What follows belongs to an exercise in optimizing a design on an open flow for small area and a short achievable clock period; a production flow would make more cautious choices.
Function was checked by simulation only, so behaviour that the tests miss may differ from the original.
Some runs may be left out. An edit can pass the tests and still lose a function that they never use.
Power and IR drop assume default switching activity.

Fig. 1: run 1, register map, names as in the netlist
The bar under the picture is 200 um long.
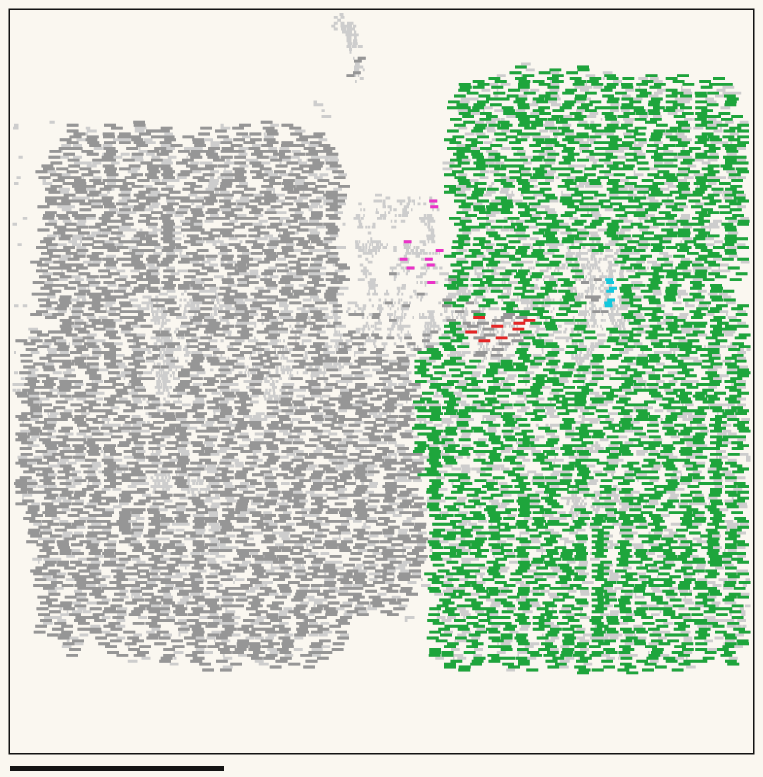
Fig. 2: run 1, the routed nets
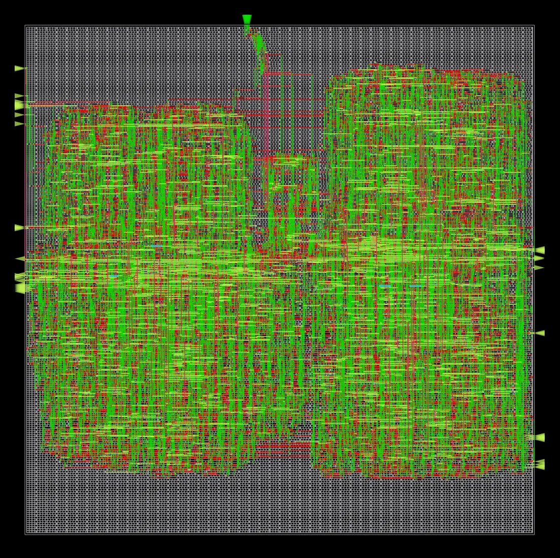
Fig. 3: run 1, met3 routing
The bar under the picture is 200 um long. Cells faint in the background.
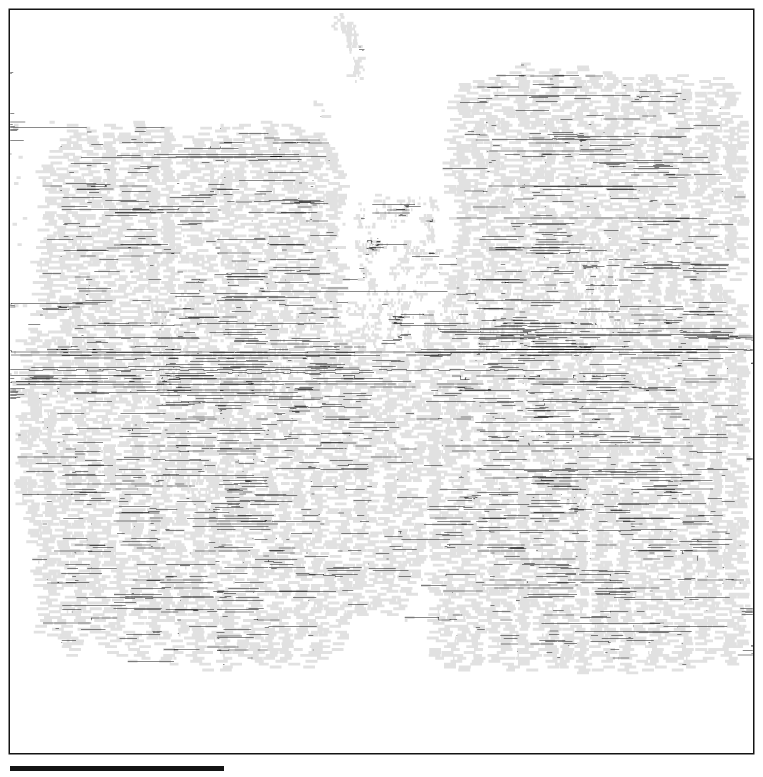
Fig. 4: run 1, met4 routing
The bar under the picture is 200 um long. Supply wires on this layer in grey. Cells faint in the background.
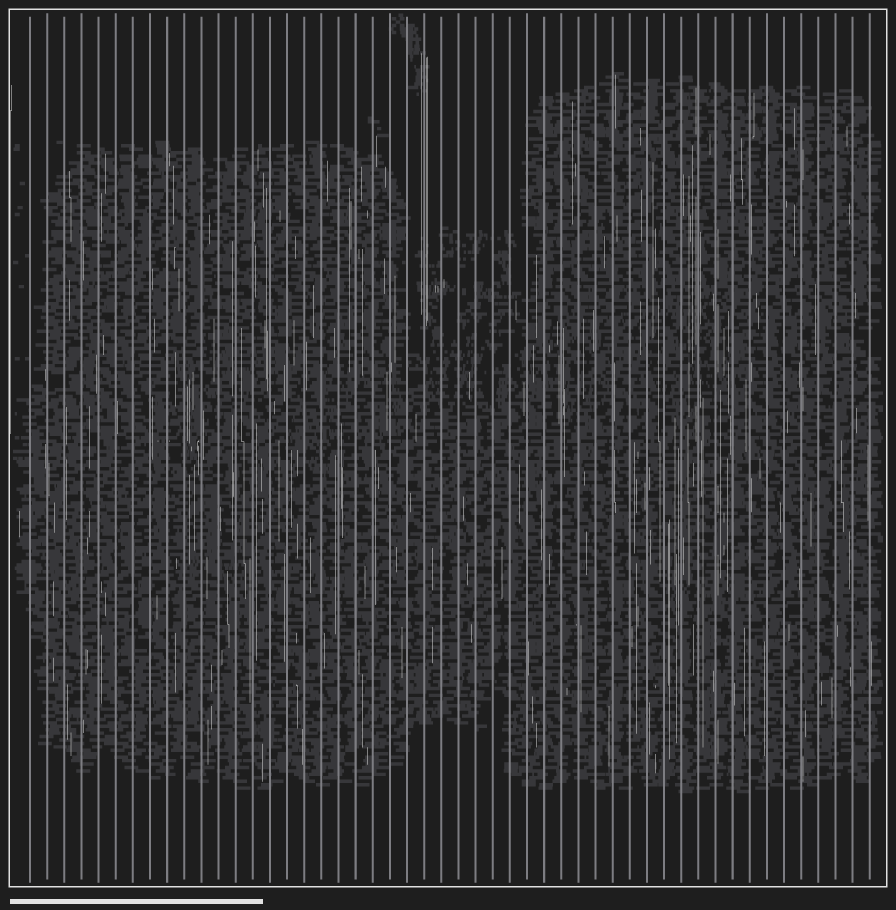
### flow/config.mk
export PLATFORM = sky130hd
export DESIGN_NAME = int_controller
export DESIGN_NICKNAME = int_controller
export VERILOG_FILES = /design/flow/design.v
export SDC_FILE = /design/flow/constraint.sdc
export NUM_CORES = 8
export LEC_CHECK = 0
export CAP_MARGIN = 20
export CORE_MARGIN = 2
export CORE_UTILIZATION = 40
export SLEW_MARGIN = 20
### flow/run.sh
#!/bin/bash
# synth_recipe.tcl (not shown) runs the flow's synth.tcl, then flattens the netlist and writes it again
# the make line also repeats each setting of config.mk as NAME=value (left out here)
make -C /OpenROAD-flow-scripts/flow DESIGN_CONFIG=/design/flow/config.mk WORK_HOME=/design/flow/orfs CLKGATE_MAP_FILE= SYNTH_SCRIPT=/design/flow/synth_recipe.tcl finish
### flow/design.v
module Pixel_Counter(PxOut,clock, reset, ResetPx, IncPx);
input clock,reset,ResetPx,IncPx;
output reg[3:0] PxOut;
always @(posedge clock)
begin
	if(reset) PxOut <= 4'b0000;
	else if(ResetPx) PxOut <= 4'b0000;
	else if(IncPx) PxOut <= PxOut+4'b0001;
end
endmodule
module Line_Counter(LineOut, clock, reset, ResetLine, IncLine);
input clock,reset,ResetLine,IncLine;
output reg[3:0] LineOut;
always @(posedge clock)
begin
	if(reset) LineOut <= 4'b0;
	else if(ResetLine) LineOut <= 4'b0;
	else if(IncLine)LineOut <= LineOut+4'b0001; 
end
endmodule
module Addr0_Counter(Addr0,clock, reset, ResetAddr0, IncAddr0);
input clock,reset,ResetAddr0,IncAddr0;
output reg[6:0] Addr0;
always @(posedge clock)
begin
	if(reset) Addr0 <= 7'b0;
	else if(ResetAddr0) Addr0 <= 7'b0;
	else if(IncAddr0)  
        begin
       	Addr0 <= Addr0 + 7'b01;
	end
end
endmodule
module Addr1_Counter(Addr1,clock, reset, ResetAddr1, IncAddr1);
input clock,reset,ResetAddr1,IncAddr1;
output reg[6:0] Addr1;
always @(posedge clock)
begin
	if(reset) Addr1 <= 7'b0000000;
	else if(ResetAddr1) Addr1 <= 7'b0000000;
	else if(IncAddr1)  
        begin
       	Addr1 <= Addr1 + 7'b01;
	end
end
endmodule
module buf0(red_pix0, green_pix0, blue_pix0, row0, WData, RE0, WE0, Addr0, clock, reset);
output reg [7:0] red_pix0, green_pix0, blue_pix0;
output reg [6:0] row0;
input [23:0] WData;
input RE0, WE0, clock, reset;
input [6:0] Addr0;
reg [23:0] buff0 [99:0];
wire [23:0] out_data;
reg [6:0] i;
assign out_data = (Addr0 < 7'd100) ? buff0[Addr0] : 24'b0;
always@(posedge clock)
begin
	if(RE0)
	begin
		red_pix0 <=  out_data[23:16];
		green_pix0 <= out_data[15:8];
		blue_pix0 <= out_data[7:0];
	end
end
always@(posedge clock)
begin
	if(WE0)
	begin
		buff0[i] <= WData;
	end
end
always@(posedge clock)
begin
	if(reset)
	begin
		i <= 7'b0;
		row0 <= 7'b0;
	end
	else if(WE0)
	begin
		row0 <= i;
		if (i == 7'b1100011) i <= 7'b0;
		else i <= i + 7'b1;
	end
	else if(row0 == 7'b1100011) row0 <= i;
end
endmodule
module buf1(red_pix1, green_pix1, blue_pix1, row1, WData, RE1, WE1, Addr1, clock, reset);
output reg [7:0] red_pix1, green_pix1, blue_pix1;
output reg [6:0] row1;
input [23:0] WData;
input RE1, WE1, clock, reset;
input [6:0] Addr1;
reg [23:0] buff1 [99:0];
wire [23:0] out_data;
reg [6:0] i;
assign out_data = (Addr1 < 7'd100) ? buff1[Addr1] : 24'b0;
always@(posedge clock)
begin
	if(RE1)
	begin
		red_pix1 <=  out_data[23:16];
		green_pix1 <= out_data[15:8];
		blue_pix1 <= out_data[7:0];
	end
end
always@(posedge clock)
begin
	if(WE1)
	begin
		buff1[i] <= WData;
	end
end
always@(posedge clock)
begin
	if(reset)
	begin
		i <= 7'b0;
		row1 <= 7'b0;
	end
	else if(WE1)
	begin
		row1 <= i;
		if (i == 7'b1100011) i <= 7'b0;
		else i <= i + 7'b1;
	end
	else if(row1 == 7'b1100011) row1 <= i;
end
endmodule
module mux_buf0(B0, SelR0, SelG0, SelB0, red_pix0, green_pix0, blue_pix0);
output reg [7:0] B0;
input SelR0, SelG0, SelB0;
input [7:0] red_pix0, green_pix0, blue_pix0;
always@(*)
begin
	if(SelR0) B0 = red_pix0;
	else if(SelG0) B0 = green_pix0;
	else if(SelB0) B0 = blue_pix0;
	else B0 = 8'b0;
end
endmodule
module mux_buf1(B1, SelR1, SelG1, SelB1, red_pix1, green_pix1, blue_pix1);
output reg [7:0] B1;
input SelR1, SelG1, SelB1;
input [7:0] red_pix1, green_pix1, blue_pix1;
always@(*)
begin
	if(SelR1) B1 = red_pix1;
	else if(SelG1) B1 = green_pix1;
	else if(SelB1) B1 = blue_pix1;
	else B1 = 8'b0;
end
endmodule
module frame_mux(FrameIn,B0,B1,SelBuf0,SelBlank,SelBuf1);
output reg[7:0] FrameIn;
input[7:0] B0,B1;
input SelBuf0,SelBlank,SelBuf1;
always@(*)
begin
	FrameIn = 8'b0;
	if(SelBuf0) FrameIn = B0;
	if(SelBlank)FrameIn = 8'b0;
	if(SelBuf1) FrameIn = B1;
end
endmodule
module controller_buff0(RE0, WE0, RE1, WE1, SelR0, SelG0, SelB0, SelR1, SelG1, SelB1, SelBuf0, SelBlank, SelBuf1, IncPx, ResetPx, IncLine, ResetLine, SyncVB, Buf0Empty, Buf1Empty, IncAddr0, ResetAddr0, IncAddr1, ResetAddr1, row0, row1,
			PxOut, LineOut, VBOut, AIPOut, AILOut, CSDisplay, clock, reset);
output reg RE0, WE0, RE1, WE1, SelR0, SelG0, SelB0, SelR1, SelG1, SelB1, SelBuf0, SelBlank, SelBuf1, IncPx, ResetPx, IncLine, ResetLine, SyncVB, Buf0Empty, Buf1Empty, IncAddr0, ResetAddr0, IncAddr1, ResetAddr1;
input [3:0] VBOut, AILOut, AIPOut, PxOut, LineOut;
input [6:0] row0, row1;
input clock, reset, CSDisplay;
reg[8:0] counter;
parameter zero = 9'b0;
reg buf_select;
wire [8:0] cnt = counter + 9'b01;
wire [1:0] rgb_count = cnt % 3;
always@(posedge clock)
begin
	if(reset)
	begin
		counter <= 9'b111111111;
		buf_select <= 1'b0;
		{RE0, WE0, RE1, WE1, SelR0, SelG0, SelB0, SelR1, SelG1, SelB1} <= 10'b0;
		{SelBuf0, SelBlank, SelBuf1, IncPx, ResetPx, IncLine, ResetLine} <= 7'b0;
		{SyncVB, Buf0Empty, Buf1Empty, IncAddr0, ResetAddr0, IncAddr1, ResetAddr1} <= 7'b0;
	end
	else
	begin
	if(CSDisplay)
	begin
	   counter <= cnt;
	  if((cnt == zero) && (buf_select%2 == 0))                     
	  begin
		 SelBlank <= 1'b1;
  		 Buf1Empty <= 1'b1;
		 Buf0Empty <= 1'b0;
  		 SyncVB <= 1'b1;
		 RE0 <= 1'b0;
		 RE1 <= 1'b0;
		 SelB1 <= 1'b0;
		 WE0 <= 1'b1;
	  end
	  else if((cnt == zero) && (buf_select%2 == 1) )              
	  begin
		 SelBlank <= 1'b1;
  		 Buf0Empty <= 1'b1;
		 Buf1Empty <= 1'b0;
  		 SyncVB <= 1'b1;
		 RE0 <= 1'b0;
		 RE1 <= 1'b0;
		 SelB0 <= 1'b0; 
	  end
	  else if(cnt == 1)						
	  begin
	  	SyncVB <= 1'b0;
  	  end
	if(RE0)
	begin
		SelBlank <= 0;
		SelBuf0 <= 1;
		if(PxOut < AIPOut - 1)
	  	begin
			if(rgb_count == 0)			
			begin
				SelR0 <= 1;
				SelB0 <= 0;
				SelG0 <= 0;
				SelBuf0 <= 1;
				RE0 <= 1;
				IncPx <=0;
				IncAddr0 <= 0;
			end
			else if(rgb_count == 1)			
			begin
				SelG0 <= 1;
				SelB0 <= 0;
				SelR0 <= 0;
				SelBuf0 <= 1;
				RE0 <= 1;
				IncAddr0 <= 1;
				IncPx <=0;
			end
			else if(rgb_count == 2)			
			begin
				SelB0 <= 1;
				SelR0 <= 0;
				SelG0 <= 0;
				SelBuf0 <= 1;
				RE0 <= 1;
				IncPx <=1;
				IncAddr0 <= 0;
			end
	 	end
		else if(PxOut == AIPOut - 1)			
		begin
			if(rgb_count == 0)			
			begin
				SelR0 <= 1;
				SelB0 <= 0;
				SelG0 <= 0;
				SelBuf0 <= 1;
				RE0 <= 1;
				IncPx <= 0;
				ResetPx <= 0;
				IncLine <= 0;
				ResetLine <= 0;
				IncAddr0 <= 0;
			end
			else if(rgb_count == 1)			
			begin
				SelG0 <= 1;
				SelB0 <= 0;
				SelR0 <= 0;
				SelBuf0 <= 1;
				IncPx <= 0;
				ResetPx <= 0;
				IncLine <= 0;
				ResetLine <= 0;
				RE0 <= 1;
				IncAddr0 <= 1;
				if(LineOut == AILOut - 1)	
				begin
					ResetAddr0 <=1;
				end
			end
			else if(rgb_count == 2)			
			begin
				ResetPx <= 1;
				IncPx <= 0;
				SelB0 <= 1;
				SelR0 <= 0;
				SelG0 <= 0;
				SelBuf0 <= 1;
				IncAddr0 <= 0;
				if(LineOut < AILOut - 1)	
				begin
					IncLine <= 1;
					SelBlank <= 0;
					ResetLine <= 0;
				end
				else if(LineOut == AILOut - 1)				
				begin
					ResetLine <= 1;
					ResetAddr0 <= 0;
					counter <= 9'b111111111;			 
					buf_select <= buf_select + 1;                     
					RE0 <= 1'b0;
				end
			end
		end    
	end  
	else if(RE1)
	begin
		SelBlank <= 0;
		SelBuf1 <= 1;
		if(PxOut < AIPOut - 1)
	  	begin
	  		if(rgb_count == 0)			
			begin
				SelR1 <= 1;
				SelB1 <= 0;
				SelG1 <= 0;
				SelBuf1 <= 1;
				RE1 <= 1;
				IncPx <=0;
				IncAddr1 <= 0;
			end
			else if(rgb_count == 1)			
			begin
				SelG1 <= 1;
				SelB1 <= 0;
				SelR1 <= 0;
				SelBuf1 <= 1;
				RE1 <= 1;
				IncAddr1 <= 1;
				IncPx <=0;
			end
			else if(rgb_count == 2)			
			begin
				SelB1 <= 1;
				SelR1 <= 0;
				SelG1 <= 0;
				SelBuf1 <= 1;
				RE1 <= 1;
				IncPx <=1;
				IncAddr1 <= 0;
			end
	 	end
		else if(PxOut == AIPOut - 1)			
		begin
			if(rgb_count == 0)			
			begin
				SelR1 <= 1;
				SelB1 <= 0;
				SelG1 <= 0;
				SelBuf1 <= 1;
				RE1 <= 1;
				IncPx <= 0;
				ResetPx <= 0;
				IncLine <= 0;
				ResetLine <= 0;
				IncAddr1 <= 0;
			end
			else if(rgb_count == 1)			
			begin
				SelG1 <= 1;
				SelB1 <= 0;
				SelR1 <= 0;
				SelBuf1 <= 1;
				IncPx <= 0;
				ResetPx <= 0;
				IncLine <= 0;
				ResetLine <= 0;
				RE1 <= 1;
				IncAddr1 <= 1;
				if(LineOut == AILOut - 1)	
				begin
					ResetAddr1 <=1;
				end
			end
			else if(rgb_count == 2)			
			begin
				ResetPx <= 1;
				IncPx <= 0;
				SelB1 <= 1;
				SelR1 <= 0;
				SelG1 <= 0;
				SelBuf1 <= 1;
				IncAddr1 <= 0;
				if(LineOut < AILOut - 1)	
				begin
					IncLine <= 1;
					SelBlank <= 0;
					ResetLine <= 0;
				end
				else if(LineOut == AILOut - 1)				
				begin
					ResetLine <= 1;
					ResetAddr1 <= 0; 
					counter <= 9'b111111111;			 
					buf_select <= buf_select + 1;                      
					RE1 <= 1'b0;
				end
			end
		end   
	end 
	else 
	begin
	SelBuf1 <= 0;
	SelBuf0 <= 0;
	if(rgb_count == 2)
		begin
			if(PxOut < AIPOut - 1)       				
			begin
				IncPx <=1;
				SelBlank <= 1;
			end
			else if(PxOut == AIPOut -1)			    
			begin
				if(LineOut < VBOut - 1)			 
				begin
					ResetPx <= 1;
					IncPx <= 0;
					IncLine <= 1;
					SelBlank <=1;
				end
				else if(LineOut == VBOut -1)				 
				begin
					ResetPx <=1 ;
					ResetLine <= 1;
					IncLine <= 0;
					IncPx <= 0;
					if(buf_select%2 == 0) RE0 <= 1;			 
					else if(buf_select%2 == 1) RE1 <= 1;		 
				end
			end
		end
	else
	begin
		IncPx <= 0;
		ResetPx <= 0;
		ResetLine <= 0;
		IncLine <= 0;
	end
	end  
	end 
	if(CSDisplay)
	begin
		if(row0 == 7'b1100011) 
		begin	
			WE0 <= 1'b0;
			WE1 <= 1'b1;
		end
		if(row1 == 7'b1100011)
		begin
 			WE1 <= 1'b0;
		end
	end
	end 
end 
endmodule
module int_controller(FrameIn, SyncVB, SelBlank, WE0, WE1, Buf0Empty, Buf1Empty,
		WData, CSDisplay, VBOut, AILOut, AIPOut, clock, reset);
input clock, reset,CSDisplay;
input[3:0] VBOut,AILOut,AIPOut;
input [23:0] WData;
output [7:0] FrameIn;
output SyncVB, SelBlank, WE0, WE1, Buf0Empty, Buf1Empty;
wire clock,CSDisplay,reset;
wire [3:0] PxOut, LineOut, VBOut, AIPOut, AILOut ;
wire IncPx, ResetPx, IncLine, ResetLine,ResetAddr0,IncAddr0,ResetAddr1, IncAddr1,RE0, WE0, SelR0, SelG0, SelB0, RE1, WE1, SelR1, SelG1, SelB1, SelBuf0,SelBlank,SelBuf1;
wire[6:0] Addr0, Addr1, row0, row1;
wire[7:0] B0, B1, FrameIn, red_pix0, green_pix0, blue_pix0, red_pix1, green_pix1, blue_pix1;
Pixel_Counter pc (PxOut,clock, reset, ResetPx, IncPx);
Line_Counter  lc (LineOut, clock, reset, ResetLine, IncLine);
Addr0_Counter ac0(Addr0,clock, reset, ResetAddr0, IncAddr0);
buf0 b0 (red_pix0, green_pix0, blue_pix0, row0, WData, RE0, WE0, Addr0, clock, reset);
mux_buf0 mb0 (B0,SelR0, SelG0, SelB0, red_pix0, green_pix0, blue_pix0);
Addr1_Counter ac1(Addr1,clock, reset, ResetAddr1, IncAddr1);
buf1 b1 (red_pix1, green_pix1, blue_pix1, row1, WData, RE1, WE1, Addr1, clock, reset);
mux_buf1 mb1 (B1,SelR1, SelG1, SelB1, red_pix1, green_pix1, blue_pix1);
frame_mux fm (FrameIn,B0,B1,SelBuf0,SelBlank,SelBuf1);
 controller_buff0 cb(RE0, WE0, RE1, WE1, SelR0, SelG0, SelB0, SelR1, SelG1, SelB1, SelBuf0, SelBlank, SelBuf1, IncPx, ResetPx, IncLine, ResetLine, SyncVB, Buf0Empty, Buf1Empty, IncAddr0, ResetAddr0, IncAddr1, ResetAddr1, row0, row1,
			PxOut, LineOut, VBOut, AIPOut, AILOut, CSDisplay, clock, reset);
endmodule
### flow/constraint.sdc
create_clock -name core_clock -period 9.0 [get_ports {clock}]
set_input_delay 1.8000 -clock core_clock [delete_from_list [all_inputs] [get_ports {clock}]]
set_output_delay 1.8000 -clock core_clock [all_outputs]
set_load 0.01 [all_outputs]
==> results.txt, run 1 <==
* Worst-margin pin slew at 1190 ps
* Core region area at 474000 um^2
* Multi-In Gates at 2657
* Top cell type's share of synthesized area at 76.5%
* Critical Path End Type: register
* DPL Wire Length at 259000 um
* Top FF cell, synth: edfxtp_1
* Yosys cell types at 83
* Worst slack, placed at 1700 ps
* Final GP Congestion at 0.811
* FFs w/ async S/R, synth at 0%
* Filler instances at 38800
* Non-filler cells, final at 15100
* CP arrival at 8280 ps
* CTS Buffer Depth at 4
* Flop pwr share at 55.2%
* Max Slew Vio Count at 0
* Sequential share of cell area at 68.4%
* Num sequential at 4932
* Post-placement cell area at 200000 um^2
* Worst r2r src: cb.counter[0]
* Vias in the first global route at 89500
* Largest area class, layout: registers
* Later-pin clock latency in the skew report at 1020 ps
* # port buffers at 52
* FF+latch area at 147000 um^2
* Mapped Area at 190000 um^2
* WL final at 477000 um
* Met3 Usage GRT at 3.21%
* Non-clock buffers, area share at 1.59%
* Initial Util at 40.1%
* Met1 wire length at 195000 um
* Largest regs: b0.buff0 (2400), b1.buff1 (2400), cb.counter (9)
* Crit-path slowest cell: a22o_1
* Cell with the most instances after synthesis: edfxtp_1
* Top delay family on crit path: compound AO/OA/AOI/OAI gates
* Outcome: timing/DRC/antenna clean
* Initial antenna violation count at 33
* Clock buffers at 579
* Cell depth of the worst setup path at 26
* RSZ-0062 raised after global routing: false
* Largest net degree at the start of global routing at 134
* ClkCell Share at 6.81%
* Combinational fraction of design power at 3.1%
* Yosys reg bits at 4932
* Register-to-Register Path Depth at 26
* Clk slew on worst S/H paths at 70 ps
* I/O pin total at 53
* Reg-to-Reg End: cb.buf_select
* Die width at 694 um
* Die Ht at 694 um
* Post-synth EDFFs at 4848
* Warnings from Yosys at 10
* Slowest stage delay, CP at 660 ps
* CP max FO at 21
* Post-Syn Area per Cell at 23.6 um^2
* Final ANT Viol Nets at 0
* WP data required at 9890 ps
* Routing usage on met1 at 27.5%
* Area of the multi-input gates at 41900 um^2
* Met2 Use GR at 32.1%
* Synth area leaders: edfxtp_1 (77%), mux4_2 (18%), dfxtp_1 (0.88%), nor2_1 (0.67%), mux2i_1 (0.56%)
* Layout area overhead at 13.1%
* Top cells by count, synth: edfxtp_1 (4848), mux4_2 (1536), nor2_1 (341), clkbuf_1 (279), buf_1 (157)
* # diodes at 16
* Multi-input logic portion of the cell area at 19.5%
* Hold EP: cb.Buf0Empty
* Hold path depth at 2
* Crit path top cell by count: ha_1
* WL met3 at 36500 um
* Clock group share of total power at 41.7%
* PD cells at 212 nW/um^2
* End of the critical path: cb.buf_select
* CTS Buf Count at 474
* Root buffer cell: clkbuf_16
* Max VDD drop at 0.000181 V
* Startpoint Class: register
* Final hold violations at 0
* # Taps at 6247
* Final Cycle Share at 82.1%
* Fmax at 135 MHz
* # DRC at 0
* Via density at 5.80
* Critical path origin: cb.counter[0]
* Overall Power at 45700 uW
* # hold bufs at CTS at 0
* Total GRT Usage at 19.5%
* Largest area contributor in the netlist: edfxtp_1
* Post-synthesis net count at 8134
* Cell count after placement at 14200
* Clk_skew at 41.9 ps
* Hold WC Path Type: reg -> reg
* Setup tns final at 0 ps
* H-Tree Depth at 5
* Reg-to-reg setup timing slack at 1610 ps
* Critical path buffer and inverter count at 2
* HP Start: cb.Buf0Empty
* Die ar. at 481000 um^2
* Post-CTS Setup Inserts at 0
* Setup violators final at 0
* Top sig layer: met5
* Final nets at 8520
* Signal inverters at 33
About Fig. 1:
[`b0.buff0`] green | placed flops: 2400
[`b0.row0`] cyan | placed flops: 7
[`cb.counter`] magenta | placed flops: 9
[`b0.blue_pix0`] red | placed flops: 8
not coloured: 2508

About Fig. 2:
routed wl met2: 234000 um
via total after detailed routing: 87600
DR WL/cell: 31.6 um

About Fig. 3:
nets with wire on the layer: 700
main direction: horizontal
share of all routed wire: 7.7%
wire length on this layer: 36.5 mm
longest straight run: 317 um

About Fig. 4:
main direction: vertical
share of all routed wire: 2.4%
nets with wire on the layer: 107
wire length on this layer: 11500 um
longest straight run: 277 um

-- run 1: cells by family (layout without fill, tap and decap cells) --
family / count (synthesis) / in the layout / synth area share, %
and+or+nand+nor: 670 / 670 / 1.56
adders and majority gates: 27 / 27 / 0.178
AOI/OAI and AO/OA: 275 / 275 / 0.971
xor gates and xnor gates: 41 / 41 / 0.189
buffers and inverters: 479 / 1250 / 0.959
DFF: 4932 / 4932 / 77.4
muxes: 1644 / 1644 / 18.7
other: 0 / 16 / 0
-- run 1: power groups by stage --
stage                     registers, uW  clock network, uW  logic, uW
after CTS                         25300              19400       1400
after floorplan                   25700                  0        727
after detailed placement          25800                  0       1400
final                             25300              19100       1410
after global routing              25200              20300       1530
after global placement            25700                  0       1360
-- run 1: worst register-to-register path, delay by kind of cell, from the launching register on --
| family | cells | cell delay [ps] |
|---|---|---|
| multiplexers | 1 | 310 |
| AND/OR/NAND/NOR | 9 | 1670 |
| flip-flops | 1 | 300 |
| XOR/XNOR | 1 | 230 |
| adder cells (fa/ha/maj) | 4 | 1510 |
| buffers and inverters | 2 | 430 |
| AO/OA/AOI/OAI | 9 | 2840 |
Fig. 5: run 1, zoomed window
Window x 153 to 193, y 153 to 193 um. Cells in grey, sequential cells in the stronger grey; small squares are vias.
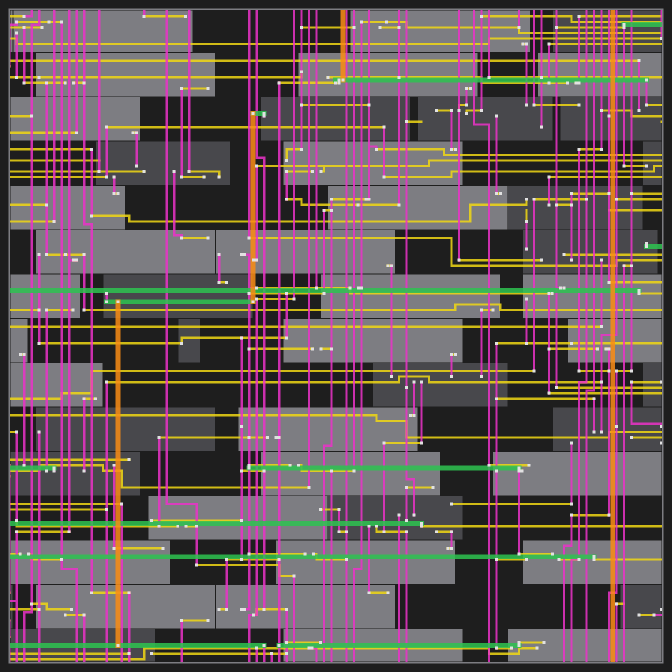

--- run 2 (changed files replaced; the others as in run 1) ---
==> flow/design.v <==
module Pixel_Counter(PxOut,clock, reset, ResetPx, IncPx);
input clock,reset,ResetPx,IncPx;
output reg[3:0] PxOut;
always @(posedge clock)
begin
	if(reset) PxOut <= 4'b0000;
	else if(ResetPx) PxOut <= 4'b0000;
	else if(IncPx) PxOut <= PxOut+4'b0001;
end
endmodule
module Line_Counter(LineOut, clock, reset, ResetLine, IncLine);
input clock,reset,ResetLine,IncLine;
output reg[3:0] LineOut;
always @(posedge clock)
begin
	if(reset) LineOut <= 4'b0;
	else if(ResetLine) LineOut <= 4'b0;
	else if(IncLine)LineOut <= LineOut+4'b0001; 
end
endmodule
module Addr0_Counter(lo_n, mid_n, hi_n, clock, reset, ResetAddr0, IncAddr0);
input clock,reset,ResetAddr0,IncAddr0;
output reg [3:0] lo_n, mid_n;
output reg [7:0] hi_n;
reg [3:0] lo, mid;
reg [7:0] hi;
always @(*)
begin
	lo_n = lo;
	mid_n = mid;
	hi_n = hi;
	if(ResetAddr0)
	begin
		lo_n = 4'b0001;
		mid_n = 4'b0001;
		hi_n = 8'b00000001;
	end
	else if(IncAddr0)
	begin
		lo_n = {lo[2:0], lo[3]};
		if(lo[3]) mid_n = {mid[2:0], mid[3]};
		if(lo[3] && mid[3]) hi_n = {hi[6:0], hi[7]};
	end
end
always @(posedge clock)
begin
	if(reset)
	begin
		lo <= 4'b0001;
		mid <= 4'b0001;
		hi <= 8'b00000001;
	end
	else
	begin
		lo <= lo_n;
		mid <= mid_n;
		hi <= hi_n;
	end
end
endmodule
module Addr1_Counter(lo_n, mid_n, hi_n, clock, reset, ResetAddr1, IncAddr1);
input clock,reset,ResetAddr1,IncAddr1;
output reg [3:0] lo_n, mid_n;
output reg [7:0] hi_n;
reg [3:0] lo, mid;
reg [7:0] hi;
always @(*)
begin
	lo_n = lo;
	mid_n = mid;
	hi_n = hi;
	if(ResetAddr1)
	begin
		lo_n = 4'b0001;
		mid_n = 4'b0001;
		hi_n = 8'b00000001;
	end
	else if(IncAddr1)
	begin
		lo_n = {lo[2:0], lo[3]};
		if(lo[3]) mid_n = {mid[2:0], mid[3]};
		if(lo[3] && mid[3]) hi_n = {hi[6:0], hi[7]};
	end
end
always @(posedge clock)
begin
	if(reset)
	begin
		lo <= 4'b0001;
		mid <= 4'b0001;
		hi <= 8'b00000001;
	end
	else
	begin
		lo <= lo_n;
		mid <= mid_n;
		hi <= hi_n;
	end
end
endmodule
module buf0(out_data, row0_99, WData, WE0, lo, mid, hi, clock, reset);
output reg row0_99;
input [23:0] WData;
input WE0, clock, reset;
input [3:0] lo, mid;
input [7:0] hi;
reg [2399:0] buff0;
reg [6:0] i;
output reg [23:0] out_data;
reg [23:0] rd;
integer k;
always @(*)
begin
	rd = 24'b0;
	for (k = 0; k < 100; k = k + 1)
		rd = rd | (buff0[k*24 +: 24] & {24{lo[k%4] & mid[(k/4)%4] & hi[k/16]}});
end
wire hit = WE0 & lo[i[1:0]] & mid[i[3:2]] & hi[i[6:4]];
always@(posedge clock)
	out_data <= hit ? WData : rd;
genvar r;
generate
	for (r = 0; r < 100; r = r + 1) begin : row
		always@(posedge clock)
			if (WE0 && i == r) buff0[r*24 +: 24] <= WData;
	end
endgenerate
always@(posedge clock)
begin
	if(reset)
	begin
		i <= 7'b0;
		row0_99 <= 1'b0;
	end
	else
	begin
		row0_99 <= (WE0 | row0_99) & (i == 7'd99);
		if(WE0)
		begin
			if (i == 7'd99) i <= 7'b0;
			else i <= i + 7'b1;
		end
	end
end
endmodule
module buf1(out_data, row1_99, WData, WE1, lo, mid, hi, clock, reset);
output reg row1_99;
input [23:0] WData;
input WE1, clock, reset;
input [3:0] lo, mid;
input [7:0] hi;
reg [2399:0] buff1;
reg [6:0] i;
output reg [23:0] out_data;
reg [23:0] rd;
integer k;
always @(*)
begin
	rd = 24'b0;
	for (k = 0; k < 100; k = k + 1)
		rd = rd | (buff1[k*24 +: 24] & {24{lo[k%4] & mid[(k/4)%4] & hi[k/16]}});
end
wire hit = WE1 & lo[i[1:0]] & mid[i[3:2]] & hi[i[6:4]];
always@(posedge clock)
	out_data <= hit ? WData : rd;
genvar r;
generate
	for (r = 0; r < 100; r = r + 1) begin : row
		always@(posedge clock)
			if (WE1 && i == r) buff1[r*24 +: 24] <= WData;
	end
endgenerate
always@(posedge clock)
begin
	if(reset)
	begin
		i <= 7'b0;
		row1_99 <= 1'b0;
	end
	else
	begin
		row1_99 <= (WE1 | row1_99) & (i == 7'd99);
		if(WE1)
		begin
			if (i == 7'd99) i <= 7'b0;
			else i <= i + 7'b1;
		end
	end
end
endmodule
module mux_buf0(B0, SelR0, SelG0, SelB0, red_pix0, green_pix0, blue_pix0);
output reg [7:0] B0;
input SelR0, SelG0, SelB0;
input [7:0] red_pix0, green_pix0, blue_pix0;
always@(*)
begin
	if(SelR0) B0 = red_pix0;
	else if(SelG0) B0 = green_pix0;
	else if(SelB0) B0 = blue_pix0;
	else B0 = 8'b0;
end
endmodule
module mux_buf1(B1, SelR1, SelG1, SelB1, red_pix1, green_pix1, blue_pix1);
output reg [7:0] B1;
input SelR1, SelG1, SelB1;
input [7:0] red_pix1, green_pix1, blue_pix1;
always@(*)
begin
	if(SelR1) B1 = red_pix1;
	else if(SelG1) B1 = green_pix1;
	else if(SelB1) B1 = blue_pix1;
	else B1 = 8'b0;
end
endmodule
module frame_mux(FrameIn,P0,P1,SelR0,SelG0,SelB0,SelR1,SelG1,SelB1,SelBuf0,SelBlank,SelBuf1,
		rgb,PxOut,AIPOut,RE0,RE1,CSDisplay,reset,clock);
output reg[7:0] FrameIn;
input [23:0] P0,P1;
input SelR0,SelG0,SelB0,SelR1,SelG1,SelB1,SelBuf0,SelBlank,SelBuf1;
input [1:0] rgb;
input [3:0] PxOut, AIPOut;
input RE0,RE1,CSDisplay,reset,clock;
wire le = (AIPOut == 4'd0) | (PxOut < AIPOut);
wire [7:0] H0, H1;
mux_buf0 mb0 (H0, SelR0, SelG0, SelB0, P0[23:16], P0[15:8], P0[7:0]);
mux_buf1 mb1 (H1, SelR1, SelG1, SelB1, P1[23:16], P1[15:8], P1[7:0]);
wire [7:0] C0, C1;
mux_buf0 mc0 (C0, rgb == 2'd0, rgb == 2'd1, rgb == 2'd2, P0[23:16], P0[15:8], P0[7:0]);
mux_buf1 mc1 (C1, rgb == 2'd0, rgb == 2'd1, rgb == 2'd2, P1[23:16], P1[15:8], P1[7:0]);
always@(posedge clock)
begin
	if(reset) FrameIn <= 8'b0;
	else if(RE0)
	begin
		if(CSDisplay) FrameIn <= le ? C0 : H0;
		else FrameIn <= (SelBuf0 & ~SelBlank) ? H0 : 8'b0;
	end
	else if(RE1)
	begin
		if(CSDisplay) FrameIn <= le ? C1 : H1;
		else FrameIn <= SelBuf1 ? H1 : 8'b0;
	end
	else if(CSDisplay) FrameIn <= 8'b0;
end
endmodule
module controller_buff0(RE0, WE0, RE1, WE1, SelR0, SelG0, SelB0, SelR1, SelG1, SelB1, SelBuf0, SelBlank, SelBuf1, IncPx, ResetPx, IncLine, ResetLine, SyncVB, Buf0Empty, Buf1Empty, IncAddr0, ResetAddr0, IncAddr1, ResetAddr1, row0_99, row1_99, ph,
			PxOut, LineOut, VBOut, AIPOut, AILOut, CSDisplay, clock, reset);
output reg RE0, WE0, RE1, WE1, SelR0, SelG0, SelB0, SelR1, SelG1, SelB1, SelBuf0, SelBlank, SelBuf1, IncPx, ResetPx, IncLine, ResetLine, SyncVB, Buf0Empty, Buf1Empty, IncAddr0, ResetAddr0, IncAddr1, ResetAddr1;
input [3:0] VBOut, AILOut, AIPOut, PxOut, LineOut;
input row0_99, row1_99;
input clock, reset, CSDisplay;
reg[8:0] counter;
parameter zero = 9'b0;
reg buf_select;
output reg [1:0] ph;
wire [8:0] cnt = counter + 9'b01;
wire [1:0] rgb_count = ph;
wire cnt_is0 = (counter == 9'd511);
wire cnt_is1 = (counter == 9'd0);
wire cnt_is511 = (counter == 9'd510);
wire [1:0] ph_inc = cnt_is511 ? 2'd0 : (ph == 2'd2) ? 2'd0 : ph + 2'd1;
reg [8:0] counter_n;
reg [1:0] ph_n;
reg SelR0_n, SelG0_n, SelB0_n, SelR1_n, SelG1_n, SelB1_n, SelBuf0_n, SelBlank_n, SelBuf1_n;
reg buf_select_n, RE0_n, WE0_n, RE1_n, WE1_n, IncPx_n, ResetPx_n, IncLine_n, ResetLine_n, SyncVB_n, Buf0Empty_n, Buf1Empty_n, IncAddr0_n, ResetAddr0_n, IncAddr1_n, ResetAddr1_n;
always @(*)
begin
	counter_n = counter;
	ph_n = ph;
	buf_select_n = buf_select;
	RE0_n = RE0;
	WE0_n = WE0;
	RE1_n = RE1;
	WE1_n = WE1;
	SelR0_n = SelR0;
	SelG0_n = SelG0;
	SelB0_n = SelB0;
	SelR1_n = SelR1;
	SelG1_n = SelG1;
	SelB1_n = SelB1;
	SelBuf0_n = SelBuf0;
	SelBlank_n = SelBlank;
	SelBuf1_n = SelBuf1;
	IncPx_n = IncPx;
	ResetPx_n = ResetPx;
	IncLine_n = IncLine;
	ResetLine_n = ResetLine;
	SyncVB_n = SyncVB;
	Buf0Empty_n = Buf0Empty;
	Buf1Empty_n = Buf1Empty;
	IncAddr0_n = IncAddr0;
	ResetAddr0_n = ResetAddr0;
	IncAddr1_n = IncAddr1;
	ResetAddr1_n = ResetAddr1;
	if(reset)
	begin
		counter_n = 9'b111111111;
		ph_n = 2'd0;
		buf_select_n = 1'b0;
		{RE0_n, WE0_n, RE1_n, WE1_n, SelR0_n, SelG0_n, SelB0_n, SelR1_n, SelG1_n, SelB1_n} = 10'b0;
		{SelBuf0_n, SelBlank_n, SelBuf1_n, IncPx_n, ResetPx_n, IncLine_n, ResetLine_n} = 7'b0;
		{SyncVB_n, Buf0Empty_n, Buf1Empty_n, IncAddr0_n, ResetAddr0_n, IncAddr1_n, ResetAddr1_n} = 7'b0;
	end
	else
	begin
	if(CSDisplay)
	begin
	   counter_n = cnt;
	   ph_n = ph_inc;
	  if(cnt_is0 && (buf_select%2 == 0))                     
	  begin
		 SelBlank_n = 1'b1;
  		 Buf1Empty_n = 1'b1;
		 Buf0Empty_n = 1'b0;
  		 SyncVB_n = 1'b1;
		 RE0_n = 1'b0;
		 RE1_n = 1'b0;
		 SelB1_n = 1'b0;
		 WE0_n = 1'b1;
	  end
	  else if(cnt_is0 && (buf_select%2 == 1) )              
	  begin
		 SelBlank_n = 1'b1;
  		 Buf0Empty_n = 1'b1;
		 Buf1Empty_n = 1'b0;
  		 SyncVB_n = 1'b1;
		 RE0_n = 1'b0;
		 RE1_n = 1'b0;
		 SelB0_n = 1'b0; 
	  end
	  else if(cnt_is1)						
	  begin
	  	SyncVB_n = 1'b0;
  	  end
	if(RE0)
	begin
		SelBlank_n = 0;
		SelBuf0_n = 1;
		if(PxOut < AIPOut - 1)
	  	begin
			if(rgb_count == 0)			
			begin
				SelR0_n = 1;
				SelB0_n = 0;
				SelG0_n = 0;
				SelBuf0_n = 1;
				RE0_n = 1;
				IncPx_n =0;
				IncAddr0_n = 0;
			end
			else if(rgb_count == 1)			
			begin
				SelG0_n = 1;
				SelB0_n = 0;
				SelR0_n = 0;
				SelBuf0_n = 1;
				RE0_n = 1;
				IncAddr0_n = 1;
				IncPx_n =0;
			end
			else if(rgb_count == 2)			
			begin
				SelB0_n = 1;
				SelR0_n = 0;
				SelG0_n = 0;
				SelBuf0_n = 1;
				RE0_n = 1;
				IncPx_n =1;
				IncAddr0_n = 0;
			end
	 	end
		else if(PxOut == AIPOut - 1)			
		begin
			if(rgb_count == 0)			
			begin
				SelR0_n = 1;
				SelB0_n = 0;
				SelG0_n = 0;
				SelBuf0_n = 1;
				RE0_n = 1;
				IncPx_n = 0;
				ResetPx_n = 0;
				IncLine_n = 0;
				ResetLine_n = 0;
				IncAddr0_n = 0;
			end
			else if(rgb_count == 1)			
			begin
				SelG0_n = 1;
				SelB0_n = 0;
				SelR0_n = 0;
				SelBuf0_n = 1;
				IncPx_n = 0;
				ResetPx_n = 0;
				IncLine_n = 0;
				ResetLine_n = 0;
				RE0_n = 1;
				IncAddr0_n = 1;
				if(LineOut == AILOut - 1)	
				begin
					ResetAddr0_n =1;
				end
			end
			else if(rgb_count == 2)			
			begin
				ResetPx_n = 1;
				IncPx_n = 0;
				SelB0_n = 1;
				SelR0_n = 0;
				SelG0_n = 0;
				SelBuf0_n = 1;
				IncAddr0_n = 0;
				if(LineOut < AILOut - 1)	
				begin
					IncLine_n = 1;
					SelBlank_n = 0;
					ResetLine_n = 0;
				end
				else if(LineOut == AILOut - 1)				
				begin
					ResetLine_n = 1;
					ResetAddr0_n = 0;
					ph_n = 2'd0;
					counter_n = 9'b111111111;			 
					buf_select_n = buf_select + 1;                     
					RE0_n = 1'b0;
				end
			end
		end    
	end  
	else if(RE1)
	begin
		SelBlank_n = 0;
		SelBuf1_n = 1;
		if(PxOut < AIPOut - 1)
	  	begin
	  		if(rgb_count == 0)			
			begin
				SelR1_n = 1;
				SelB1_n = 0;
				SelG1_n = 0;
				SelBuf1_n = 1;
				RE1_n = 1;
				IncPx_n =0;
				IncAddr1_n = 0;
			end
			else if(rgb_count == 1)			
			begin
				SelG1_n = 1;
				SelB1_n = 0;
				SelR1_n = 0;
				SelBuf1_n = 1;
				RE1_n = 1;
				IncAddr1_n = 1;
				IncPx_n =0;
			end
			else if(rgb_count == 2)			
			begin
				SelB1_n = 1;
				SelR1_n = 0;
				SelG1_n = 0;
				SelBuf1_n = 1;
				RE1_n = 1;
				IncPx_n =1;
				IncAddr1_n = 0;
			end
	 	end
		else if(PxOut == AIPOut - 1)			
		begin
			if(rgb_count == 0)			
			begin
				SelR1_n = 1;
				SelB1_n = 0;
				SelG1_n = 0;
				SelBuf1_n = 1;
				RE1_n = 1;
				IncPx_n = 0;
				ResetPx_n = 0;
				IncLine_n = 0;
				ResetLine_n = 0;
				IncAddr1_n = 0;
			end
			else if(rgb_count == 1)			
			begin
				SelG1_n = 1;
				SelB1_n = 0;
				SelR1_n = 0;
				SelBuf1_n = 1;
				IncPx_n = 0;
				ResetPx_n = 0;
				IncLine_n = 0;
				ResetLine_n = 0;
				RE1_n = 1;
				IncAddr1_n = 1;
				if(LineOut == AILOut - 1)	
				begin
					ResetAddr1_n =1;
				end
			end
			else if(rgb_count == 2)			
			begin
				ResetPx_n = 1;
				IncPx_n = 0;
				SelB1_n = 1;
				SelR1_n = 0;
				SelG1_n = 0;
				SelBuf1_n = 1;
				IncAddr1_n = 0;
				if(LineOut < AILOut - 1)	
				begin
					IncLine_n = 1;
					SelBlank_n = 0;
					ResetLine_n = 0;
				end
				else if(LineOut == AILOut - 1)				
				begin
					ResetLine_n = 1;
					ResetAddr1_n = 0; 
					ph_n = 2'd0;
					counter_n = 9'b111111111;			 
					buf_select_n = buf_select + 1;                      
					RE1_n = 1'b0;
				end
			end
		end   
	end 
	else 
	begin
	SelBuf1_n = 0;
	SelBuf0_n = 0;
	if(rgb_count == 2)
		begin
			if(PxOut < AIPOut - 1)       				
			begin
				IncPx_n =1;
				SelBlank_n = 1;
			end
			else if(PxOut == AIPOut -1)			    
			begin
				if(LineOut < VBOut - 1)			 
				begin
					ResetPx_n = 1;
					IncPx_n = 0;
					IncLine_n = 1;
					SelBlank_n =1;
				end
				else if(LineOut == VBOut -1)				 
				begin
					ResetPx_n =1 ;
					ResetLine_n = 1;
					IncLine_n = 0;
					IncPx_n = 0;
					if(buf_select%2 == 0) RE0_n = 1;			 
					else if(buf_select%2 == 1) RE1_n = 1;		 
				end
			end
		end
	else
	begin
		IncPx_n = 0;
		ResetPx_n = 0;
		ResetLine_n = 0;
		IncLine_n = 0;
	end
	end  
	end 
	if(CSDisplay)
	begin
		if(row0_99) 
		begin	
			WE0_n = 1'b0;
			WE1_n = 1'b1;
		end
		if(row1_99)
		begin
 			WE1_n = 1'b0;
		end
	end
	end 
end 
always @(posedge clock)
begin
	counter <= counter_n;
	ph <= ph_n;
	buf_select <= buf_select_n;
	RE0 <= RE0_n;
	WE0 <= WE0_n;
	RE1 <= RE1_n;
	WE1 <= WE1_n;
	SelR0 <= SelR0_n;
	SelG0 <= SelG0_n;
	SelB0 <= SelB0_n;
	SelR1 <= SelR1_n;
	SelG1 <= SelG1_n;
	SelB1 <= SelB1_n;
	SelBuf0 <= SelBuf0_n;
	SelBlank <= SelBlank_n;
	SelBuf1 <= SelBuf1_n;
	IncPx <= IncPx_n;
	ResetPx <= ResetPx_n;
	IncLine <= IncLine_n;
	ResetLine <= ResetLine_n;
	SyncVB <= SyncVB_n;
	Buf0Empty <= Buf0Empty_n;
	Buf1Empty <= Buf1Empty_n;
	IncAddr0 <= IncAddr0_n;
	ResetAddr0 <= ResetAddr0_n;
	IncAddr1 <= IncAddr1_n;
	ResetAddr1 <= ResetAddr1_n;
end
endmodule
module int_controller(FrameIn, SyncVB, SelBlank, WE0, WE1, Buf0Empty, Buf1Empty,
		WData, CSDisplay, VBOut, AILOut, AIPOut, clock, reset);
input clock, reset,CSDisplay;
input[3:0] VBOut,AILOut,AIPOut;
input [23:0] WData;
output [7:0] FrameIn;
output SyncVB, SelBlank, WE0, WE1, Buf0Empty, Buf1Empty;
wire clock,CSDisplay,reset;
wire [3:0] PxOut, LineOut, VBOut, AIPOut, AILOut ;
wire IncPx, ResetPx, IncLine, ResetLine,ResetAddr0,IncAddr0,ResetAddr1, IncAddr1,RE0, WE0, SelR0, SelG0, SelB0, RE1, WE1, SelR1, SelG1, SelB1, SelBuf0,SelBlank,SelBuf1;
wire [1:0] ph;
wire [3:0] lo0, mid0, lo1, mid1;
wire [7:0] hi0, hi1;
wire row0_99, row1_99;
wire [23:0] rd0, rd1;
wire[7:0] FrameIn;
Pixel_Counter pc (PxOut,clock, reset, ResetPx, IncPx);
Line_Counter  lc (LineOut, clock, reset, ResetLine, IncLine);
Addr0_Counter ac0(lo0, mid0, hi0, clock, reset, ResetAddr0, IncAddr0);
buf0 b0 (rd0, row0_99, WData, WE0, lo0, mid0, hi0, clock, reset);
Addr1_Counter ac1(lo1, mid1, hi1, clock, reset, ResetAddr1, IncAddr1);
buf1 b1 (rd1, row1_99, WData, WE1, lo1, mid1, hi1, clock, reset);
frame_mux fm (FrameIn,rd0,rd1,SelR0,SelG0,SelB0,SelR1,SelG1,SelB1,SelBuf0,SelBlank,SelBuf1,
		ph,PxOut,AIPOut,RE0,RE1,CSDisplay,reset,clock);
 controller_buff0 cb(RE0, WE0, RE1, WE1, SelR0, SelG0, SelB0, SelR1, SelG1, SelB1, SelBuf0, SelBlank, SelBuf1, IncPx, ResetPx, IncLine, ResetLine, SyncVB, Buf0Empty, Buf1Empty, IncAddr0, ResetAddr0, IncAddr1, ResetAddr1, row0_99, row1_99, ph,
			PxOut, LineOut, VBOut, AIPOut, AILOut, CSDisplay, clock, reset);
endmodule
Fig. 6: run 2, zoomed window
Window x 150 to 190, y 150 to 190 um. Cells in grey, sequential cells in the stronger grey; small squares are vias.
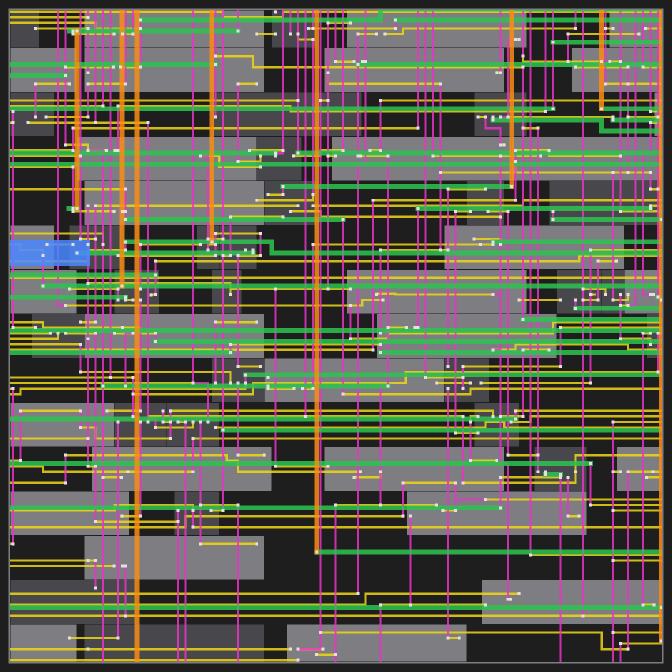
[M2] magenta
[M5] blue
[M1] yellow
[M4] orange
[M3] green
cells with their middle in the window: 47
sequential cells in the window: 22
most frequent: edfxtp_1 (22), a22oi_1 (8), a22o_1 (4)
netlist names of flops here include: `b1.buff1` (22)

Fig. 7: run 2, met3 routing
The bar under the picture is 200 um long. Cells faint in the background.
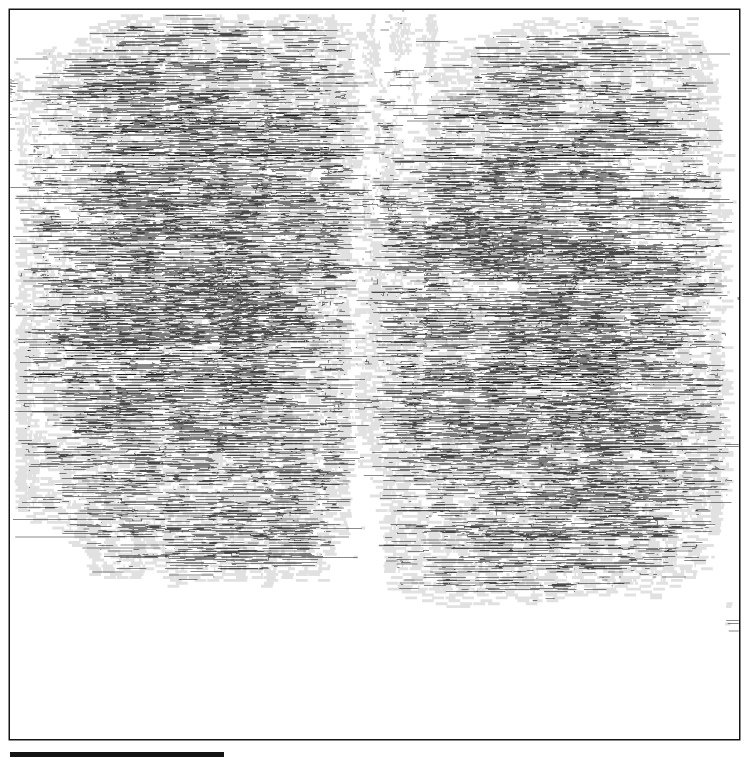
nets with wire on the layer: 2412
main direction: horizontal
longest straight run: 344 um

==> run 2 against run 1 <==
Effect of this change:
- the layout now fails its checks (max-capacitance violations, max-slew violations)
- highest routed layer unchanged
- combinational power is 34% lower
- area after synthesis shrank 3.5%
- critical endpoint is now b1.out_data[6]
- final cell count is 18% higher
- critical path depth is 16 lower
==> results.txt, run 2 <==
* Num sequential at 4948 (+0.32%)
* Warnings from Yosys at 10 (unchanged)
* WP data required at 9940 ps (+50 ps)
* Worst-margin pin slew at 1500 ps (+312 ps)
* Non-clock buffers, area share at 3.04% (+1.5 points)
* Die width at 681 um (-1.8%)
* Clock buffers at 592 (+2.2%)
* DR WL/cell at 54.0 um (+71%)
* Final hold violations at 0 (unchanged)
* Clk slew on worst S/H paths at 60 ps (about the same)
* # diodes at 168 (+152)
* Post-synth EDFFs at 4800 (-0.99%)
* Sequential share of cell area at 68.8% (+0.33 points)
* Yosys cell types at 104 (+25%)
* Seq pwr at 25400 uW (about the same)
* Setup tns final at 0 ps (unchanged)
* Cell with the most instances after synthesis: edfxtp_1
* FFs w/ async S/R, synth at 0% (unchanged)
* ClkCell Share at 7.22% (+0.41 points)
* Combinational fraction of design power at 2.0% (-1.1 points)
* CP arrival at 7470 ps (-810 ps)
* # DRC at 0 (unchanged)
* Die ar. at 464000 um^2 (-3.5%)
* Cell count after placement at 16800 (+18%)
* Flop pwr share at 54.3% (-0.9 points)
* Top cells by count, synth: edfxtp_1 (4800), a22oi_1 (1341), nor2_1 (508), nand2_1 (459), clkbuf_1 (402)
* Post-synthesis net count at 10600 (+30%)
* Crit-path slowest cell: nor4_1
* Top sig layer: met5
* Post-placement cell area at 198000 um^2 (-1.3%)
* Area of the multi-input gates at 36700 um^2 (-12%)
* Via density at 7.46 (+29%)
* Routing usage on met1 at 46.8% (+19 points)
* Worst slack, placed at 3090 ps (+1390 ps)
* Worst r2r src: ac1.lo[3]
* Mapped Area at 184000 um^2 (-3.5%)
* Blocking Checks: max-capacitance violations, max-slew violations
* Filler instances at 38300 (-1.4%)
* Largest regs: b0.buff0 (2400), b1.buff1 (2400)
* Layout area overhead at 16.6%
* Most common cell after layout, fill and taps aside: edfxtp_1
* Multi-In Gates at 4972 (+87%)
* Root buffer cell: clkbuf_16
* WL met3 at 167000 um (+360%)
* Critical path buffer and inverter count at 2 (unchanged)
* I/O pin total at 53 (unchanged)
* Largest net degree at the start of global routing at 155 (+16%)
* Slowest stage delay, CP at 1450 ps (+790 ps)
* Critical path origin: ac1.lo[3]
* Startpoint Class: register
* # hold bufs at CTS at 0 (unchanged)
* Max Slew Vio Count at 1 (+1)
* Multi-input logic portion of the cell area at 17.1% (-2.3 points)
* Comb pwr at 937 uW (-34%)
* Repair and plain buffers at 785
* Die Ht at 681 um (-1.8%)
* Signal inverters at 30 (-9.1%)
* HP Start: cb.Buf0Empty
* RSZ-0062 raised after global routing: false
* Final ANT Viol Nets at 0 (unchanged)
* Met1 wire length at 295000 um (+51%)
* Non-filler cells, final at 17900 (+18%)
* Critical Path End Type: register
* WL final at 966000 um (+100%)
* Final GP Congestion at 1.09 (+34%)
* Outcome: complete, but fails checks
* Fmax at 153 MHz (+13%)
* Post-Syn Area per Cell at 17.4 um^2 (-26%)
* H-Tree Depth at 5 (unchanged)
* # Taps at 6125 (-2.0%)
* Setup violators final at 0 (unchanged)
* CTS Buf Count at 468 (-1.3%)
* Clock group share of total power at 43.7% (+2.0 points)
* Yosys reg bits at 4948 (+0.32%)
* DPL Wire Length at 585000 um (+130%)
* Maxcap violations at 1
* Later-pin clock latency in the skew report at 1120 ps (+100 ps)
* Initial antenna violation count at 174 (+430%)
* FF+latch area at 147000 um^2 (-0.13%)
* # resized after CTS at 0
* Met3 Usage GRT at 19.1% (+16 points)
* P_clk at 20500 uW (+7%)
* Post-CTS Setup Inserts at 0 (unchanged)
* Top delay family on crit path: simple AND/OR/NAND/NOR gates
* Top FF cell, synth: edfxtp_1
* Met2 Use GR at 56.3% (+24 points)
* Top cell type's share of synthesized area at 78.5% (+2.0 points)
* Overall Power at 46800 uW (+2.4%)
* Initial Util at 40.2% (+0.081 points)
* Largest area class, layout: registers
* CP max FO at 27 (+29%)
* Final nets at 11300 (+32%)
* Final Cycle Share at 72.6% (-9.5 points)
* Core region area at 456000 um^2 (-3.7%)
* Routed wl met2 at 393000 um (+68%)
Fig. 8: run 2, met4 routing
The bar under the picture is 200 um long. Supply wires on this layer in grey. Cells faint in the background.
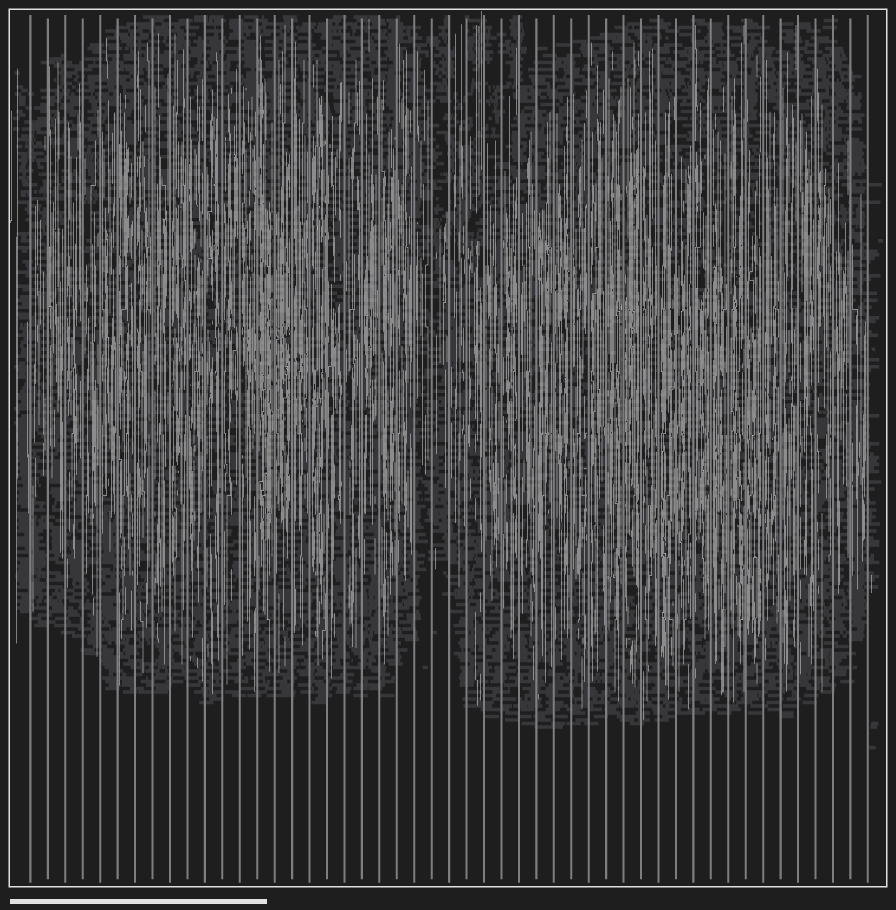
wire length on this layer: 111 mm
nets with wire on the layer: 1087
main direction: vertical
share of all routed wire: 11%
longest straight run: 319 um

-- run 2: cell count changes after synthesis, sizes merged, moves of 167 or more --
| cell | previous run | this run |
|---|---|---|
| nand4 | 18 | 261 |
| a22oi | 22 | 1343 |
| nand2 | 144 | 464 |
| a22o | 10 | 371 |
| a221oi | 3 | 297 |
| nor2 | 344 | 511 |
| mux4 | 1536 | 1 |
-- run 2: cells by family (layout without fill, tap and decap cells) --
group                      Yosys count  in the layout  share of synthesized area (%)
and+or+nand+nor                   1963           1963                           5.36
buffers and inverters              617           1682                           1.44
DFF                               4948           4948                           80.2
xor gates and xnor gates            30             30                          0.143
adders and majority gates           38             38                          0.259
other                                0            168                              0
AOI/OAI and AO/OA                 2885           2885                           12.3
muxes                               56             56                          0.343
-- run 2: final timing paths --
| kind | to | slack, ps | cells past startpoint |
|---|---|---|---|
| setup / recovery | b1.out_data[6] | 2470 | 10 |
| hold / removal | cb.Buf0Empty | 470 | 2 |
| setup reg to reg | b1.out_data[6] | 2470 | 10 |
| hold reg to reg | cb.Buf0Empty | 470 | 2 |
Fig. 9: run 2, register map, names as in the netlist
The bar under the picture is 200 um long.
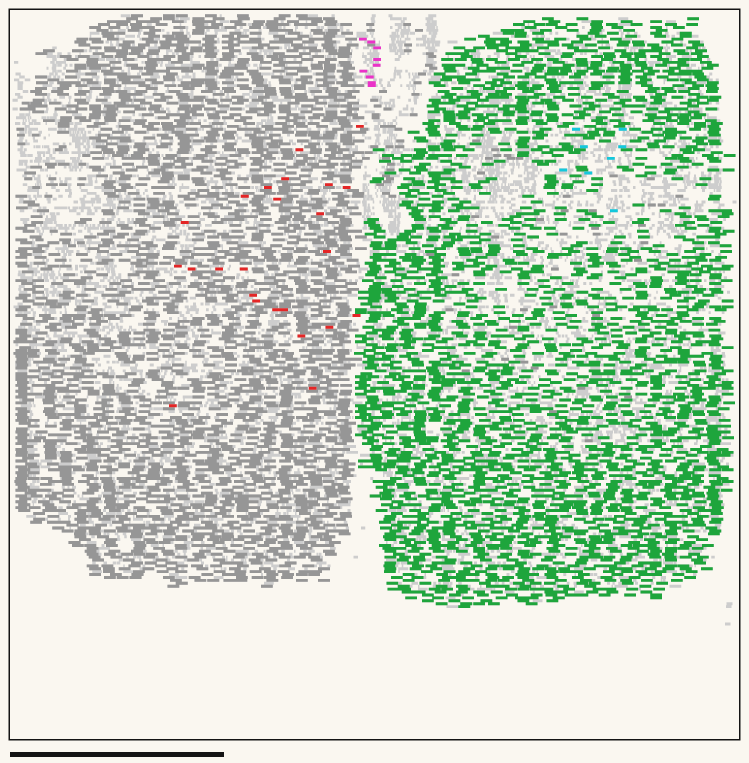

--- run 3 (diff from run 2) ---
--- a/flow/config.mk
+++ b/flow/config.mk
@@ -8,4 +8,5 @@
 export CAP_MARGIN = 20
 export CORE_MARGIN = 2
 export CORE_UTILIZATION = 40
+export SETUP_SLACK_MARGIN = 4.5
 export SLEW_MARGIN = 20
Fig. 10: run 3, register map, names as in the netlist
The bar under the picture is 200 um long.
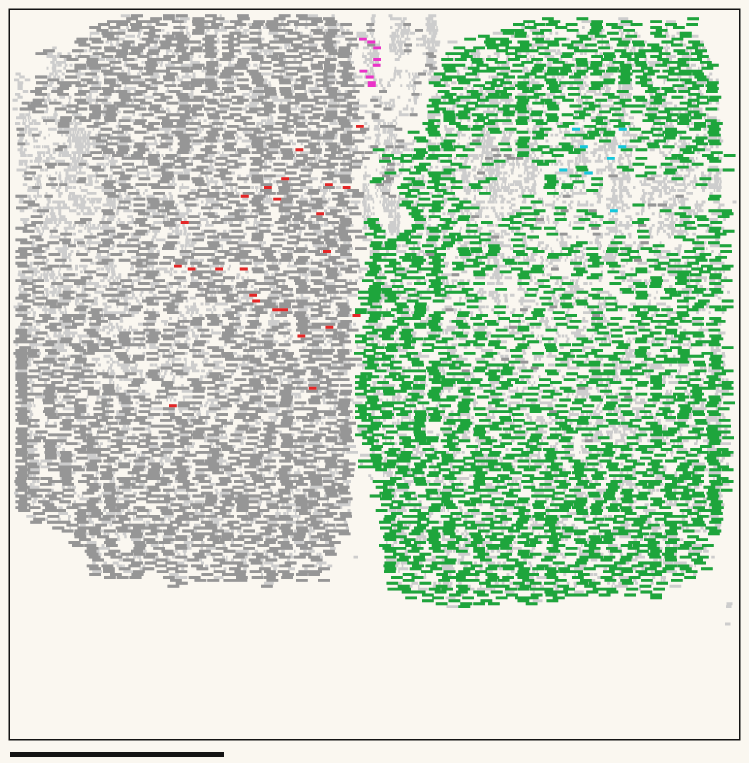
[`ac0.hi`] cyan | placed flops: 8 | where: upper right
[`cb.counter`] magenta | placed flops: 9 | where: top centre
[`b0.buff0`] green | placed flops: 2400
[`b1.out_data`] red | placed flops: 24
not coloured: 2507

Fig. 11: run 3, met4 routing
The bar under the picture is 200 um long. Supply wires on this layer in grey. Cells faint in the background.
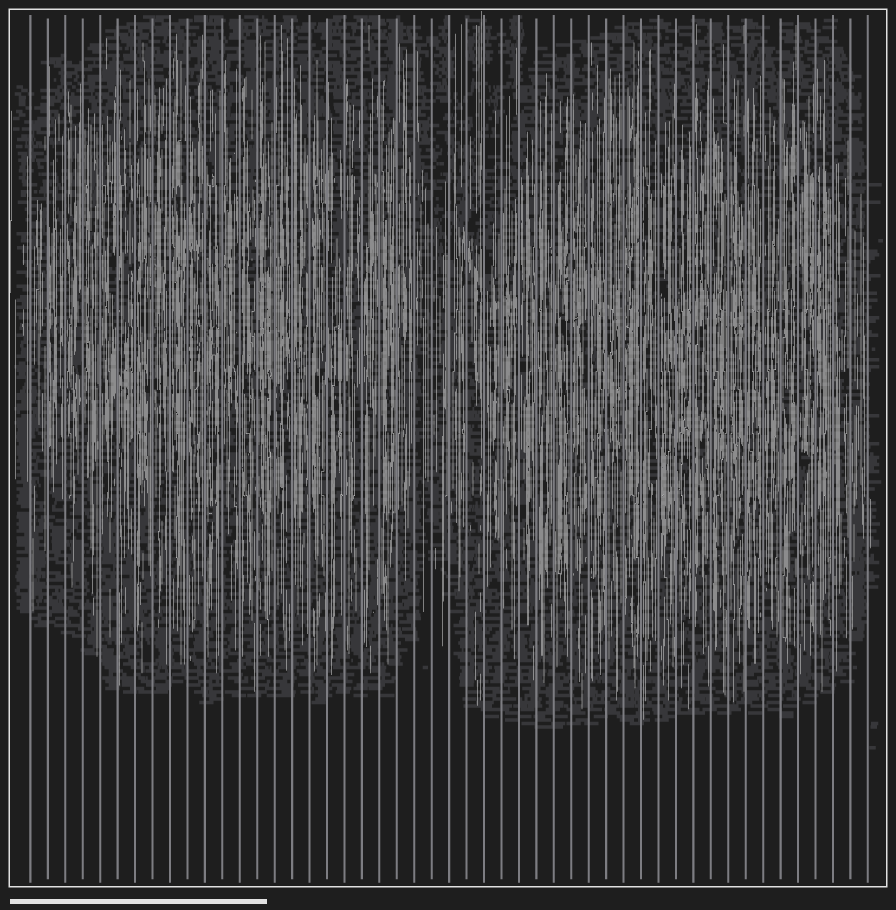
wire length on this layer: 114 mm
longest straight run: 378 um
nets with wire on the layer: 1131

==> run 3 against run 2 <==
Effect of this change:
- the layout still fails its checks (max-capacitance violations, max-slew violations)
- global-route usage increased by 0.15 points
- sequential cell count is the same
- setup slack better by 1500 ps
- highest routed layer unchanged
- register-to-register slack better by 1500 ps
- synthesized cell count is the same
- clock-buffer cell count unchanged
- via count grew 0.95%
- critical path type unchanged
- sequential power about the same
- hold slack worse by 1.7 ps
- clock skew is 6.9 ps higher
==> results.txt, run 3 <==
* Layout area overhead at 17.9%
* Non-clock buffers, area share at 3.74% (+0.69 points)
* I/O pin total at 53 (unchanged)
* CTS Buf Count at 468 (unchanged)
* Via density at 7.49 (+0.41%)
* DPL Wire Length at 585000 um (unchanged)
* Filler instances at 38100 (-0.53%)
* Final hold violations at 0 (unchanged)
* Startpoint Class: register
* Multi-input logic portion of the cell area at 17.4% (+0.22 points)
* Final ANT Viol Nets at 0 (unchanged)
* CP arrival at 6000 ps (-1470 ps)
* Cell count after placement at 16800 (unchanged)
* Setup violators final at 0 (unchanged)
* Area of the multi-input gates at 37600 um^2 (+2.4%)
* Most common cell after layout, fill and taps aside: edfxtp_1
* Comb pwr at 942 uW (+0.5%)
* Post-synth EDFFs at 4800 (unchanged)
* Cell with the most instances after synthesis: edfxtp_1
* Final GP Congestion at 1.09 (unchanged)
* Reg-to-reg setup timing slack at 3940 ps (+1480 ps)
* Largest net degree at the start of global routing at 155 (unchanged)
* Num sequential at 4948 (unchanged)
* Crit-path slowest cell: nand4_1
* Largest area class, layout: registers
* Overall Power at 46900 uW (about the same)
* Register-to-Register Path Depth at 10 (unchanged)
* Maxcap violations at 1 (unchanged)
* Hold path depth at 2 (unchanged)
* Multi-In Gates at 4978 (+0.12%)
* # diodes at 142 (-15%)
* Worst-margin pin slew at 1710 ps (+210 ps)
* Clk_skew at 73.3 ps
* Clock group share of total power at 43.8% (about the same)
* Signal inverters at 30 (unchanged)
* P_clk at 20500 uW (about the same)
* Post-placement cell area at 198000 um^2 (unchanged)
* FFs w/ async S/R, synth at 0% (unchanged)
* Non-filler cells, final at 18000 (+0.54%)
* # Taps at 6125 (unchanged)
* Post-synthesis net count at 10600 (unchanged)
* Blocking Checks: max-capacitance violations, max-slew violations
* Fmax at 198 MHz (+29%)
* Post-Syn Area per Cell at 17.4 um^2 (unchanged)
* CP max FO at 26 (-3.7%)
* Top FF cell, synth: edfxtp_1
* # DRC at 0 (unchanged)
* Repair and plain buffers at 901 (+15%)
* Flop pwr share at 54.2% (about the same)
* HP Start: cb.Buf0Empty
* Top cells by count, synth: edfxtp_1 (4800), a22oi_1 (1341), nor2_1 (508), nand2_1 (459), clkbuf_1 (402)
* Clock buffers at 592 (unchanged)
* Initial Util at 40.2% (unchanged)
* Slowest stage delay, CP at 990 ps (-460 ps)
* Outcome: complete, but fails checks
* Worst r2r src: cb.ResetAddr1
* Max Slew Vio Count at 3 (+2)
* Clk slew on worst S/H paths at 60 ps (about the same)
* ClkCell Share at 7.14% (-0.081 points)
* Sequential share of cell area at 68.0% (-0.76 points)
* FF+latch area at 147000 um^2 (about the same)
* Top cell type's share of synthesized area at 78.5% (unchanged)
* Critical Path End Type: register
* RSZ-0062 raised after global routing: true
* Seq pwr at 25400 uW (about the same)
* Die width at 681 um (unchanged)
* Combinational fraction of design power at 2.0% (about the same)
* WP data required at 9950 ps (about the same)
* H-Tree Depth at 5 (unchanged)
* Worst slack, placed at 3090 ps (unchanged)
* Yosys reg bits at 4948 (unchanged)
* Reg-to-Reg End: b1.out_data[23]
* Final Cycle Share at 56.2% (-16 points)
* Root buffer cell: clkbuf_16
* Initial antenna violation count at 146 (-16%)
Fig. 12: run 3, zoomed window
Window x 150 to 190, y 150 to 190 um. Cells in grey, sequential cells in the stronger grey; small squares are vias.
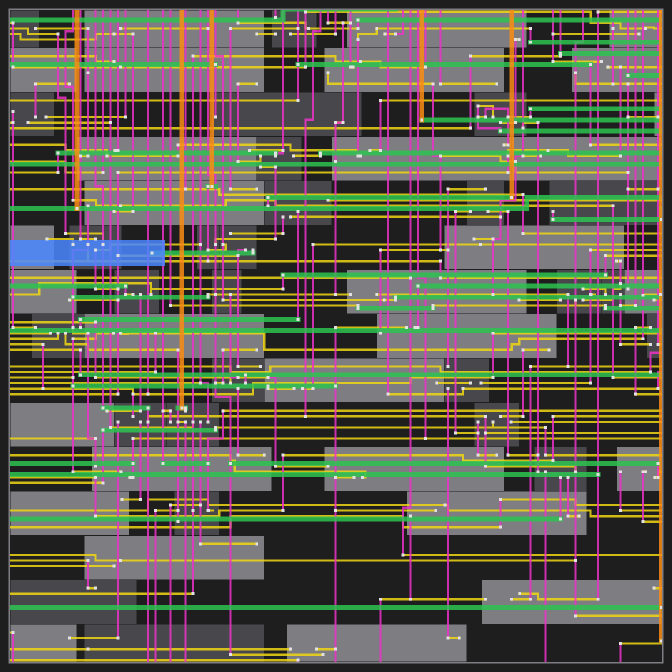
[M3] green
[M4] orange
[M5] blue
[M2] magenta
[M1] yellow
most frequent: edfxtp_1 (22), a22oi_1 (8), a22o_1 (4)
netlist names of flops here include: `b1.buff1` (22)
sequential cells in the window: 22
cells with their middle in the window: 47

run 3: timing repair:
item / CTS / global route
pin swaps: 21 / 48
endpoints found under the hold margin: 0 / 0
setup endpoints to repair: 48 / 39
gates cloned: 4 / 12
hold buffers: 0 / 0
setup buffers: 18 / 89
gates resized for setup: 113 / 185
run 3: cells by family (layout without fill, tap and decap cells):
group | after synthesis | after routing | share of synthesized area [%]
other | 0 | 142 | 0
adder cells (fa/ha/maj) | 38 | 38 | 0.259
buffers and inverters | 617 | 1798 | 1.44
flip-flops | 4948 | 4948 | 80.2
XOR/XNOR | 30 | 30 | 0.143
multiplexers | 56 | 56 | 0.343
AO/OA/AOI/OAI | 2885 | 2885 | 12.3
AND/OR/NAND/NOR | 1963 | 1969 | 5.36
run 3: worst max-delay path: cells and delay by family, from the launching register on:
kind | cells | cell delay [ps]
DFF | 1 | 490
AOI/OAI and AO/OA | 4 | 870
and+or+nand+nor | 3 | 2820
buffers and inverters | 3 | 640
run 3: layer usage:
| metal | wire (um) | track usage, % |
|---|---|---|
| met3 | 172000 | 19.7 |
| met2 | 393000 | 56.1 |
| met1 | 296000 | 46.8 |
| met5 | 881 | 1.02 |
| met4 | 114000 | 37.1 |
Fig. 13: run 3, the routed nets
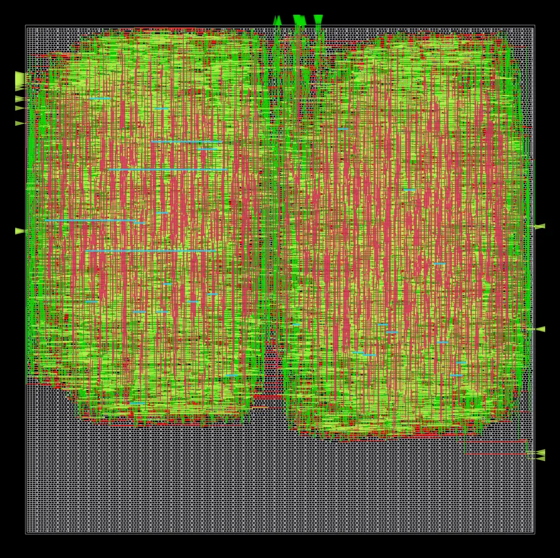

--- run 4 (diff from run 3) ---
--- a/flow/design.v
+++ b/flow/design.v
@@ -1,21 +1,21 @@
-module Pixel_Counter(PxOut,clock, reset, ResetPx, IncPx);
+module Pixel_Counter(Px1, clock, reset, ResetPx, IncPx);
 input clock,reset,ResetPx,IncPx;
-output reg[3:0] PxOut;
+output reg[4:0] Px1;
 always @(posedge clock)
 begin
-	if(reset) PxOut <= 4'b0000;
-	else if(ResetPx) PxOut <= 4'b0000;
-	else if(IncPx) PxOut <= PxOut+4'b0001;
+	if(reset) Px1 <= 5'd1;
+	else if(ResetPx) Px1 <= 5'd1;
+	else if(IncPx) Px1 <= (Px1 == 5'd16) ? 5'd1 : Px1 + 5'd1;
 end
 endmodule
-module Line_Counter(LineOut, clock, reset, ResetLine, IncLine);
+module Line_Counter(Ln1, clock, reset, ResetLine, IncLine);
 input clock,reset,ResetLine,IncLine;
-output reg[3:0] LineOut;
+output reg[4:0] Ln1;
 always @(posedge clock)
 begin
-	if(reset) LineOut <= 4'b0;
-	else if(ResetLine) LineOut <= 4'b0;
-	else if(IncLine)LineOut <= LineOut+4'b0001; 
+	if(reset) Ln1 <= 5'd1;
+	else if(ResetLine) Ln1 <= 5'd1;
+	else if(IncLine) Ln1 <= (Ln1 == 5'd16) ? 5'd1 : Ln1 + 5'd1;
 end
 endmodule
 module Addr0_Counter(lo_n, mid_n, hi_n, clock, reset, ResetAddr0, IncAddr0);
@@ -106,18 +106,20 @@
 input [7:0] hi;
 reg [2399:0] buff0;
 reg [6:0] i;
-output reg [23:0] out_data;
-reg [23:0] rd;
+output reg [95:0] out_data;
+reg [95:0] rd;
 integer k;
 always @(*)
 begin
-	rd = 24'b0;
+	rd = 96'b0;
 	for (k = 0; k < 100; k = k + 1)
-		rd = rd | (buff0[k*24 +: 24] & {24{lo[k%4] & mid[(k/4)%4] & hi[k/16]}});
+		rd[(k/32)*24 +: 24] = rd[(k/32)*24 +: 24] | (buff0[k*24 +: 24] & {24{lo[k%4] & mid[(k/4)%4] & hi[k/16]}});
 end
 wire hit = WE0 & lo[i[1:0]] & mid[i[3:2]] & hi[i[6:4]];
+integer g;
 always@(posedge clock)
-	out_data <= hit ? WData : rd;
+	for (g = 0; g < 4; g = g + 1)
+		out_data[g*24 +: 24] <= (hit && i[6:5] == g) ? WData : rd[g*24 +: 24];
 genvar r;
 generate
 	for (r = 0; r < 100; r = r + 1) begin : row
@@ -151,18 +153,20 @@
 input [7:0] hi;
 reg [2399:0] buff1;
 reg [6:0] i;
-output reg [23:0] out_data;
-reg [23:0] rd;
+output reg [95:0] out_data;
+reg [95:0] rd;
 integer k;
 always @(*)
 begin
-	rd = 24'b0;
+	rd = 96'b0;
 	for (k = 0; k < 100; k = k + 1)
-		rd = rd | (buff1[k*24 +: 24] & {24{lo[k%4] & mid[(k/4)%4] & hi[k/16]}});
+		rd[(k/32)*24 +: 24] = rd[(k/32)*24 +: 24] | (buff1[k*24 +: 24] & {24{lo[k%4] & mid[(k/4)%4] & hi[k/16]}});
 end
 wire hit = WE1 & lo[i[1:0]] & mid[i[3:2]] & hi[i[6:4]];
+integer g;
 always@(posedge clock)
-	out_data <= hit ? WData : rd;
+	for (g = 0; g < 4; g = g + 1)
+		out_data[g*24 +: 24] <= (hit && i[6:5] == g) ? WData : rd[g*24 +: 24];
 genvar r;
 generate
 	for (r = 0; r < 100; r = r + 1) begin : row
@@ -212,15 +216,18 @@
 	else B1 = 8'b0;
 end
 endmodule
-module frame_mux(FrameIn,P0,P1,SelR0,SelG0,SelB0,SelR1,SelG1,SelB1,SelBuf0,SelBlank,SelBuf1,
-		rgb,PxOut,AIPOut,RE0,RE1,CSDisplay,reset,clock);
+module frame_mux(FrameIn,Q0,Q1,SelR0,SelG0,SelB0,SelR1,SelG1,SelB1,SelBuf0,SelBlank,SelBuf1,
+		rgb,Px1,AIPOut,RE0,RE1,CSDisplay,reset,clock);
 output reg[7:0] FrameIn;
-input [23:0] P0,P1;
+input [95:0] Q0,Q1;
+wire [23:0] P0 = Q0[23:0] | Q0[47:24] | Q0[71:48] | Q0[95:72];
+wire [23:0] P1 = Q1[23:0] | Q1[47:24] | Q1[71:48] | Q1[95:72];
 input SelR0,SelG0,SelB0,SelR1,SelG1,SelB1,SelBuf0,SelBlank,SelBuf1;
 input [1:0] rgb;
-input [3:0] PxOut, AIPOut;
+input [4:0] Px1;
+input [3:0] AIPOut;
 input RE0,RE1,CSDisplay,reset,clock;
-wire le = (AIPOut == 4'd0) | (PxOut < AIPOut);
+wire le = (AIPOut == 4'd0) | (Px1 <= {1'b0, AIPOut});
 wire [7:0] H0, H1;
 mux_buf0 mb0 (H0, SelR0, SelG0, SelB0, P0[23:16], P0[15:8], P0[7:0]);
 mux_buf1 mb1 (H1, SelR1, SelG1, SelB1, P1[23:16], P1[15:8], P1[7:0]);
@@ -244,9 +251,16 @@
 end
 endmodule
 module controller_buff0(RE0, WE0, RE1, WE1, SelR0, SelG0, SelB0, SelR1, SelG1, SelB1, SelBuf0, SelBlank, SelBuf1, IncPx, ResetPx, IncLine, ResetLine, SyncVB, Buf0Empty, Buf1Empty, IncAddr0, ResetAddr0, IncAddr1, ResetAddr1, row0_99, row1_99, ph,
-			PxOut, LineOut, VBOut, AIPOut, AILOut, CSDisplay, clock, reset);
+			Px1, Ln1, VBOut, AIPOut, AILOut, CSDisplay, clock, reset);
 output reg RE0, WE0, RE1, WE1, SelR0, SelG0, SelB0, SelR1, SelG1, SelB1, SelBuf0, SelBlank, SelBuf1, IncPx, ResetPx, IncLine, ResetLine, SyncVB, Buf0Empty, Buf1Empty, IncAddr0, ResetAddr0, IncAddr1, ResetAddr1;
-input [3:0] VBOut, AILOut, AIPOut, PxOut, LineOut;
+input [3:0] VBOut, AILOut, AIPOut;
+input [4:0] Px1, Ln1;
+wire px_lt = (AIPOut == 4'd0) | (Px1 < {1'b0, AIPOut});
+wire px_eq = (Px1 == {1'b0, AIPOut});
+wire al_lt = (AILOut == 4'd0) | (Ln1 < {1'b0, AILOut});
+wire al_eq = (Ln1 == {1'b0, AILOut});
+wire vb_lt = (VBOut == 4'd0) | (Ln1 < {1'b0, VBOut});
+wire vb_eq = (Ln1 == {1'b0, VBOut});
 input row0_99, row1_99;
 input clock, reset, CSDisplay;
 reg[8:0] counter;
@@ -336,7 +350,7 @@
 	begin
 		SelBlank_n = 0;
 		SelBuf0_n = 1;
-		if(PxOut < AIPOut - 1)
+		if(px_lt)
 	  	begin
 			if(rgb_count == 0)			
 			begin
@@ -369,7 +383,7 @@
 				IncAddr0_n = 0;
 			end
 	 	end
-		else if(PxOut == AIPOut - 1)			
+		else if(px_eq)			
 		begin
 			if(rgb_count == 0)			
 			begin
@@ -396,7 +410,7 @@
 				ResetLine_n = 0;
 				RE0_n = 1;
 				IncAddr0_n = 1;
-				if(LineOut == AILOut - 1)	
+				if(al_eq)	
 				begin
 					ResetAddr0_n =1;
 				end
@@ -410,13 +424,13 @@
 				SelG0_n = 0;
 				SelBuf0_n = 1;
 				IncAddr0_n = 0;
-				if(LineOut < AILOut - 1)	
+				if(al_lt)	
 				begin
 					IncLine_n = 1;
 					SelBlank_n = 0;
 					ResetLine_n = 0;
 				end
-				else if(LineOut == AILOut - 1)				
+				else if(al_eq)				
 				begin
 					ResetLine_n = 1;
 					ResetAddr0_n = 0;
@@ -432,7 +446,7 @@
 	begin
 		SelBlank_n = 0;
 		SelBuf1_n = 1;
-		if(PxOut < AIPOut - 1)
+		if(px_lt)
 	  	begin
 	  		if(rgb_count == 0)			
 			begin
@@ -465,7 +479,7 @@
 				IncAddr1_n = 0;
 			end
 	 	end
-		else if(PxOut == AIPOut - 1)			
+		else if(px_eq)			
 		begin
 			if(rgb_count == 0)			
 			begin
@@ -492,7 +506,7 @@
 				ResetLine_n = 0;
 				RE1_n = 1;
 				IncAddr1_n = 1;
-				if(LineOut == AILOut - 1)	
+				if(al_eq)	
 				begin
 					ResetAddr1_n =1;
 				end
@@ -506,13 +520,13 @@
 				SelG1_n = 0;
 				SelBuf1_n = 1;
 				IncAddr1_n = 0;
-				if(LineOut < AILOut - 1)	
+				if(al_lt)	
 				begin
 					IncLine_n = 1;
 					SelBlank_n = 0;
 					ResetLine_n = 0;
 				end
-				else if(LineOut == AILOut - 1)				
+				else if(al_eq)				
 				begin
 					ResetLine_n = 1;
 					ResetAddr1_n = 0; 
@@ -530,21 +544,21 @@
 	SelBuf0_n = 0;
 	if(rgb_count == 2)
 		begin
-			if(PxOut < AIPOut - 1)       				
+			if(px_lt)       				
 			begin
 				IncPx_n =1;
 				SelBlank_n = 1;
 			end
-			else if(PxOut == AIPOut -1)			    
+			else if(px_eq)			    
 			begin
-				if(LineOut < VBOut - 1)			 
+				if(vb_lt)			 
 				begin
 					ResetPx_n = 1;
 					IncPx_n = 0;
 					IncLine_n = 1;
 					SelBlank_n =1;
 				end
-				else if(LineOut == VBOut -1)				 
+				else if(vb_eq)				 
 				begin
 					ResetPx_n =1 ;
 					ResetLine_n = 1;
@@ -617,22 +631,23 @@
 output [7:0] FrameIn;
 output SyncVB, SelBlank, WE0, WE1, Buf0Empty, Buf1Empty;
 wire clock,CSDisplay,reset;
-wire [3:0] PxOut, LineOut, VBOut, AIPOut, AILOut ;
+wire [3:0] VBOut, AIPOut, AILOut ;
+wire [4:0] Px1, Ln1;
 wire IncPx, ResetPx, IncLine, ResetLine,ResetAddr0,IncAddr0,ResetAddr1, IncAddr1,RE0, WE0, SelR0, SelG0, SelB0, RE1, WE1, SelR1, SelG1, SelB1, SelBuf0,SelBlank,SelBuf1;
 wire [1:0] ph;
 wire [3:0] lo0, mid0, lo1, mid1;
 wire [7:0] hi0, hi1;
 wire row0_99, row1_99;
-wire [23:0] rd0, rd1;
+wire [95:0] rd0, rd1;
 wire[7:0] FrameIn;
-Pixel_Counter pc (PxOut,clock, reset, ResetPx, IncPx);
-Line_Counter  lc (LineOut, clock, reset, ResetLine, IncLine);
+Pixel_Counter pc (Px1,clock, reset, ResetPx, IncPx);
+Line_Counter  lc (Ln1, clock, reset, ResetLine, IncLine);
 Addr0_Counter ac0(lo0, mid0, hi0, clock, reset, ResetAddr0, IncAddr0);
 buf0 b0 (rd0, row0_99, WData, WE0, lo0, mid0, hi0, clock, reset);
 Addr1_Counter ac1(lo1, mid1, hi1, clock, reset, ResetAddr1, IncAddr1);
 buf1 b1 (rd1, row1_99, WData, WE1, lo1, mid1, hi1, clock, reset);
 frame_mux fm (FrameIn,rd0,rd1,SelR0,SelG0,SelB0,SelR1,SelG1,SelB1,SelBuf0,SelBlank,SelBuf1,
-		ph,PxOut,AIPOut,RE0,RE1,CSDisplay,reset,clock);
+		ph,Px1,AIPOut,RE0,RE1,CSDisplay,reset,clock);
  controller_buff0 cb(RE0, WE0, RE1, WE1, SelR0, SelG0, SelB0, SelR1, SelG1, SelB1, SelBuf0, SelBlank, SelBuf1, IncPx, ResetPx, IncLine, ResetLine, SyncVB, Buf0Empty, Buf1Empty, IncAddr0, ResetAddr0, IncAddr1, ResetAddr1, row0_99, row1_99, ph,
-			PxOut, LineOut, VBOut, AIPOut, AILOut, CSDisplay, clock, reset);
+			Px1, Ln1, VBOut, AIPOut, AILOut, CSDisplay, clock, reset);
 endmodule
==> flow/flow/run.sh (new file) <==
#!/bin/bash
set -euo pipefail
bash standard.sh SETUP_SLACK_MARGIN=5.6 finish > layout.log 2>&1
==> flow/standard.sh (new file) <==
#!/bin/bash
# synth_recipe.tcl (not shown) runs the flow's synth.tcl, then flattens the netlist and writes it again
# the make line also repeats each setting of config.mk as NAME=value (left out here)
make -C /OpenROAD-flow-scripts/flow DESIGN_CONFIG=/design/flow/config.mk WORK_HOME=/design/flow/orfs CLKGATE_MAP_FILE= SYNTH_SCRIPT=/design/flow/synth_recipe.tcl "${@:-finish}"
--- a/flow/config.mk
+++ b/flow/config.mk
@@ -5,8 +5,7 @@
 export SDC_FILE = /design/flow/constraint.sdc
 export NUM_CORES = 8
 export LEC_CHECK = 0
-export CAP_MARGIN = 20
+export CAP_MARGIN = 35
 export CORE_MARGIN = 2
 export CORE_UTILIZATION = 40
-export SETUP_SLACK_MARGIN = 4.5
-export SLEW_MARGIN = 20
+export SLEW_MARGIN = 35
removed: flow/run.sh
Fig. 14: run 4, the routed nets
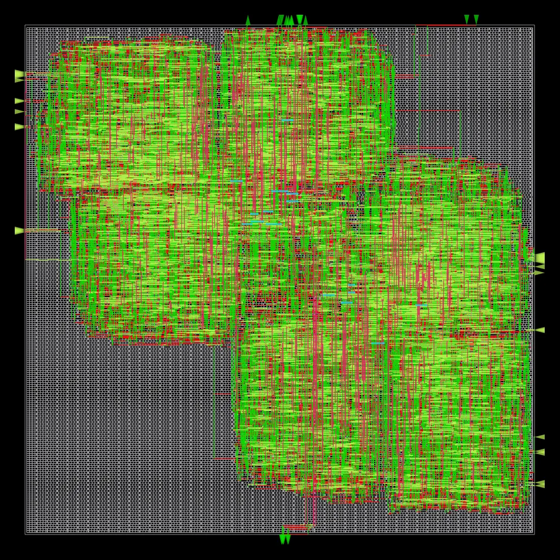
WL final: 665000 um
met1 wire length: 237000 um
top sig layer: met5

Fig. 15: run 4, register map, names as in the netlist
The bar under the picture is 200 um long.
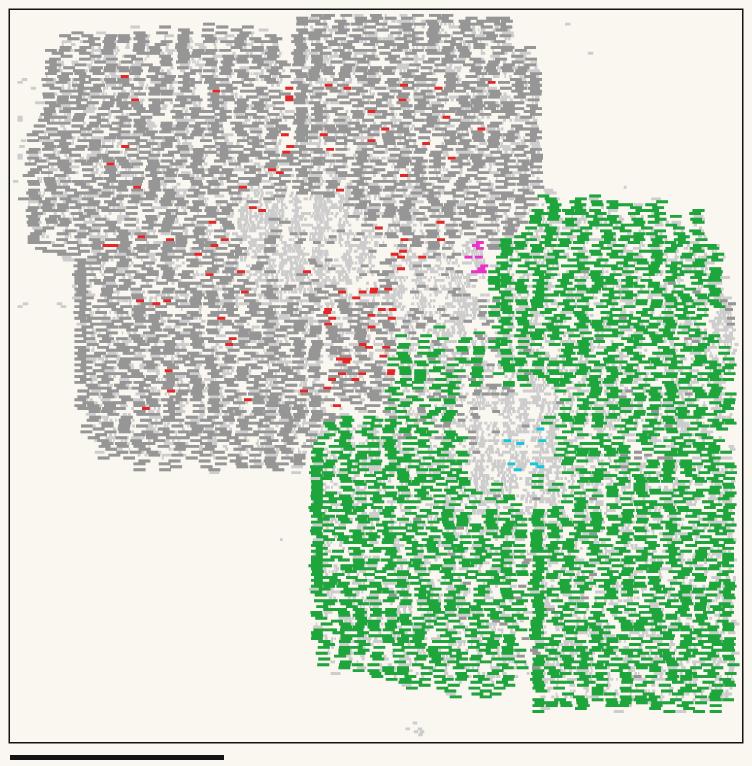
[`ac0.hi`] cyan | placed flops: 8
[`b1.out_data`] red | placed flops: 96
[`cb.counter`] magenta | placed flops: 9
[`b0.buff0`] green | placed flops: 2400
not coloured: 2581

Fig. 16: run 4, met4 routing
The bar under the picture is 200 um long. Supply wires on this layer in grey. Cells faint in the background.
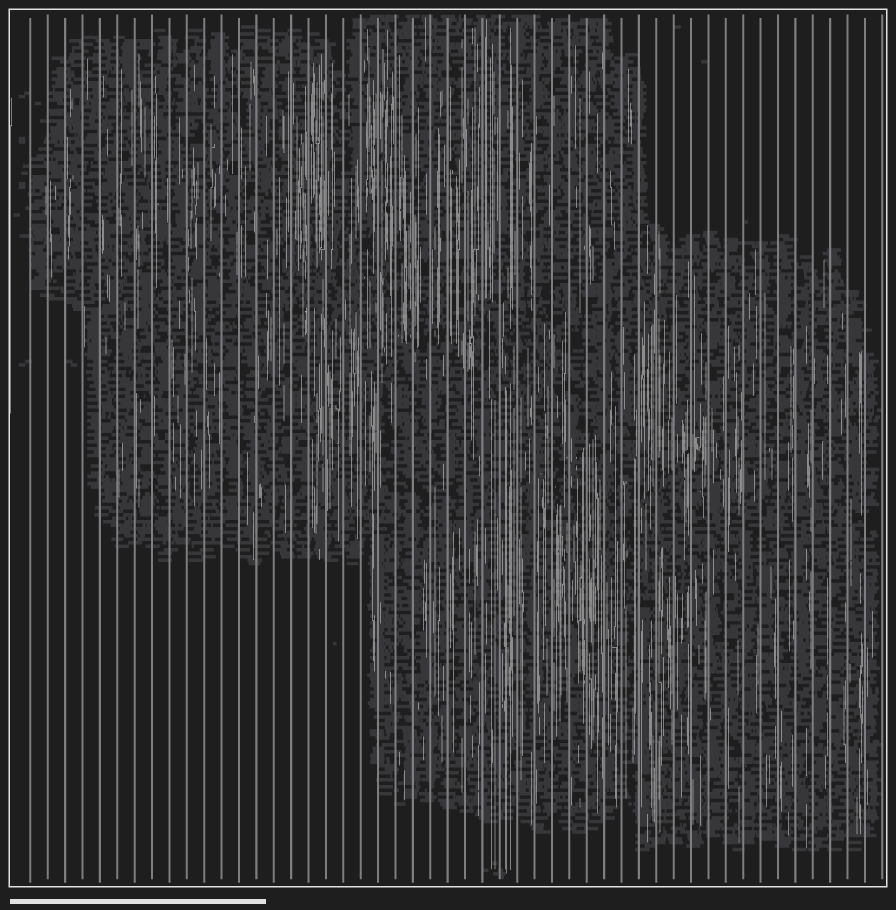
wire length on this layer: 36.8 mm
longest straight run: 379 um

==> run 4 against run 3 <==
Effect of this change:
- the run now finishes clean
- final area shrank 0.60%
- global-route usage decreased by 13 points
- sequential power up 2%
- non-clock buffer count fell by 307
- largest cell class unchanged
==> results.txt, run 4 <==
* Clk_skew at 80.0 ps (+6.62 ps)
* CP max FO at 37 (+42%)
* Maxcap violations at 0 (-1)
* Critical Path End Type: register
* Routed wl met2 at 297000 um (-24%)
* Via density at 6.47 (-14%)
* Filler instances at 38500 (+1.2%)
* Final Cycle Share at 38.7% (-17 points)
* Most common cell after layout, fill and taps aside: edfxtp_1
* Seq pwr at 26000 uW (+2%)
* Hold path depth at 2 (unchanged)
* Final ANT Viol Nets at 0 (unchanged)
* HP Start: cb.SelBuf1
* FFs w/ async S/R, synth at 0% (unchanged)
* Initial Util at 40.2% (about the same)
* Setup violators final at 0 (unchanged)
* Non-filler cells, final at 17900 (-0.41%)
* Yosys cell types at 82
* Met2 Use GR at 42.3% (-14 points)
* # DRC at 0 (unchanged)
* Reg-to-Reg End: b0.out_data[10]
* Overall Power at 48100 uW (+2.6%)
* P_clk at 21300 uW (+4%)
* Met3 Usage GRT at 7.52% (-12 points)
* Root buffer cell: clkbuf_16
* Final hold violations at 0 (unchanged)
* CP arrival at 4400 ps (-1600 ps)
* Comb pwr at 767 uW (-19%)
* Top pwr grp: sequential cells
* Worst-margin pin slew at 1130 ps (-585 ps)
* Clock group share of total power at 44.3% (+0.5 points)
* Top FF cell, synth: edfxtp_1
* # resized after CTS at 202 (+79%)
* Top cells by count, synth: edfxtp_1 (4800), a22oi_1 (2214), nand2_1 (696), nor2_1 (660), clkbuf_1 (469)
* WP data required at 9910 ps (-40 ps)
* Die width at 684 um (+0.34%)
* Post-synth EDFFs at 4800 (unchanged)
* DPL Wire Length at 344000 um (-41%)
* Crit-path slowest cell: nor2_2
* Post-Syn Area per Cell at 17.1 um^2 (-1.6%)
* I/O pin total at 53 (unchanged)
* Critical path buffer and inverter count at 3 (unchanged)
* Max Slew Vio Count at 0 (-3)
* Top delay family on crit path: simple AND/OR/NAND/NOR gates
* Design Area, Final at 215000 um^2
* Largest net degree at the start of global routing at 150 (-3.2%)
* Cell count after placement at 16900 (+0.46%)
* Busiest grt layer: met2
* Fmax at 287 MHz (+45%)
* Layout area overhead at 16.4%
* Initial antenna violation count at 48 (-67%)
* Startpoint Class: register
* Slowest stage delay, CP at 520 ps (-470 ps)
* Routing usage on met1 at 36.6% (-10 points)
* Post-synthesis net count at 10800 (+2.2%)
* Combinational fraction of design power at 1.6% (-0.4 points)
* # hold bufs at CTS at 0 (unchanged)
* Register-to-Register Path Depth at 10 (unchanged)
* TritonCTS Sinks at 5094
* Outcome: timing/DRC/antenna clean
* Post-CTS Setup Inserts at 10 (-8)
* Clk slew on worst S/H paths at 60 ps (about the same)
* # port buffers at 52
* Flop pwr share at 54.1% (about the same)
* Post-placement cell area at 197000 um^2 (-0.26%)
* Post-synthesis sequential area ratio at 81.2%
* H-Tree Depth at 6 (+1)
==> run 4: worst max-delay path by stage <==
stage	depth (start not counted)	to	from	slack, ps
global route	2	WE1	cb.WE1	5520
floorplan	9	cb.counter[1]	AIPOut[3]	5480
finish	10	b0.out_data[10]	cb.ResetAddr0	5520
detailed placement	9	cb.counter[1]	AIPOut[3]	3990
global placement	10	cb.IncLine	VBOut[3]	3720
CTS	1	WE0	cb.WE0	5440
==> run 4: cell families (layout without fill, tap and decap cells) <==
family	after synthesis	after routing	share of synthesized area [%]
compound gates	2823	2823	11.4
mux	79	81	0.507
fa+ha+maj	32	32	0.217
buf+inv	624	1587	1.33
other cells	0	22	0
simple gates	2103	2106	5.22
xor+xnor	23	23	0.109
flops	5094	5094	81.2
==> run 4: area by class of cell <==
type / instances / area, um^2 / share of cell area, %
diodes: 22 / 55.1 / 0.0256
multi-input cells: 5065 / 35100 / 16.3
repair inverters: 1 / 5.00 / 0.00233
inverters: 46 / 191 / 0.0890
well taps: 6149 / 7690 / 3.58
clock buffers: 692 / 14200 / 6.62
clock inverters: 254 / 2430 / 1.13
repair buffers: 594 / 5270 / 2.45
flip-flops and latches: 5094 / 150000 / 69.8
Fig. 17: run 4, signal wires by layer
Only two layers are drawn.
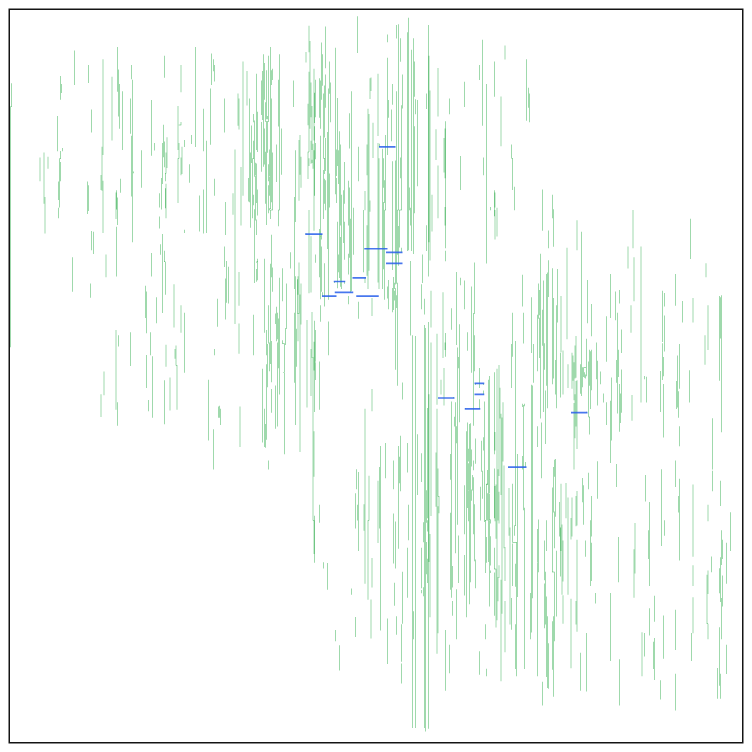

--- run 5 (diff from run 4) ---
--- a/flow/config.mk
+++ b/flow/config.mk
@@ -8,4 +8,6 @@
 export CAP_MARGIN = 35
 export CORE_MARGIN = 2
 export CORE_UTILIZATION = 40
+export CTS_CLUSTER_DIAMETER = 60
+export CTS_CLUSTER_SIZE = 25
 export SLEW_MARGIN = 35
Fig. 18: run 5, signal wires by layer
Only two layers are drawn.
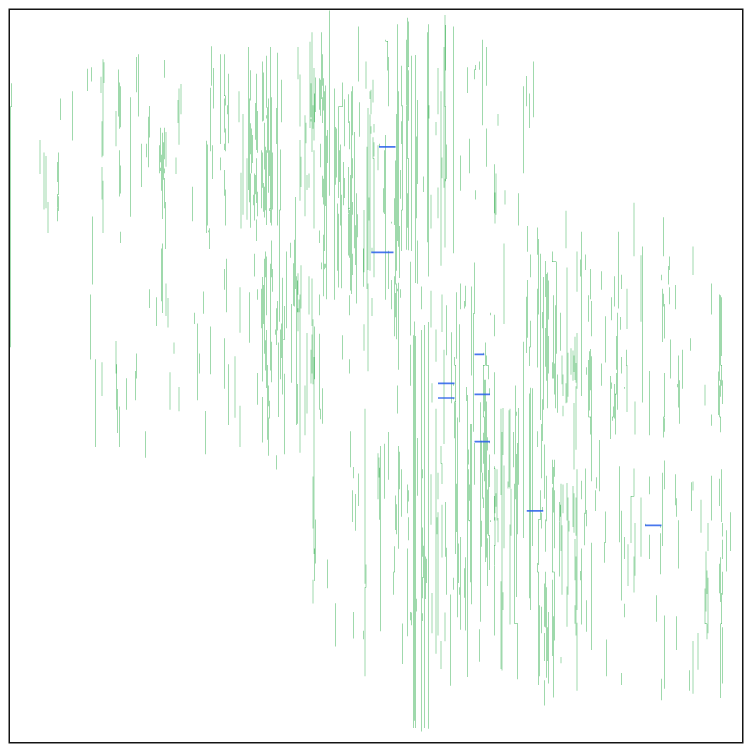
[M4] green | wire length: 37.5 mm
[M5] blue | wire length: 121 um

Fig. 19: run 5, the routed nets
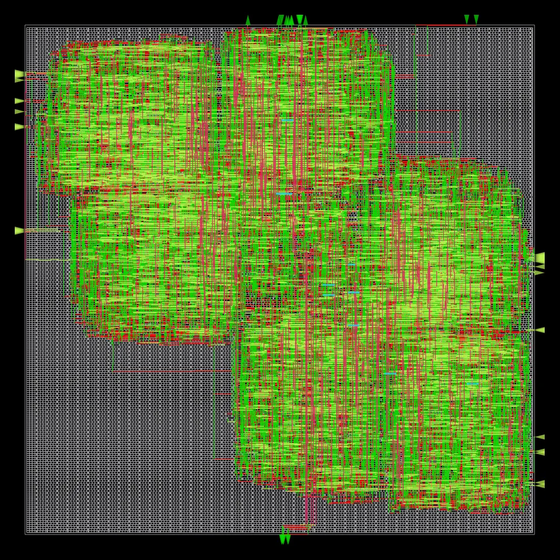
Total GRT Usage: 27.4%
DR WL/cell: 37.5 um

==> run 5 against run 4 <==
Effect of this change:
- critical path type is now reg -> out
- routed wire length is 0.63% lower
- core utilization is 0.80 points lower
- largest power group unchanged
- die area stayed put
- first-iteration DRC count is 0.58% lower
- maximum frequency is 1.1% lower
- clock-buffer cell count is 307 lower
- setup slack worse by 37 ps
- highest routed layer unchanged
- sequential share of layout area is 1.2 points higher
- final cell count is 1.5% lower
- largest cell class unchanged
- register-to-register slack better by 40 ps
- combinational power hardly changed
==> results.txt, run 5 <==
* H-Tree Depth at 5 (-1)
* Slowest stage delay, CP at 470 ps (-50 ps)
* Reg-to-Reg End: b0.out_data[71]
* Busiest grt layer: met2
* # DRC at 0 (unchanged)
* Max Slew Vio Count at 0 (unchanged)
* Final Cycle Share at 39.1% (+0.41 points)
* Maxcap violations at 0 (unchanged)
* Startpoint Class: register
* Multi-In Gates at 5065 (unchanged)
* Met3 Usage GRT at 6.98% (-0.54 points)
* Post-synthesis net count at 10800 (unchanged)
* Signal inverters at 46 (-2.1%)
* Filler instances at 38800 (+0.71%)
* Overall Power at 44700 uW (-7.1%)
* FF+latch area at 150000 um^2 (unchanged)
* Clock buffers at 385 (-44%)
* Repair and plain buffers at 595 (+0.17%)
* WP data required at 7200 ps (-2710 ps)
* Non-filler cells, final at 17700 (-1.5%)
* Critical Path End Type: output port
* Top cells by count, synth: edfxtp_1 (4800), a22oi_1 (2214), nand2_1 (696), nor2_1 (660), clkbuf_1 (469)
* Clk slew on worst S/H paths at 80 ps (+20 ps)
* Met2 Use GR at 42.1% (-0.22 points)
* Initial Util at 40.2% (unchanged)
* Largest area class, layout: registers
* TritonCTS Sinks at 5094 (unchanged)
* Outcome: timing/DRC/antenna clean
* CP arrival at 1720 ps (-2680 ps)
* Register-to-Register Path Depth at 8 (-2)
* Multi-input logic portion of the cell area at 16.6% (+0.30 points)
* Top FF cell, synth: edfxtp_1
* Main combinational cell family by area after synthesis: compound AO/OA/AOI/OAI gates
* DPL Wire Length at 344000 um (unchanged)
* Clk_skew at 85.2 ps (+5.27 ps)
* Post-placement cell area at 197000 um^2 (unchanged)
* # port buffers at 52 (unchanged)
* Non-clock buffers, area share at 2.46% (+0.011 points)
* Worst-margin pin slew at 1160 ps (+27.6 ps)
* Crit-path slowest cell: dfxtp_4
* Synth Area in Compound Gates at 11.4% (unchanged)
* Final ANT Viol Nets at 0 (unchanged)
* Root buffer cell: clkbuf_16
* Most common cell after layout, fill and taps aside: edfxtp_1
* Layout area overhead at 14.4%
* Sequential share of cell area at 71.0% (+1.2 points)
* Simple-Gate Fraction of Synth Area at 5.22% (unchanged)
* Initial antenna violation count at 36 (-25%)
Fig. 20: run 5, met4 routing
The bar under the picture is 200 um long. Supply wires on this layer in grey. Cells faint in the background.
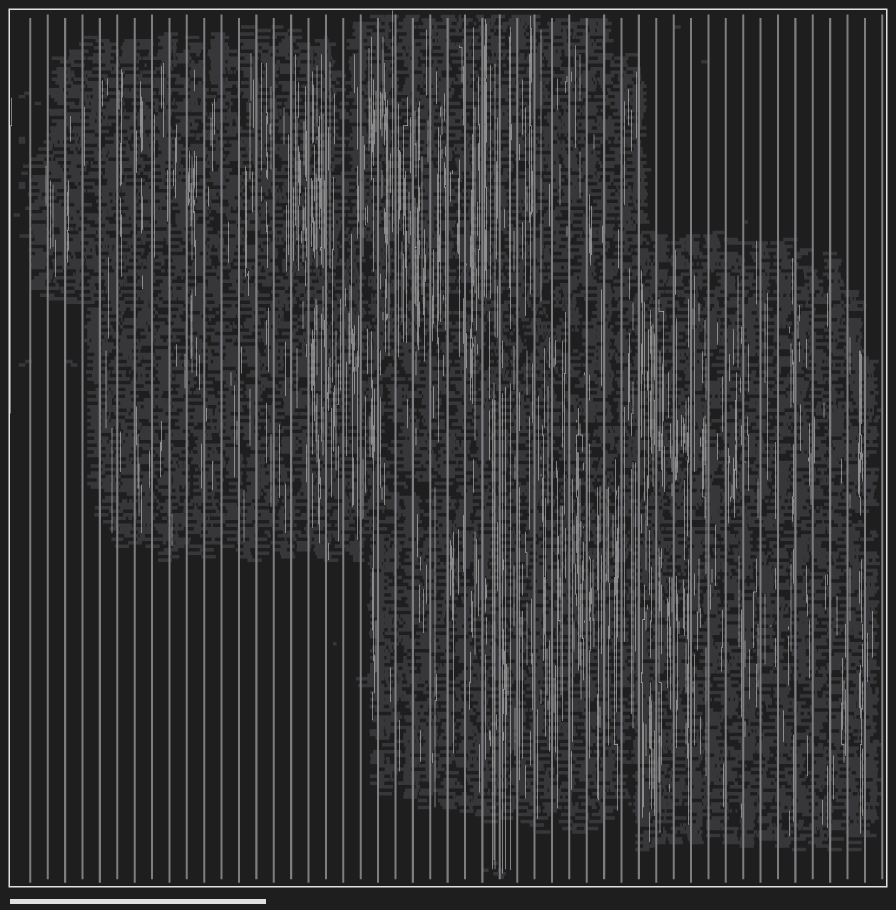
wire length on this layer: 37.5 mm
nets with wire on the layer: 414
longest straight run: 379 um

## run 5: worst max-delay path by stage
stage	from	end	slack, ps	cells after the start
floorplan	AIPOut[3]	cb.counter[1]	5480	9
global placement	VBOut[3]	cb.IncLine	3720	10
detailed placement	AIPOut[3]	cb.counter[1]	3990	9
CTS	cb.WE0	WE0	5350	1
global route	cb.WE0	WE0	5460	1
finish	cb.WE0	WE0	5480	1
## run 5: what timing repair did
item | CTS | global route
gates resized for setup | 204 | 45
setup endpoints to repair | 302 | 104
buffers inserted | 12 | 14
pin swaps | 8 | 10
endpoints found under the hold margin | 0 | 0
gates cloned | 6 | 0
## run 5: where the power goes
group	total (uW)	switching, uW	internal, uW
combinational	764	626	138
sequential	26000	88.2	25900
clock	17900	9290	8620
total	44700	10000	34700
## run 5: layer usage
| metal | share of wire, % | vias up |
|---|---|---|
| li1 | - | 45000 |
| met1 | 36 | 59000 |
| met2 | 45 | 9137 |
| met3 | 14 | 1688 |
| met4 | 5.7 | 18 |
| met5 | 0.018 | - |
Fig. 21: run 5, register map, names as in the netlist
The bar under the picture is 200 um long.
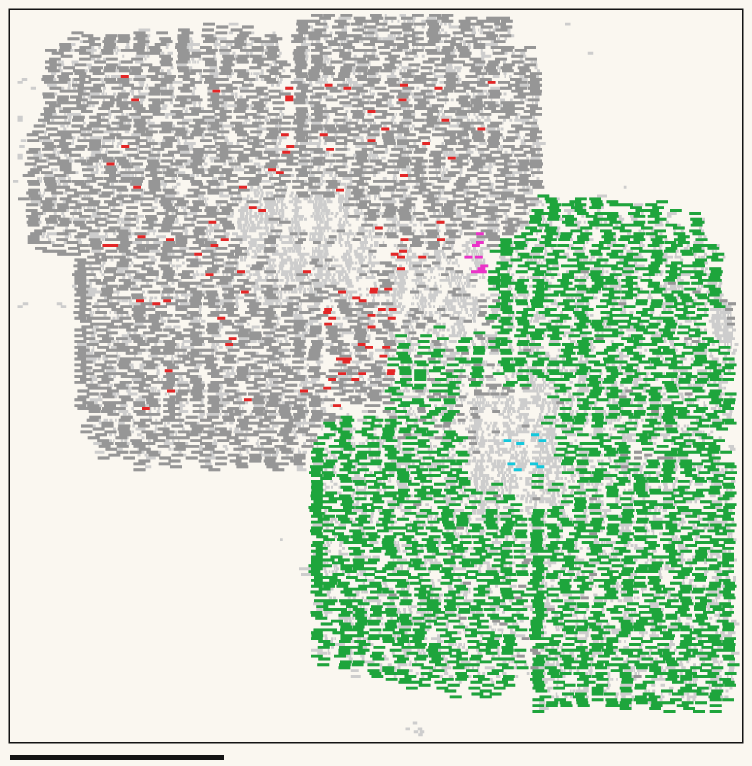

--- run 6 (diff from run 5) ---
==> flow/flow/run.sh (replaced) <==
#!/bin/bash
set -euo pipefail
bash standard.sh SETUP_SLACK_MARGIN=6.0 finish > layout.log 2>&1
Fig. 22: run 6, register map, names as in the netlist
The bar under the picture is 200 um long.
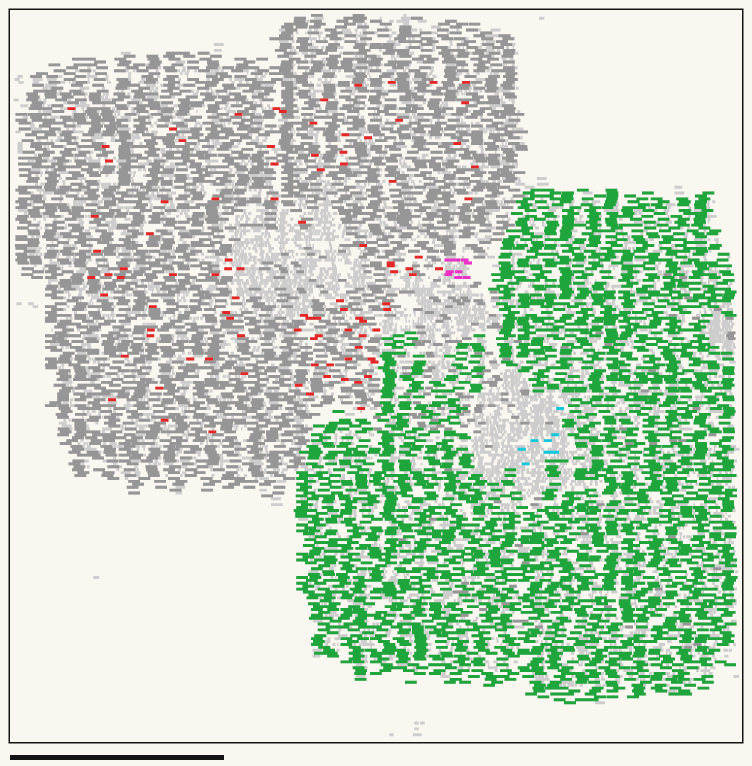
[`b0.buff0`] green | placed flops: 2400
[`b1.out_data`] red | placed flops: 96
[`cb.counter`] magenta | placed flops: 9
[`ac0.hi`] cyan | placed flops: 8 | where: middle right
not coloured: 2581

Fig. 23: run 6, the routed nets
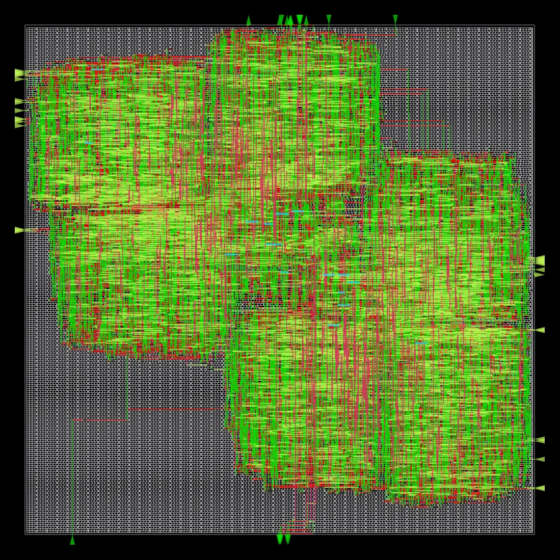
routed wl met2: 300000 um
DR WL/cell: 37.7 um
WL final: 671000 um

Fig. 24: run 6, met4 routing
The bar under the picture is 200 um long. Supply wires on this layer in grey. Cells faint in the background.
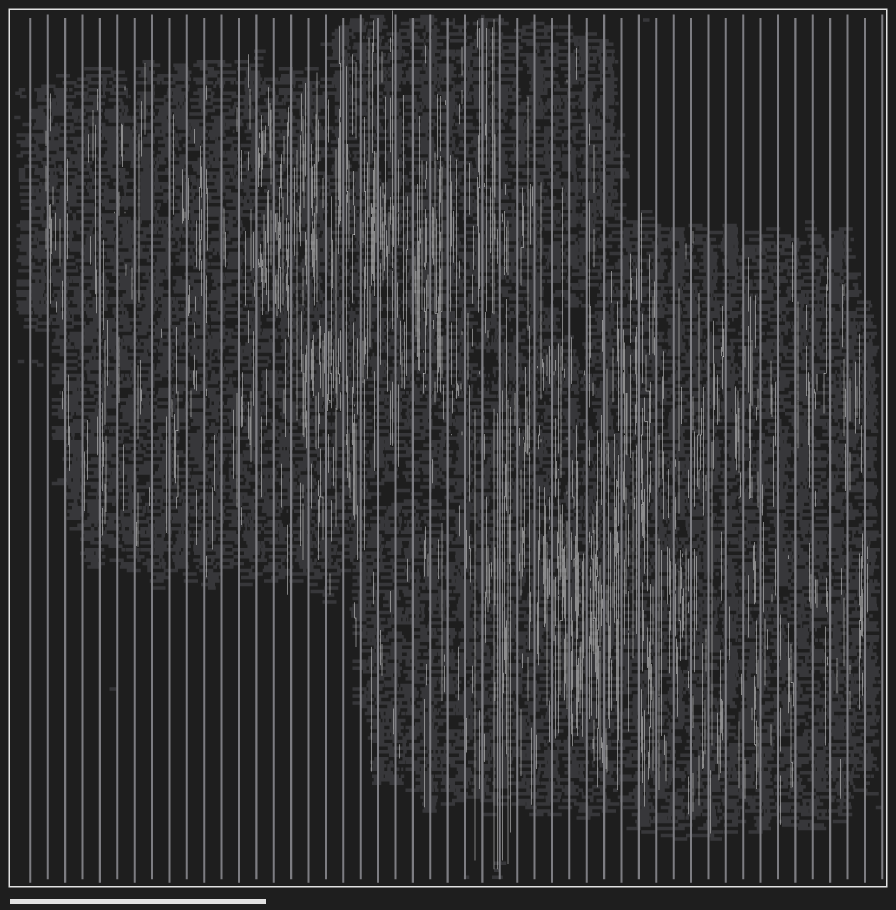
wire length on this layer: 38.3 mm
longest straight run: 367 um

==> run 6 against run 5 <==
Effect of this change:
- register-to-register slack gained 190 ps
- core utilization grew 0.61 points
- final cell count is 0.76% higher
- non-clock buffer count grew 121
- power rose by 0.31%
- critical path type unchanged
==> results.txt, run 6 <==
* Clk slew on worst S/H paths at 60 ps (-20 ps)
* Net switching power at 10200 uW (+1.5%)
* Main combinational cell family by area after synthesis: compound AO/OA/AOI/OAI gates
* # DRC at 0 (unchanged)
* Switch share at 22.7% (+0.27 points)
* Slowest stage delay, CP at 470 ps (about the same)
* Final Cycle Share at 37.4% (-1.8 points)
* WL met3 at 95400 um (+2.1%)
* Filler instances at 38600 (-0.58%)
* Met2 Use GR at 42.5% (+0.38 points)
* Clk_skew at 97.0 ps (+11.8 ps)
* Initial Util at 40.2% (unchanged)
* Post-synthesis net count at 10800 (unchanged)
* Met1 wire length at 237000 um (+0.89%)
* Startpoint Class: register
* Design internal power at 34600 uW (about the same)
* Layout area overhead at 15.9%
* Crit-path slowest cell: dfxtp_4
* Critical Path End Type: output port
* Overall Power at 44800 uW (+0.31%)
* Root buffer cell: clkbuf_16
* Initial antenna violation count at 47 (+31%)
* Combinational fraction of design power at 1.8% (about the same)
* Clock group share of total power at 40.2% (about the same)
* Flop pwr share at 58.0% (-0.2 points)
* Non-filler cells, final at 17800 (+0.76%)
* CP arrival at 1560 ps (-160 ps)
* H-Tree Depth at 5 (unchanged)
* TritonCTS Sinks at 5094 (unchanged)
* # port buffers at 52 (unchanged)
* Maxcap violations at 0 (unchanged)
* Busiest grt layer: met2
* Top FF cell, synth: edfxtp_1
* DPL Wire Length at 342000 um (-0.50%)
* Max Slew Vio Count at 0 (unchanged)
* WP data required at 7200 ps (about the same)
* Simple-Gate Fraction of Synth Area at 5.22% (unchanged)
* Outcome: timing/DRC/antenna clean
* Most common cell after layout, fill and taps aside: edfxtp_1
* Total GRT Usage at 27.6% (+0.22 points)
* Synth Area in Compound Gates at 11.4% (unchanged)
==> run 6: layout make-up <==
class                           count  area share (%)
Inverter                           46          0.0946
Antenna cell                       22          0.0257
Sequential cell                  5094            70.1
Timing Repair Buffer              716            3.21
Tap cell                         6149            3.59
Multi-Input combinational cell   5075            16.9
Clock inverter                    289            1.72
Timing Repair inverter              1         0.00234
Clock buffer                      395            4.39
==> run 6: final timing paths <==
kind,from,endpoint,slack (ps),depth (start not counted)
max,fm.FrameIn[0],FrameIn[0],5640,1
min,cb.SelBuf0,cb.SelBuf0,490,2
max reg2reg,b1.i[6],b1.buff1[1612],5750,4
min reg2reg,cb.SelBuf0,cb.SelBuf0,490,2
==> run 6: timing repair <==
action                                  4_1_cts  5_1_grt
endpoints found under the setup margin     1163      431
buffers inserted                             85       58
gates cloned                                 15       13
gates resized for setup                     413      198
pin swaps                                    46       51
==> run 6: power by group through the flow <==
stage / Combinational (uW) / Sequential, uW / Clock, uW
final: 804 / 26000 / 18000
after global routing: 840 / 26000 / 18900
after CTS: 753 / 26000 / 18100
after detailed placement: 730 / 26500 / 0
after global placement: 697 / 26500 / 0
after floorplan: 187 / 26500 / 0
Fig. 25: run 6, met3 routing
The bar under the picture is 200 um long. Cells faint in the background.
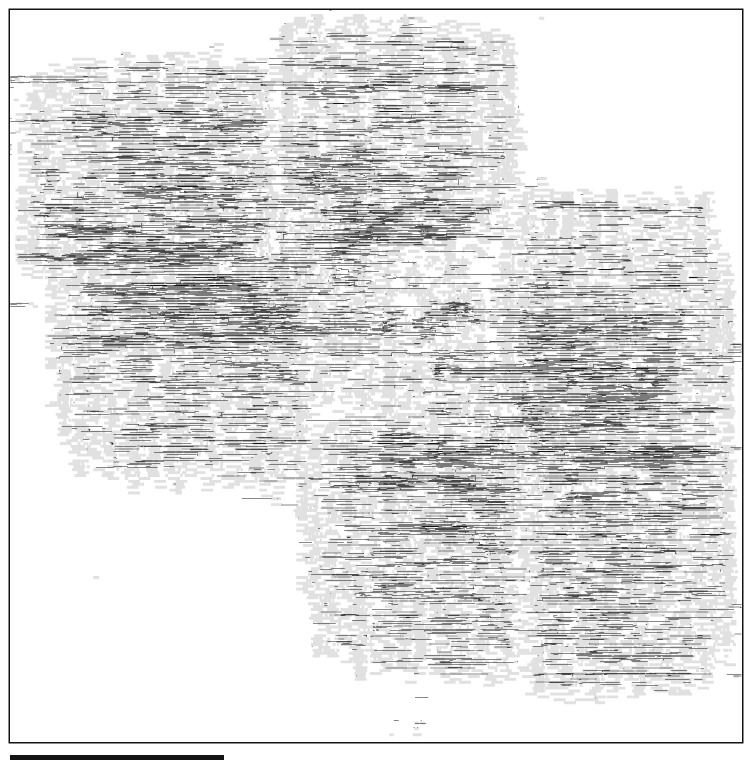

--- run 7 (diff from run 6) ---
--- a/flow/config.mk
+++ b/flow/config.mk
@@ -10,4 +10,5 @@
 export CORE_UTILIZATION = 40
 export CTS_CLUSTER_DIAMETER = 60
 export CTS_CLUSTER_SIZE = 25
+export PLACE_DENSITY = 0.75
 export SLEW_MARGIN = 35
Fig. 26: run 7, met3 routing
The bar under the picture is 200 um long. Cells faint in the background.
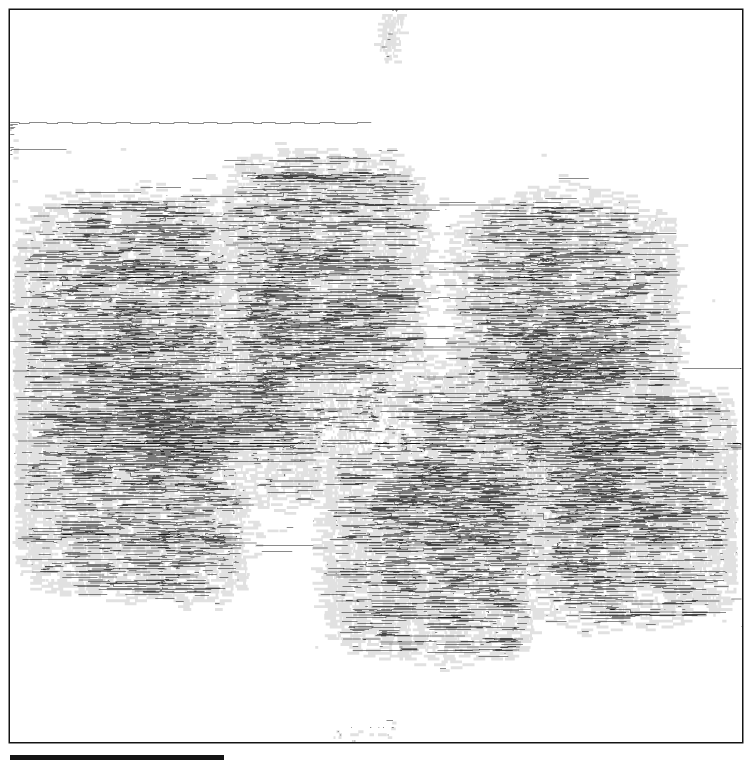
wire length on this layer: 115 mm
main direction: horizontal

Fig. 27: run 7, the routed nets
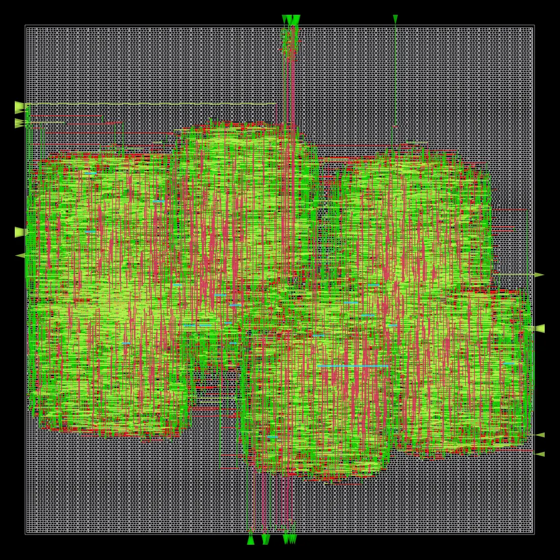
WL met3: 115000 um
routed wl met2: 270000 um

==> run 7 against run 6 <==
Effect of this change:
- hold slack lost 1.4 ps
- core utilization fell by 0.31 points
- largest power group unchanged
- sequential cell count is the same
- power shrank 4.5%
- highest routed layer unchanged
- via count increased by 1.5%
- sequential power hardly changed
- first-iteration DRC count is 23% higher
- register-to-register slack improved by 30 ps
- sequential share of layout area rose by 0.47 points
- maximum frequency decreased by 2.9%
- final area fell by 0.67%
- routed wire length fell by 5.8%
==> results.txt, run 7 <==
* Outcome: timing/DRC/antenna clean
* Met2 Use GR at 38.2% (-4.2 points)
* Startpoint Class: register
* Syn Inst Count at 10800
* # DRC at 0 (unchanged)
* Critical Path End Type: output port
* DPL Wire Length at 327000 um (-4.6%)
* I/O pin total at 53
* Clk_skew at 90.1 ps (-6.94 ps)
* Crit-path slowest cell: dfxtp_4
* DR WL/cell at 35.6 um (-5.6%)
* Initial DRC count at 24100
* Max Slew Vio Count at 0 (unchanged)
* WL final at 632000 um (-5.8%)
* Layout area overhead at 15.1%
* Busiest grt layer: met2
* Top delay family on crit path: flip-flops
* Most common cell after layout, fill and taps aside: edfxtp_1
* Hold_ws at 492 ps
* GR Overflow Total at 0
* # resized after CTS at 391 (-5.3%)
* Main combinational cell family by area after synthesis: compound AO/OA/AOI/OAI gates
* Overall Power at 42800 uW (-4.5%)
* Maxcap violations at 0 (unchanged)
* Via density at 6.65
* Initial antenna violation count at 46 (-2.1%)
* Clk slew on worst S/H paths at 100 ps (+40 ps)
* TritonCTS Sinks at 5094 (unchanged)
* Simple-Gate Fraction of Synth Area at 5.22% (unchanged)
* Synth Area in Compound Gates at 11.4% (unchanged)
* H-Tree Depth at 5 (unchanged)
* WP data required at 7200 ps (about the same)
* Final Cycle Share at 38.5% (+1.1 points)
* CP arrival at 1660 ps (+100 ps)
* Post-synthesis sequential area ratio at 81.2%
* Root buffer cell: clkbuf_16
* Largest area contributor in the netlist: edfxtp_1
* Synth area leaders: edfxtp_1 (78%), a22oi_1 (9.0%), dfxtp_1 (3.2%), nand2_1 (1.4%), nor2_1 (1.3%)
* Post-synthesis net count at 10800 (unchanged)
* Via total after detailed routing at 118000
* # port buffers at 52 (unchanged)
* Total GRT Usage at 25.7% (-1.9 points)
* Largest regs: b0.buff0 (2400), b1.buff1 (2400)
* Post-CTS Setup Inserts at 67 (-21%)
* Num rows at 249
* Non-filler cells, final at 17700 (-0.29%)
* Top FF cell, synth: edfxtp_1
* Initial Util at 40.2% (unchanged)
* Slowest stage delay, CP at 480 ps (about the same)
* Critical path class: reg -> out
* Setup tns final at 0 ps
* Fmax at 289 MHz
Fig. 28: run 7, register map, names as in the netlist
The bar under the picture is 200 um long.
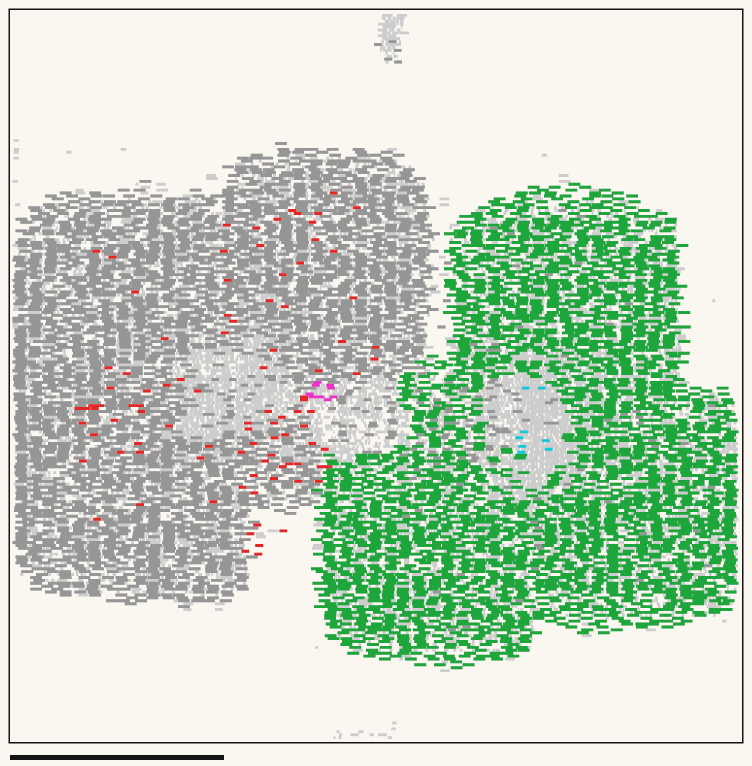
[`ac0.hi`] cyan | placed flops: 8
[`b0.buff0`] green | placed flops: 2400
[`b1.out_data`] red | placed flops: 96
[`cb.counter`] magenta | placed flops: 9 | where: centre

[run 7: cell counts after synthesis]
Identical to the previous run, type by type.
[run 7: cell type report]
type | instances | area (um^2)
flip-flops and latches | 5094 | 150000
multi-input cells | 5075 | 36000
well taps | 6149 | 7690
diodes | 18 | 45.0
repair buffers | 784 | 7800
clock inverters | 201 | 2620
fillers | 37300 | 247000
inverters | 46 | 203
clock buffers | 368 | 8240
[run 7: path summary, 6_finish.rpt]
kind / endpoint / from / slack (ps) / cells after the start
worst max register to register: b0.out_data[25] / cb.IncAddr0 / 5780 / 10
worst min-delay path: cb.SelBuf1 / cb.SelBuf1 / 490 / 2
worst max-delay path: FrameIn[7] / fm.FrameIn[7] / 5540 / 1
worst min register to register: cb.SelBuf1 / cb.SelBuf1 / 490 / 2
[run 7: report_power, final]
| group | internal, uW | switching [uW] |
|---|---|---|
| combinational | 170 | 664 |
| clock | 7370 | 8610 |
| sequential | 25900 | 80.8 |
[run 7: metal layers]
layer	wire [um]	part of all wire, %	vias to the layer above
met5	313	0.050	-
met4	50400	8.0	38
met3	115000	18	2768
met2	270000	43	12500
met1	196000	31	57500
li1	-	-	45200

[static timing again, ports no longer ideal]
The flow's constraints put no driver on any port. The routed layouts listed below were extracted and timed again, unchanged, in two steps.
Step 1, drivers: a clkbuf_16 drives clock and a buf_2 each remaining input, both assumed.
Step 2 moves the port delays by t, midway between the first and last clock arrival at a register: inputs arrive t later, outputs are due t later. That takes back most of the time a late clock gives input paths.
Slacks: ideal ports / drivers / drivers and shift; pairs: ideal ports / drivers.
run	t, ns	slack for setup (ns)	hold slack, ns	worst register clock-pin slew, ns	pins driven straight from the clock port
run 1	1.100	1.613 / 1.613 / 1.613	0.463 / 0.463 / 0.463	0.07 / 0.07	1
run 2	1.216	2.467 / 2.467 / 2.467	0.468 / 0.468 / 0.468	0.07 / 0.07	1
run 3	1.228	3.945 / 3.945 / 3.677	0.466 / 0.466 / 0.466	0.07 / 0.07	1
run 4	1.143	5.515 / 5.413 / 4.573	0.479 / 0.479 / 0.479	0.07 / 0.07	1
run 5	1.083	5.478 / 5.369 / 4.696	0.480 / 0.480 / 0.480	0.10 / 0.10	1
run 6	1.119	5.636 / 5.501 / 4.989	0.493 / 0.493 / 0.493	0.10 / 0.10	1
run 7	1.113	5.537 / 5.431 / 4.909	0.492 / 0.492 / 0.492	0.10 / 0.10	1
The setup slack of run 4, which loses most, moves by -0.102 ns with the drivers and by -0.942 ns with both steps.
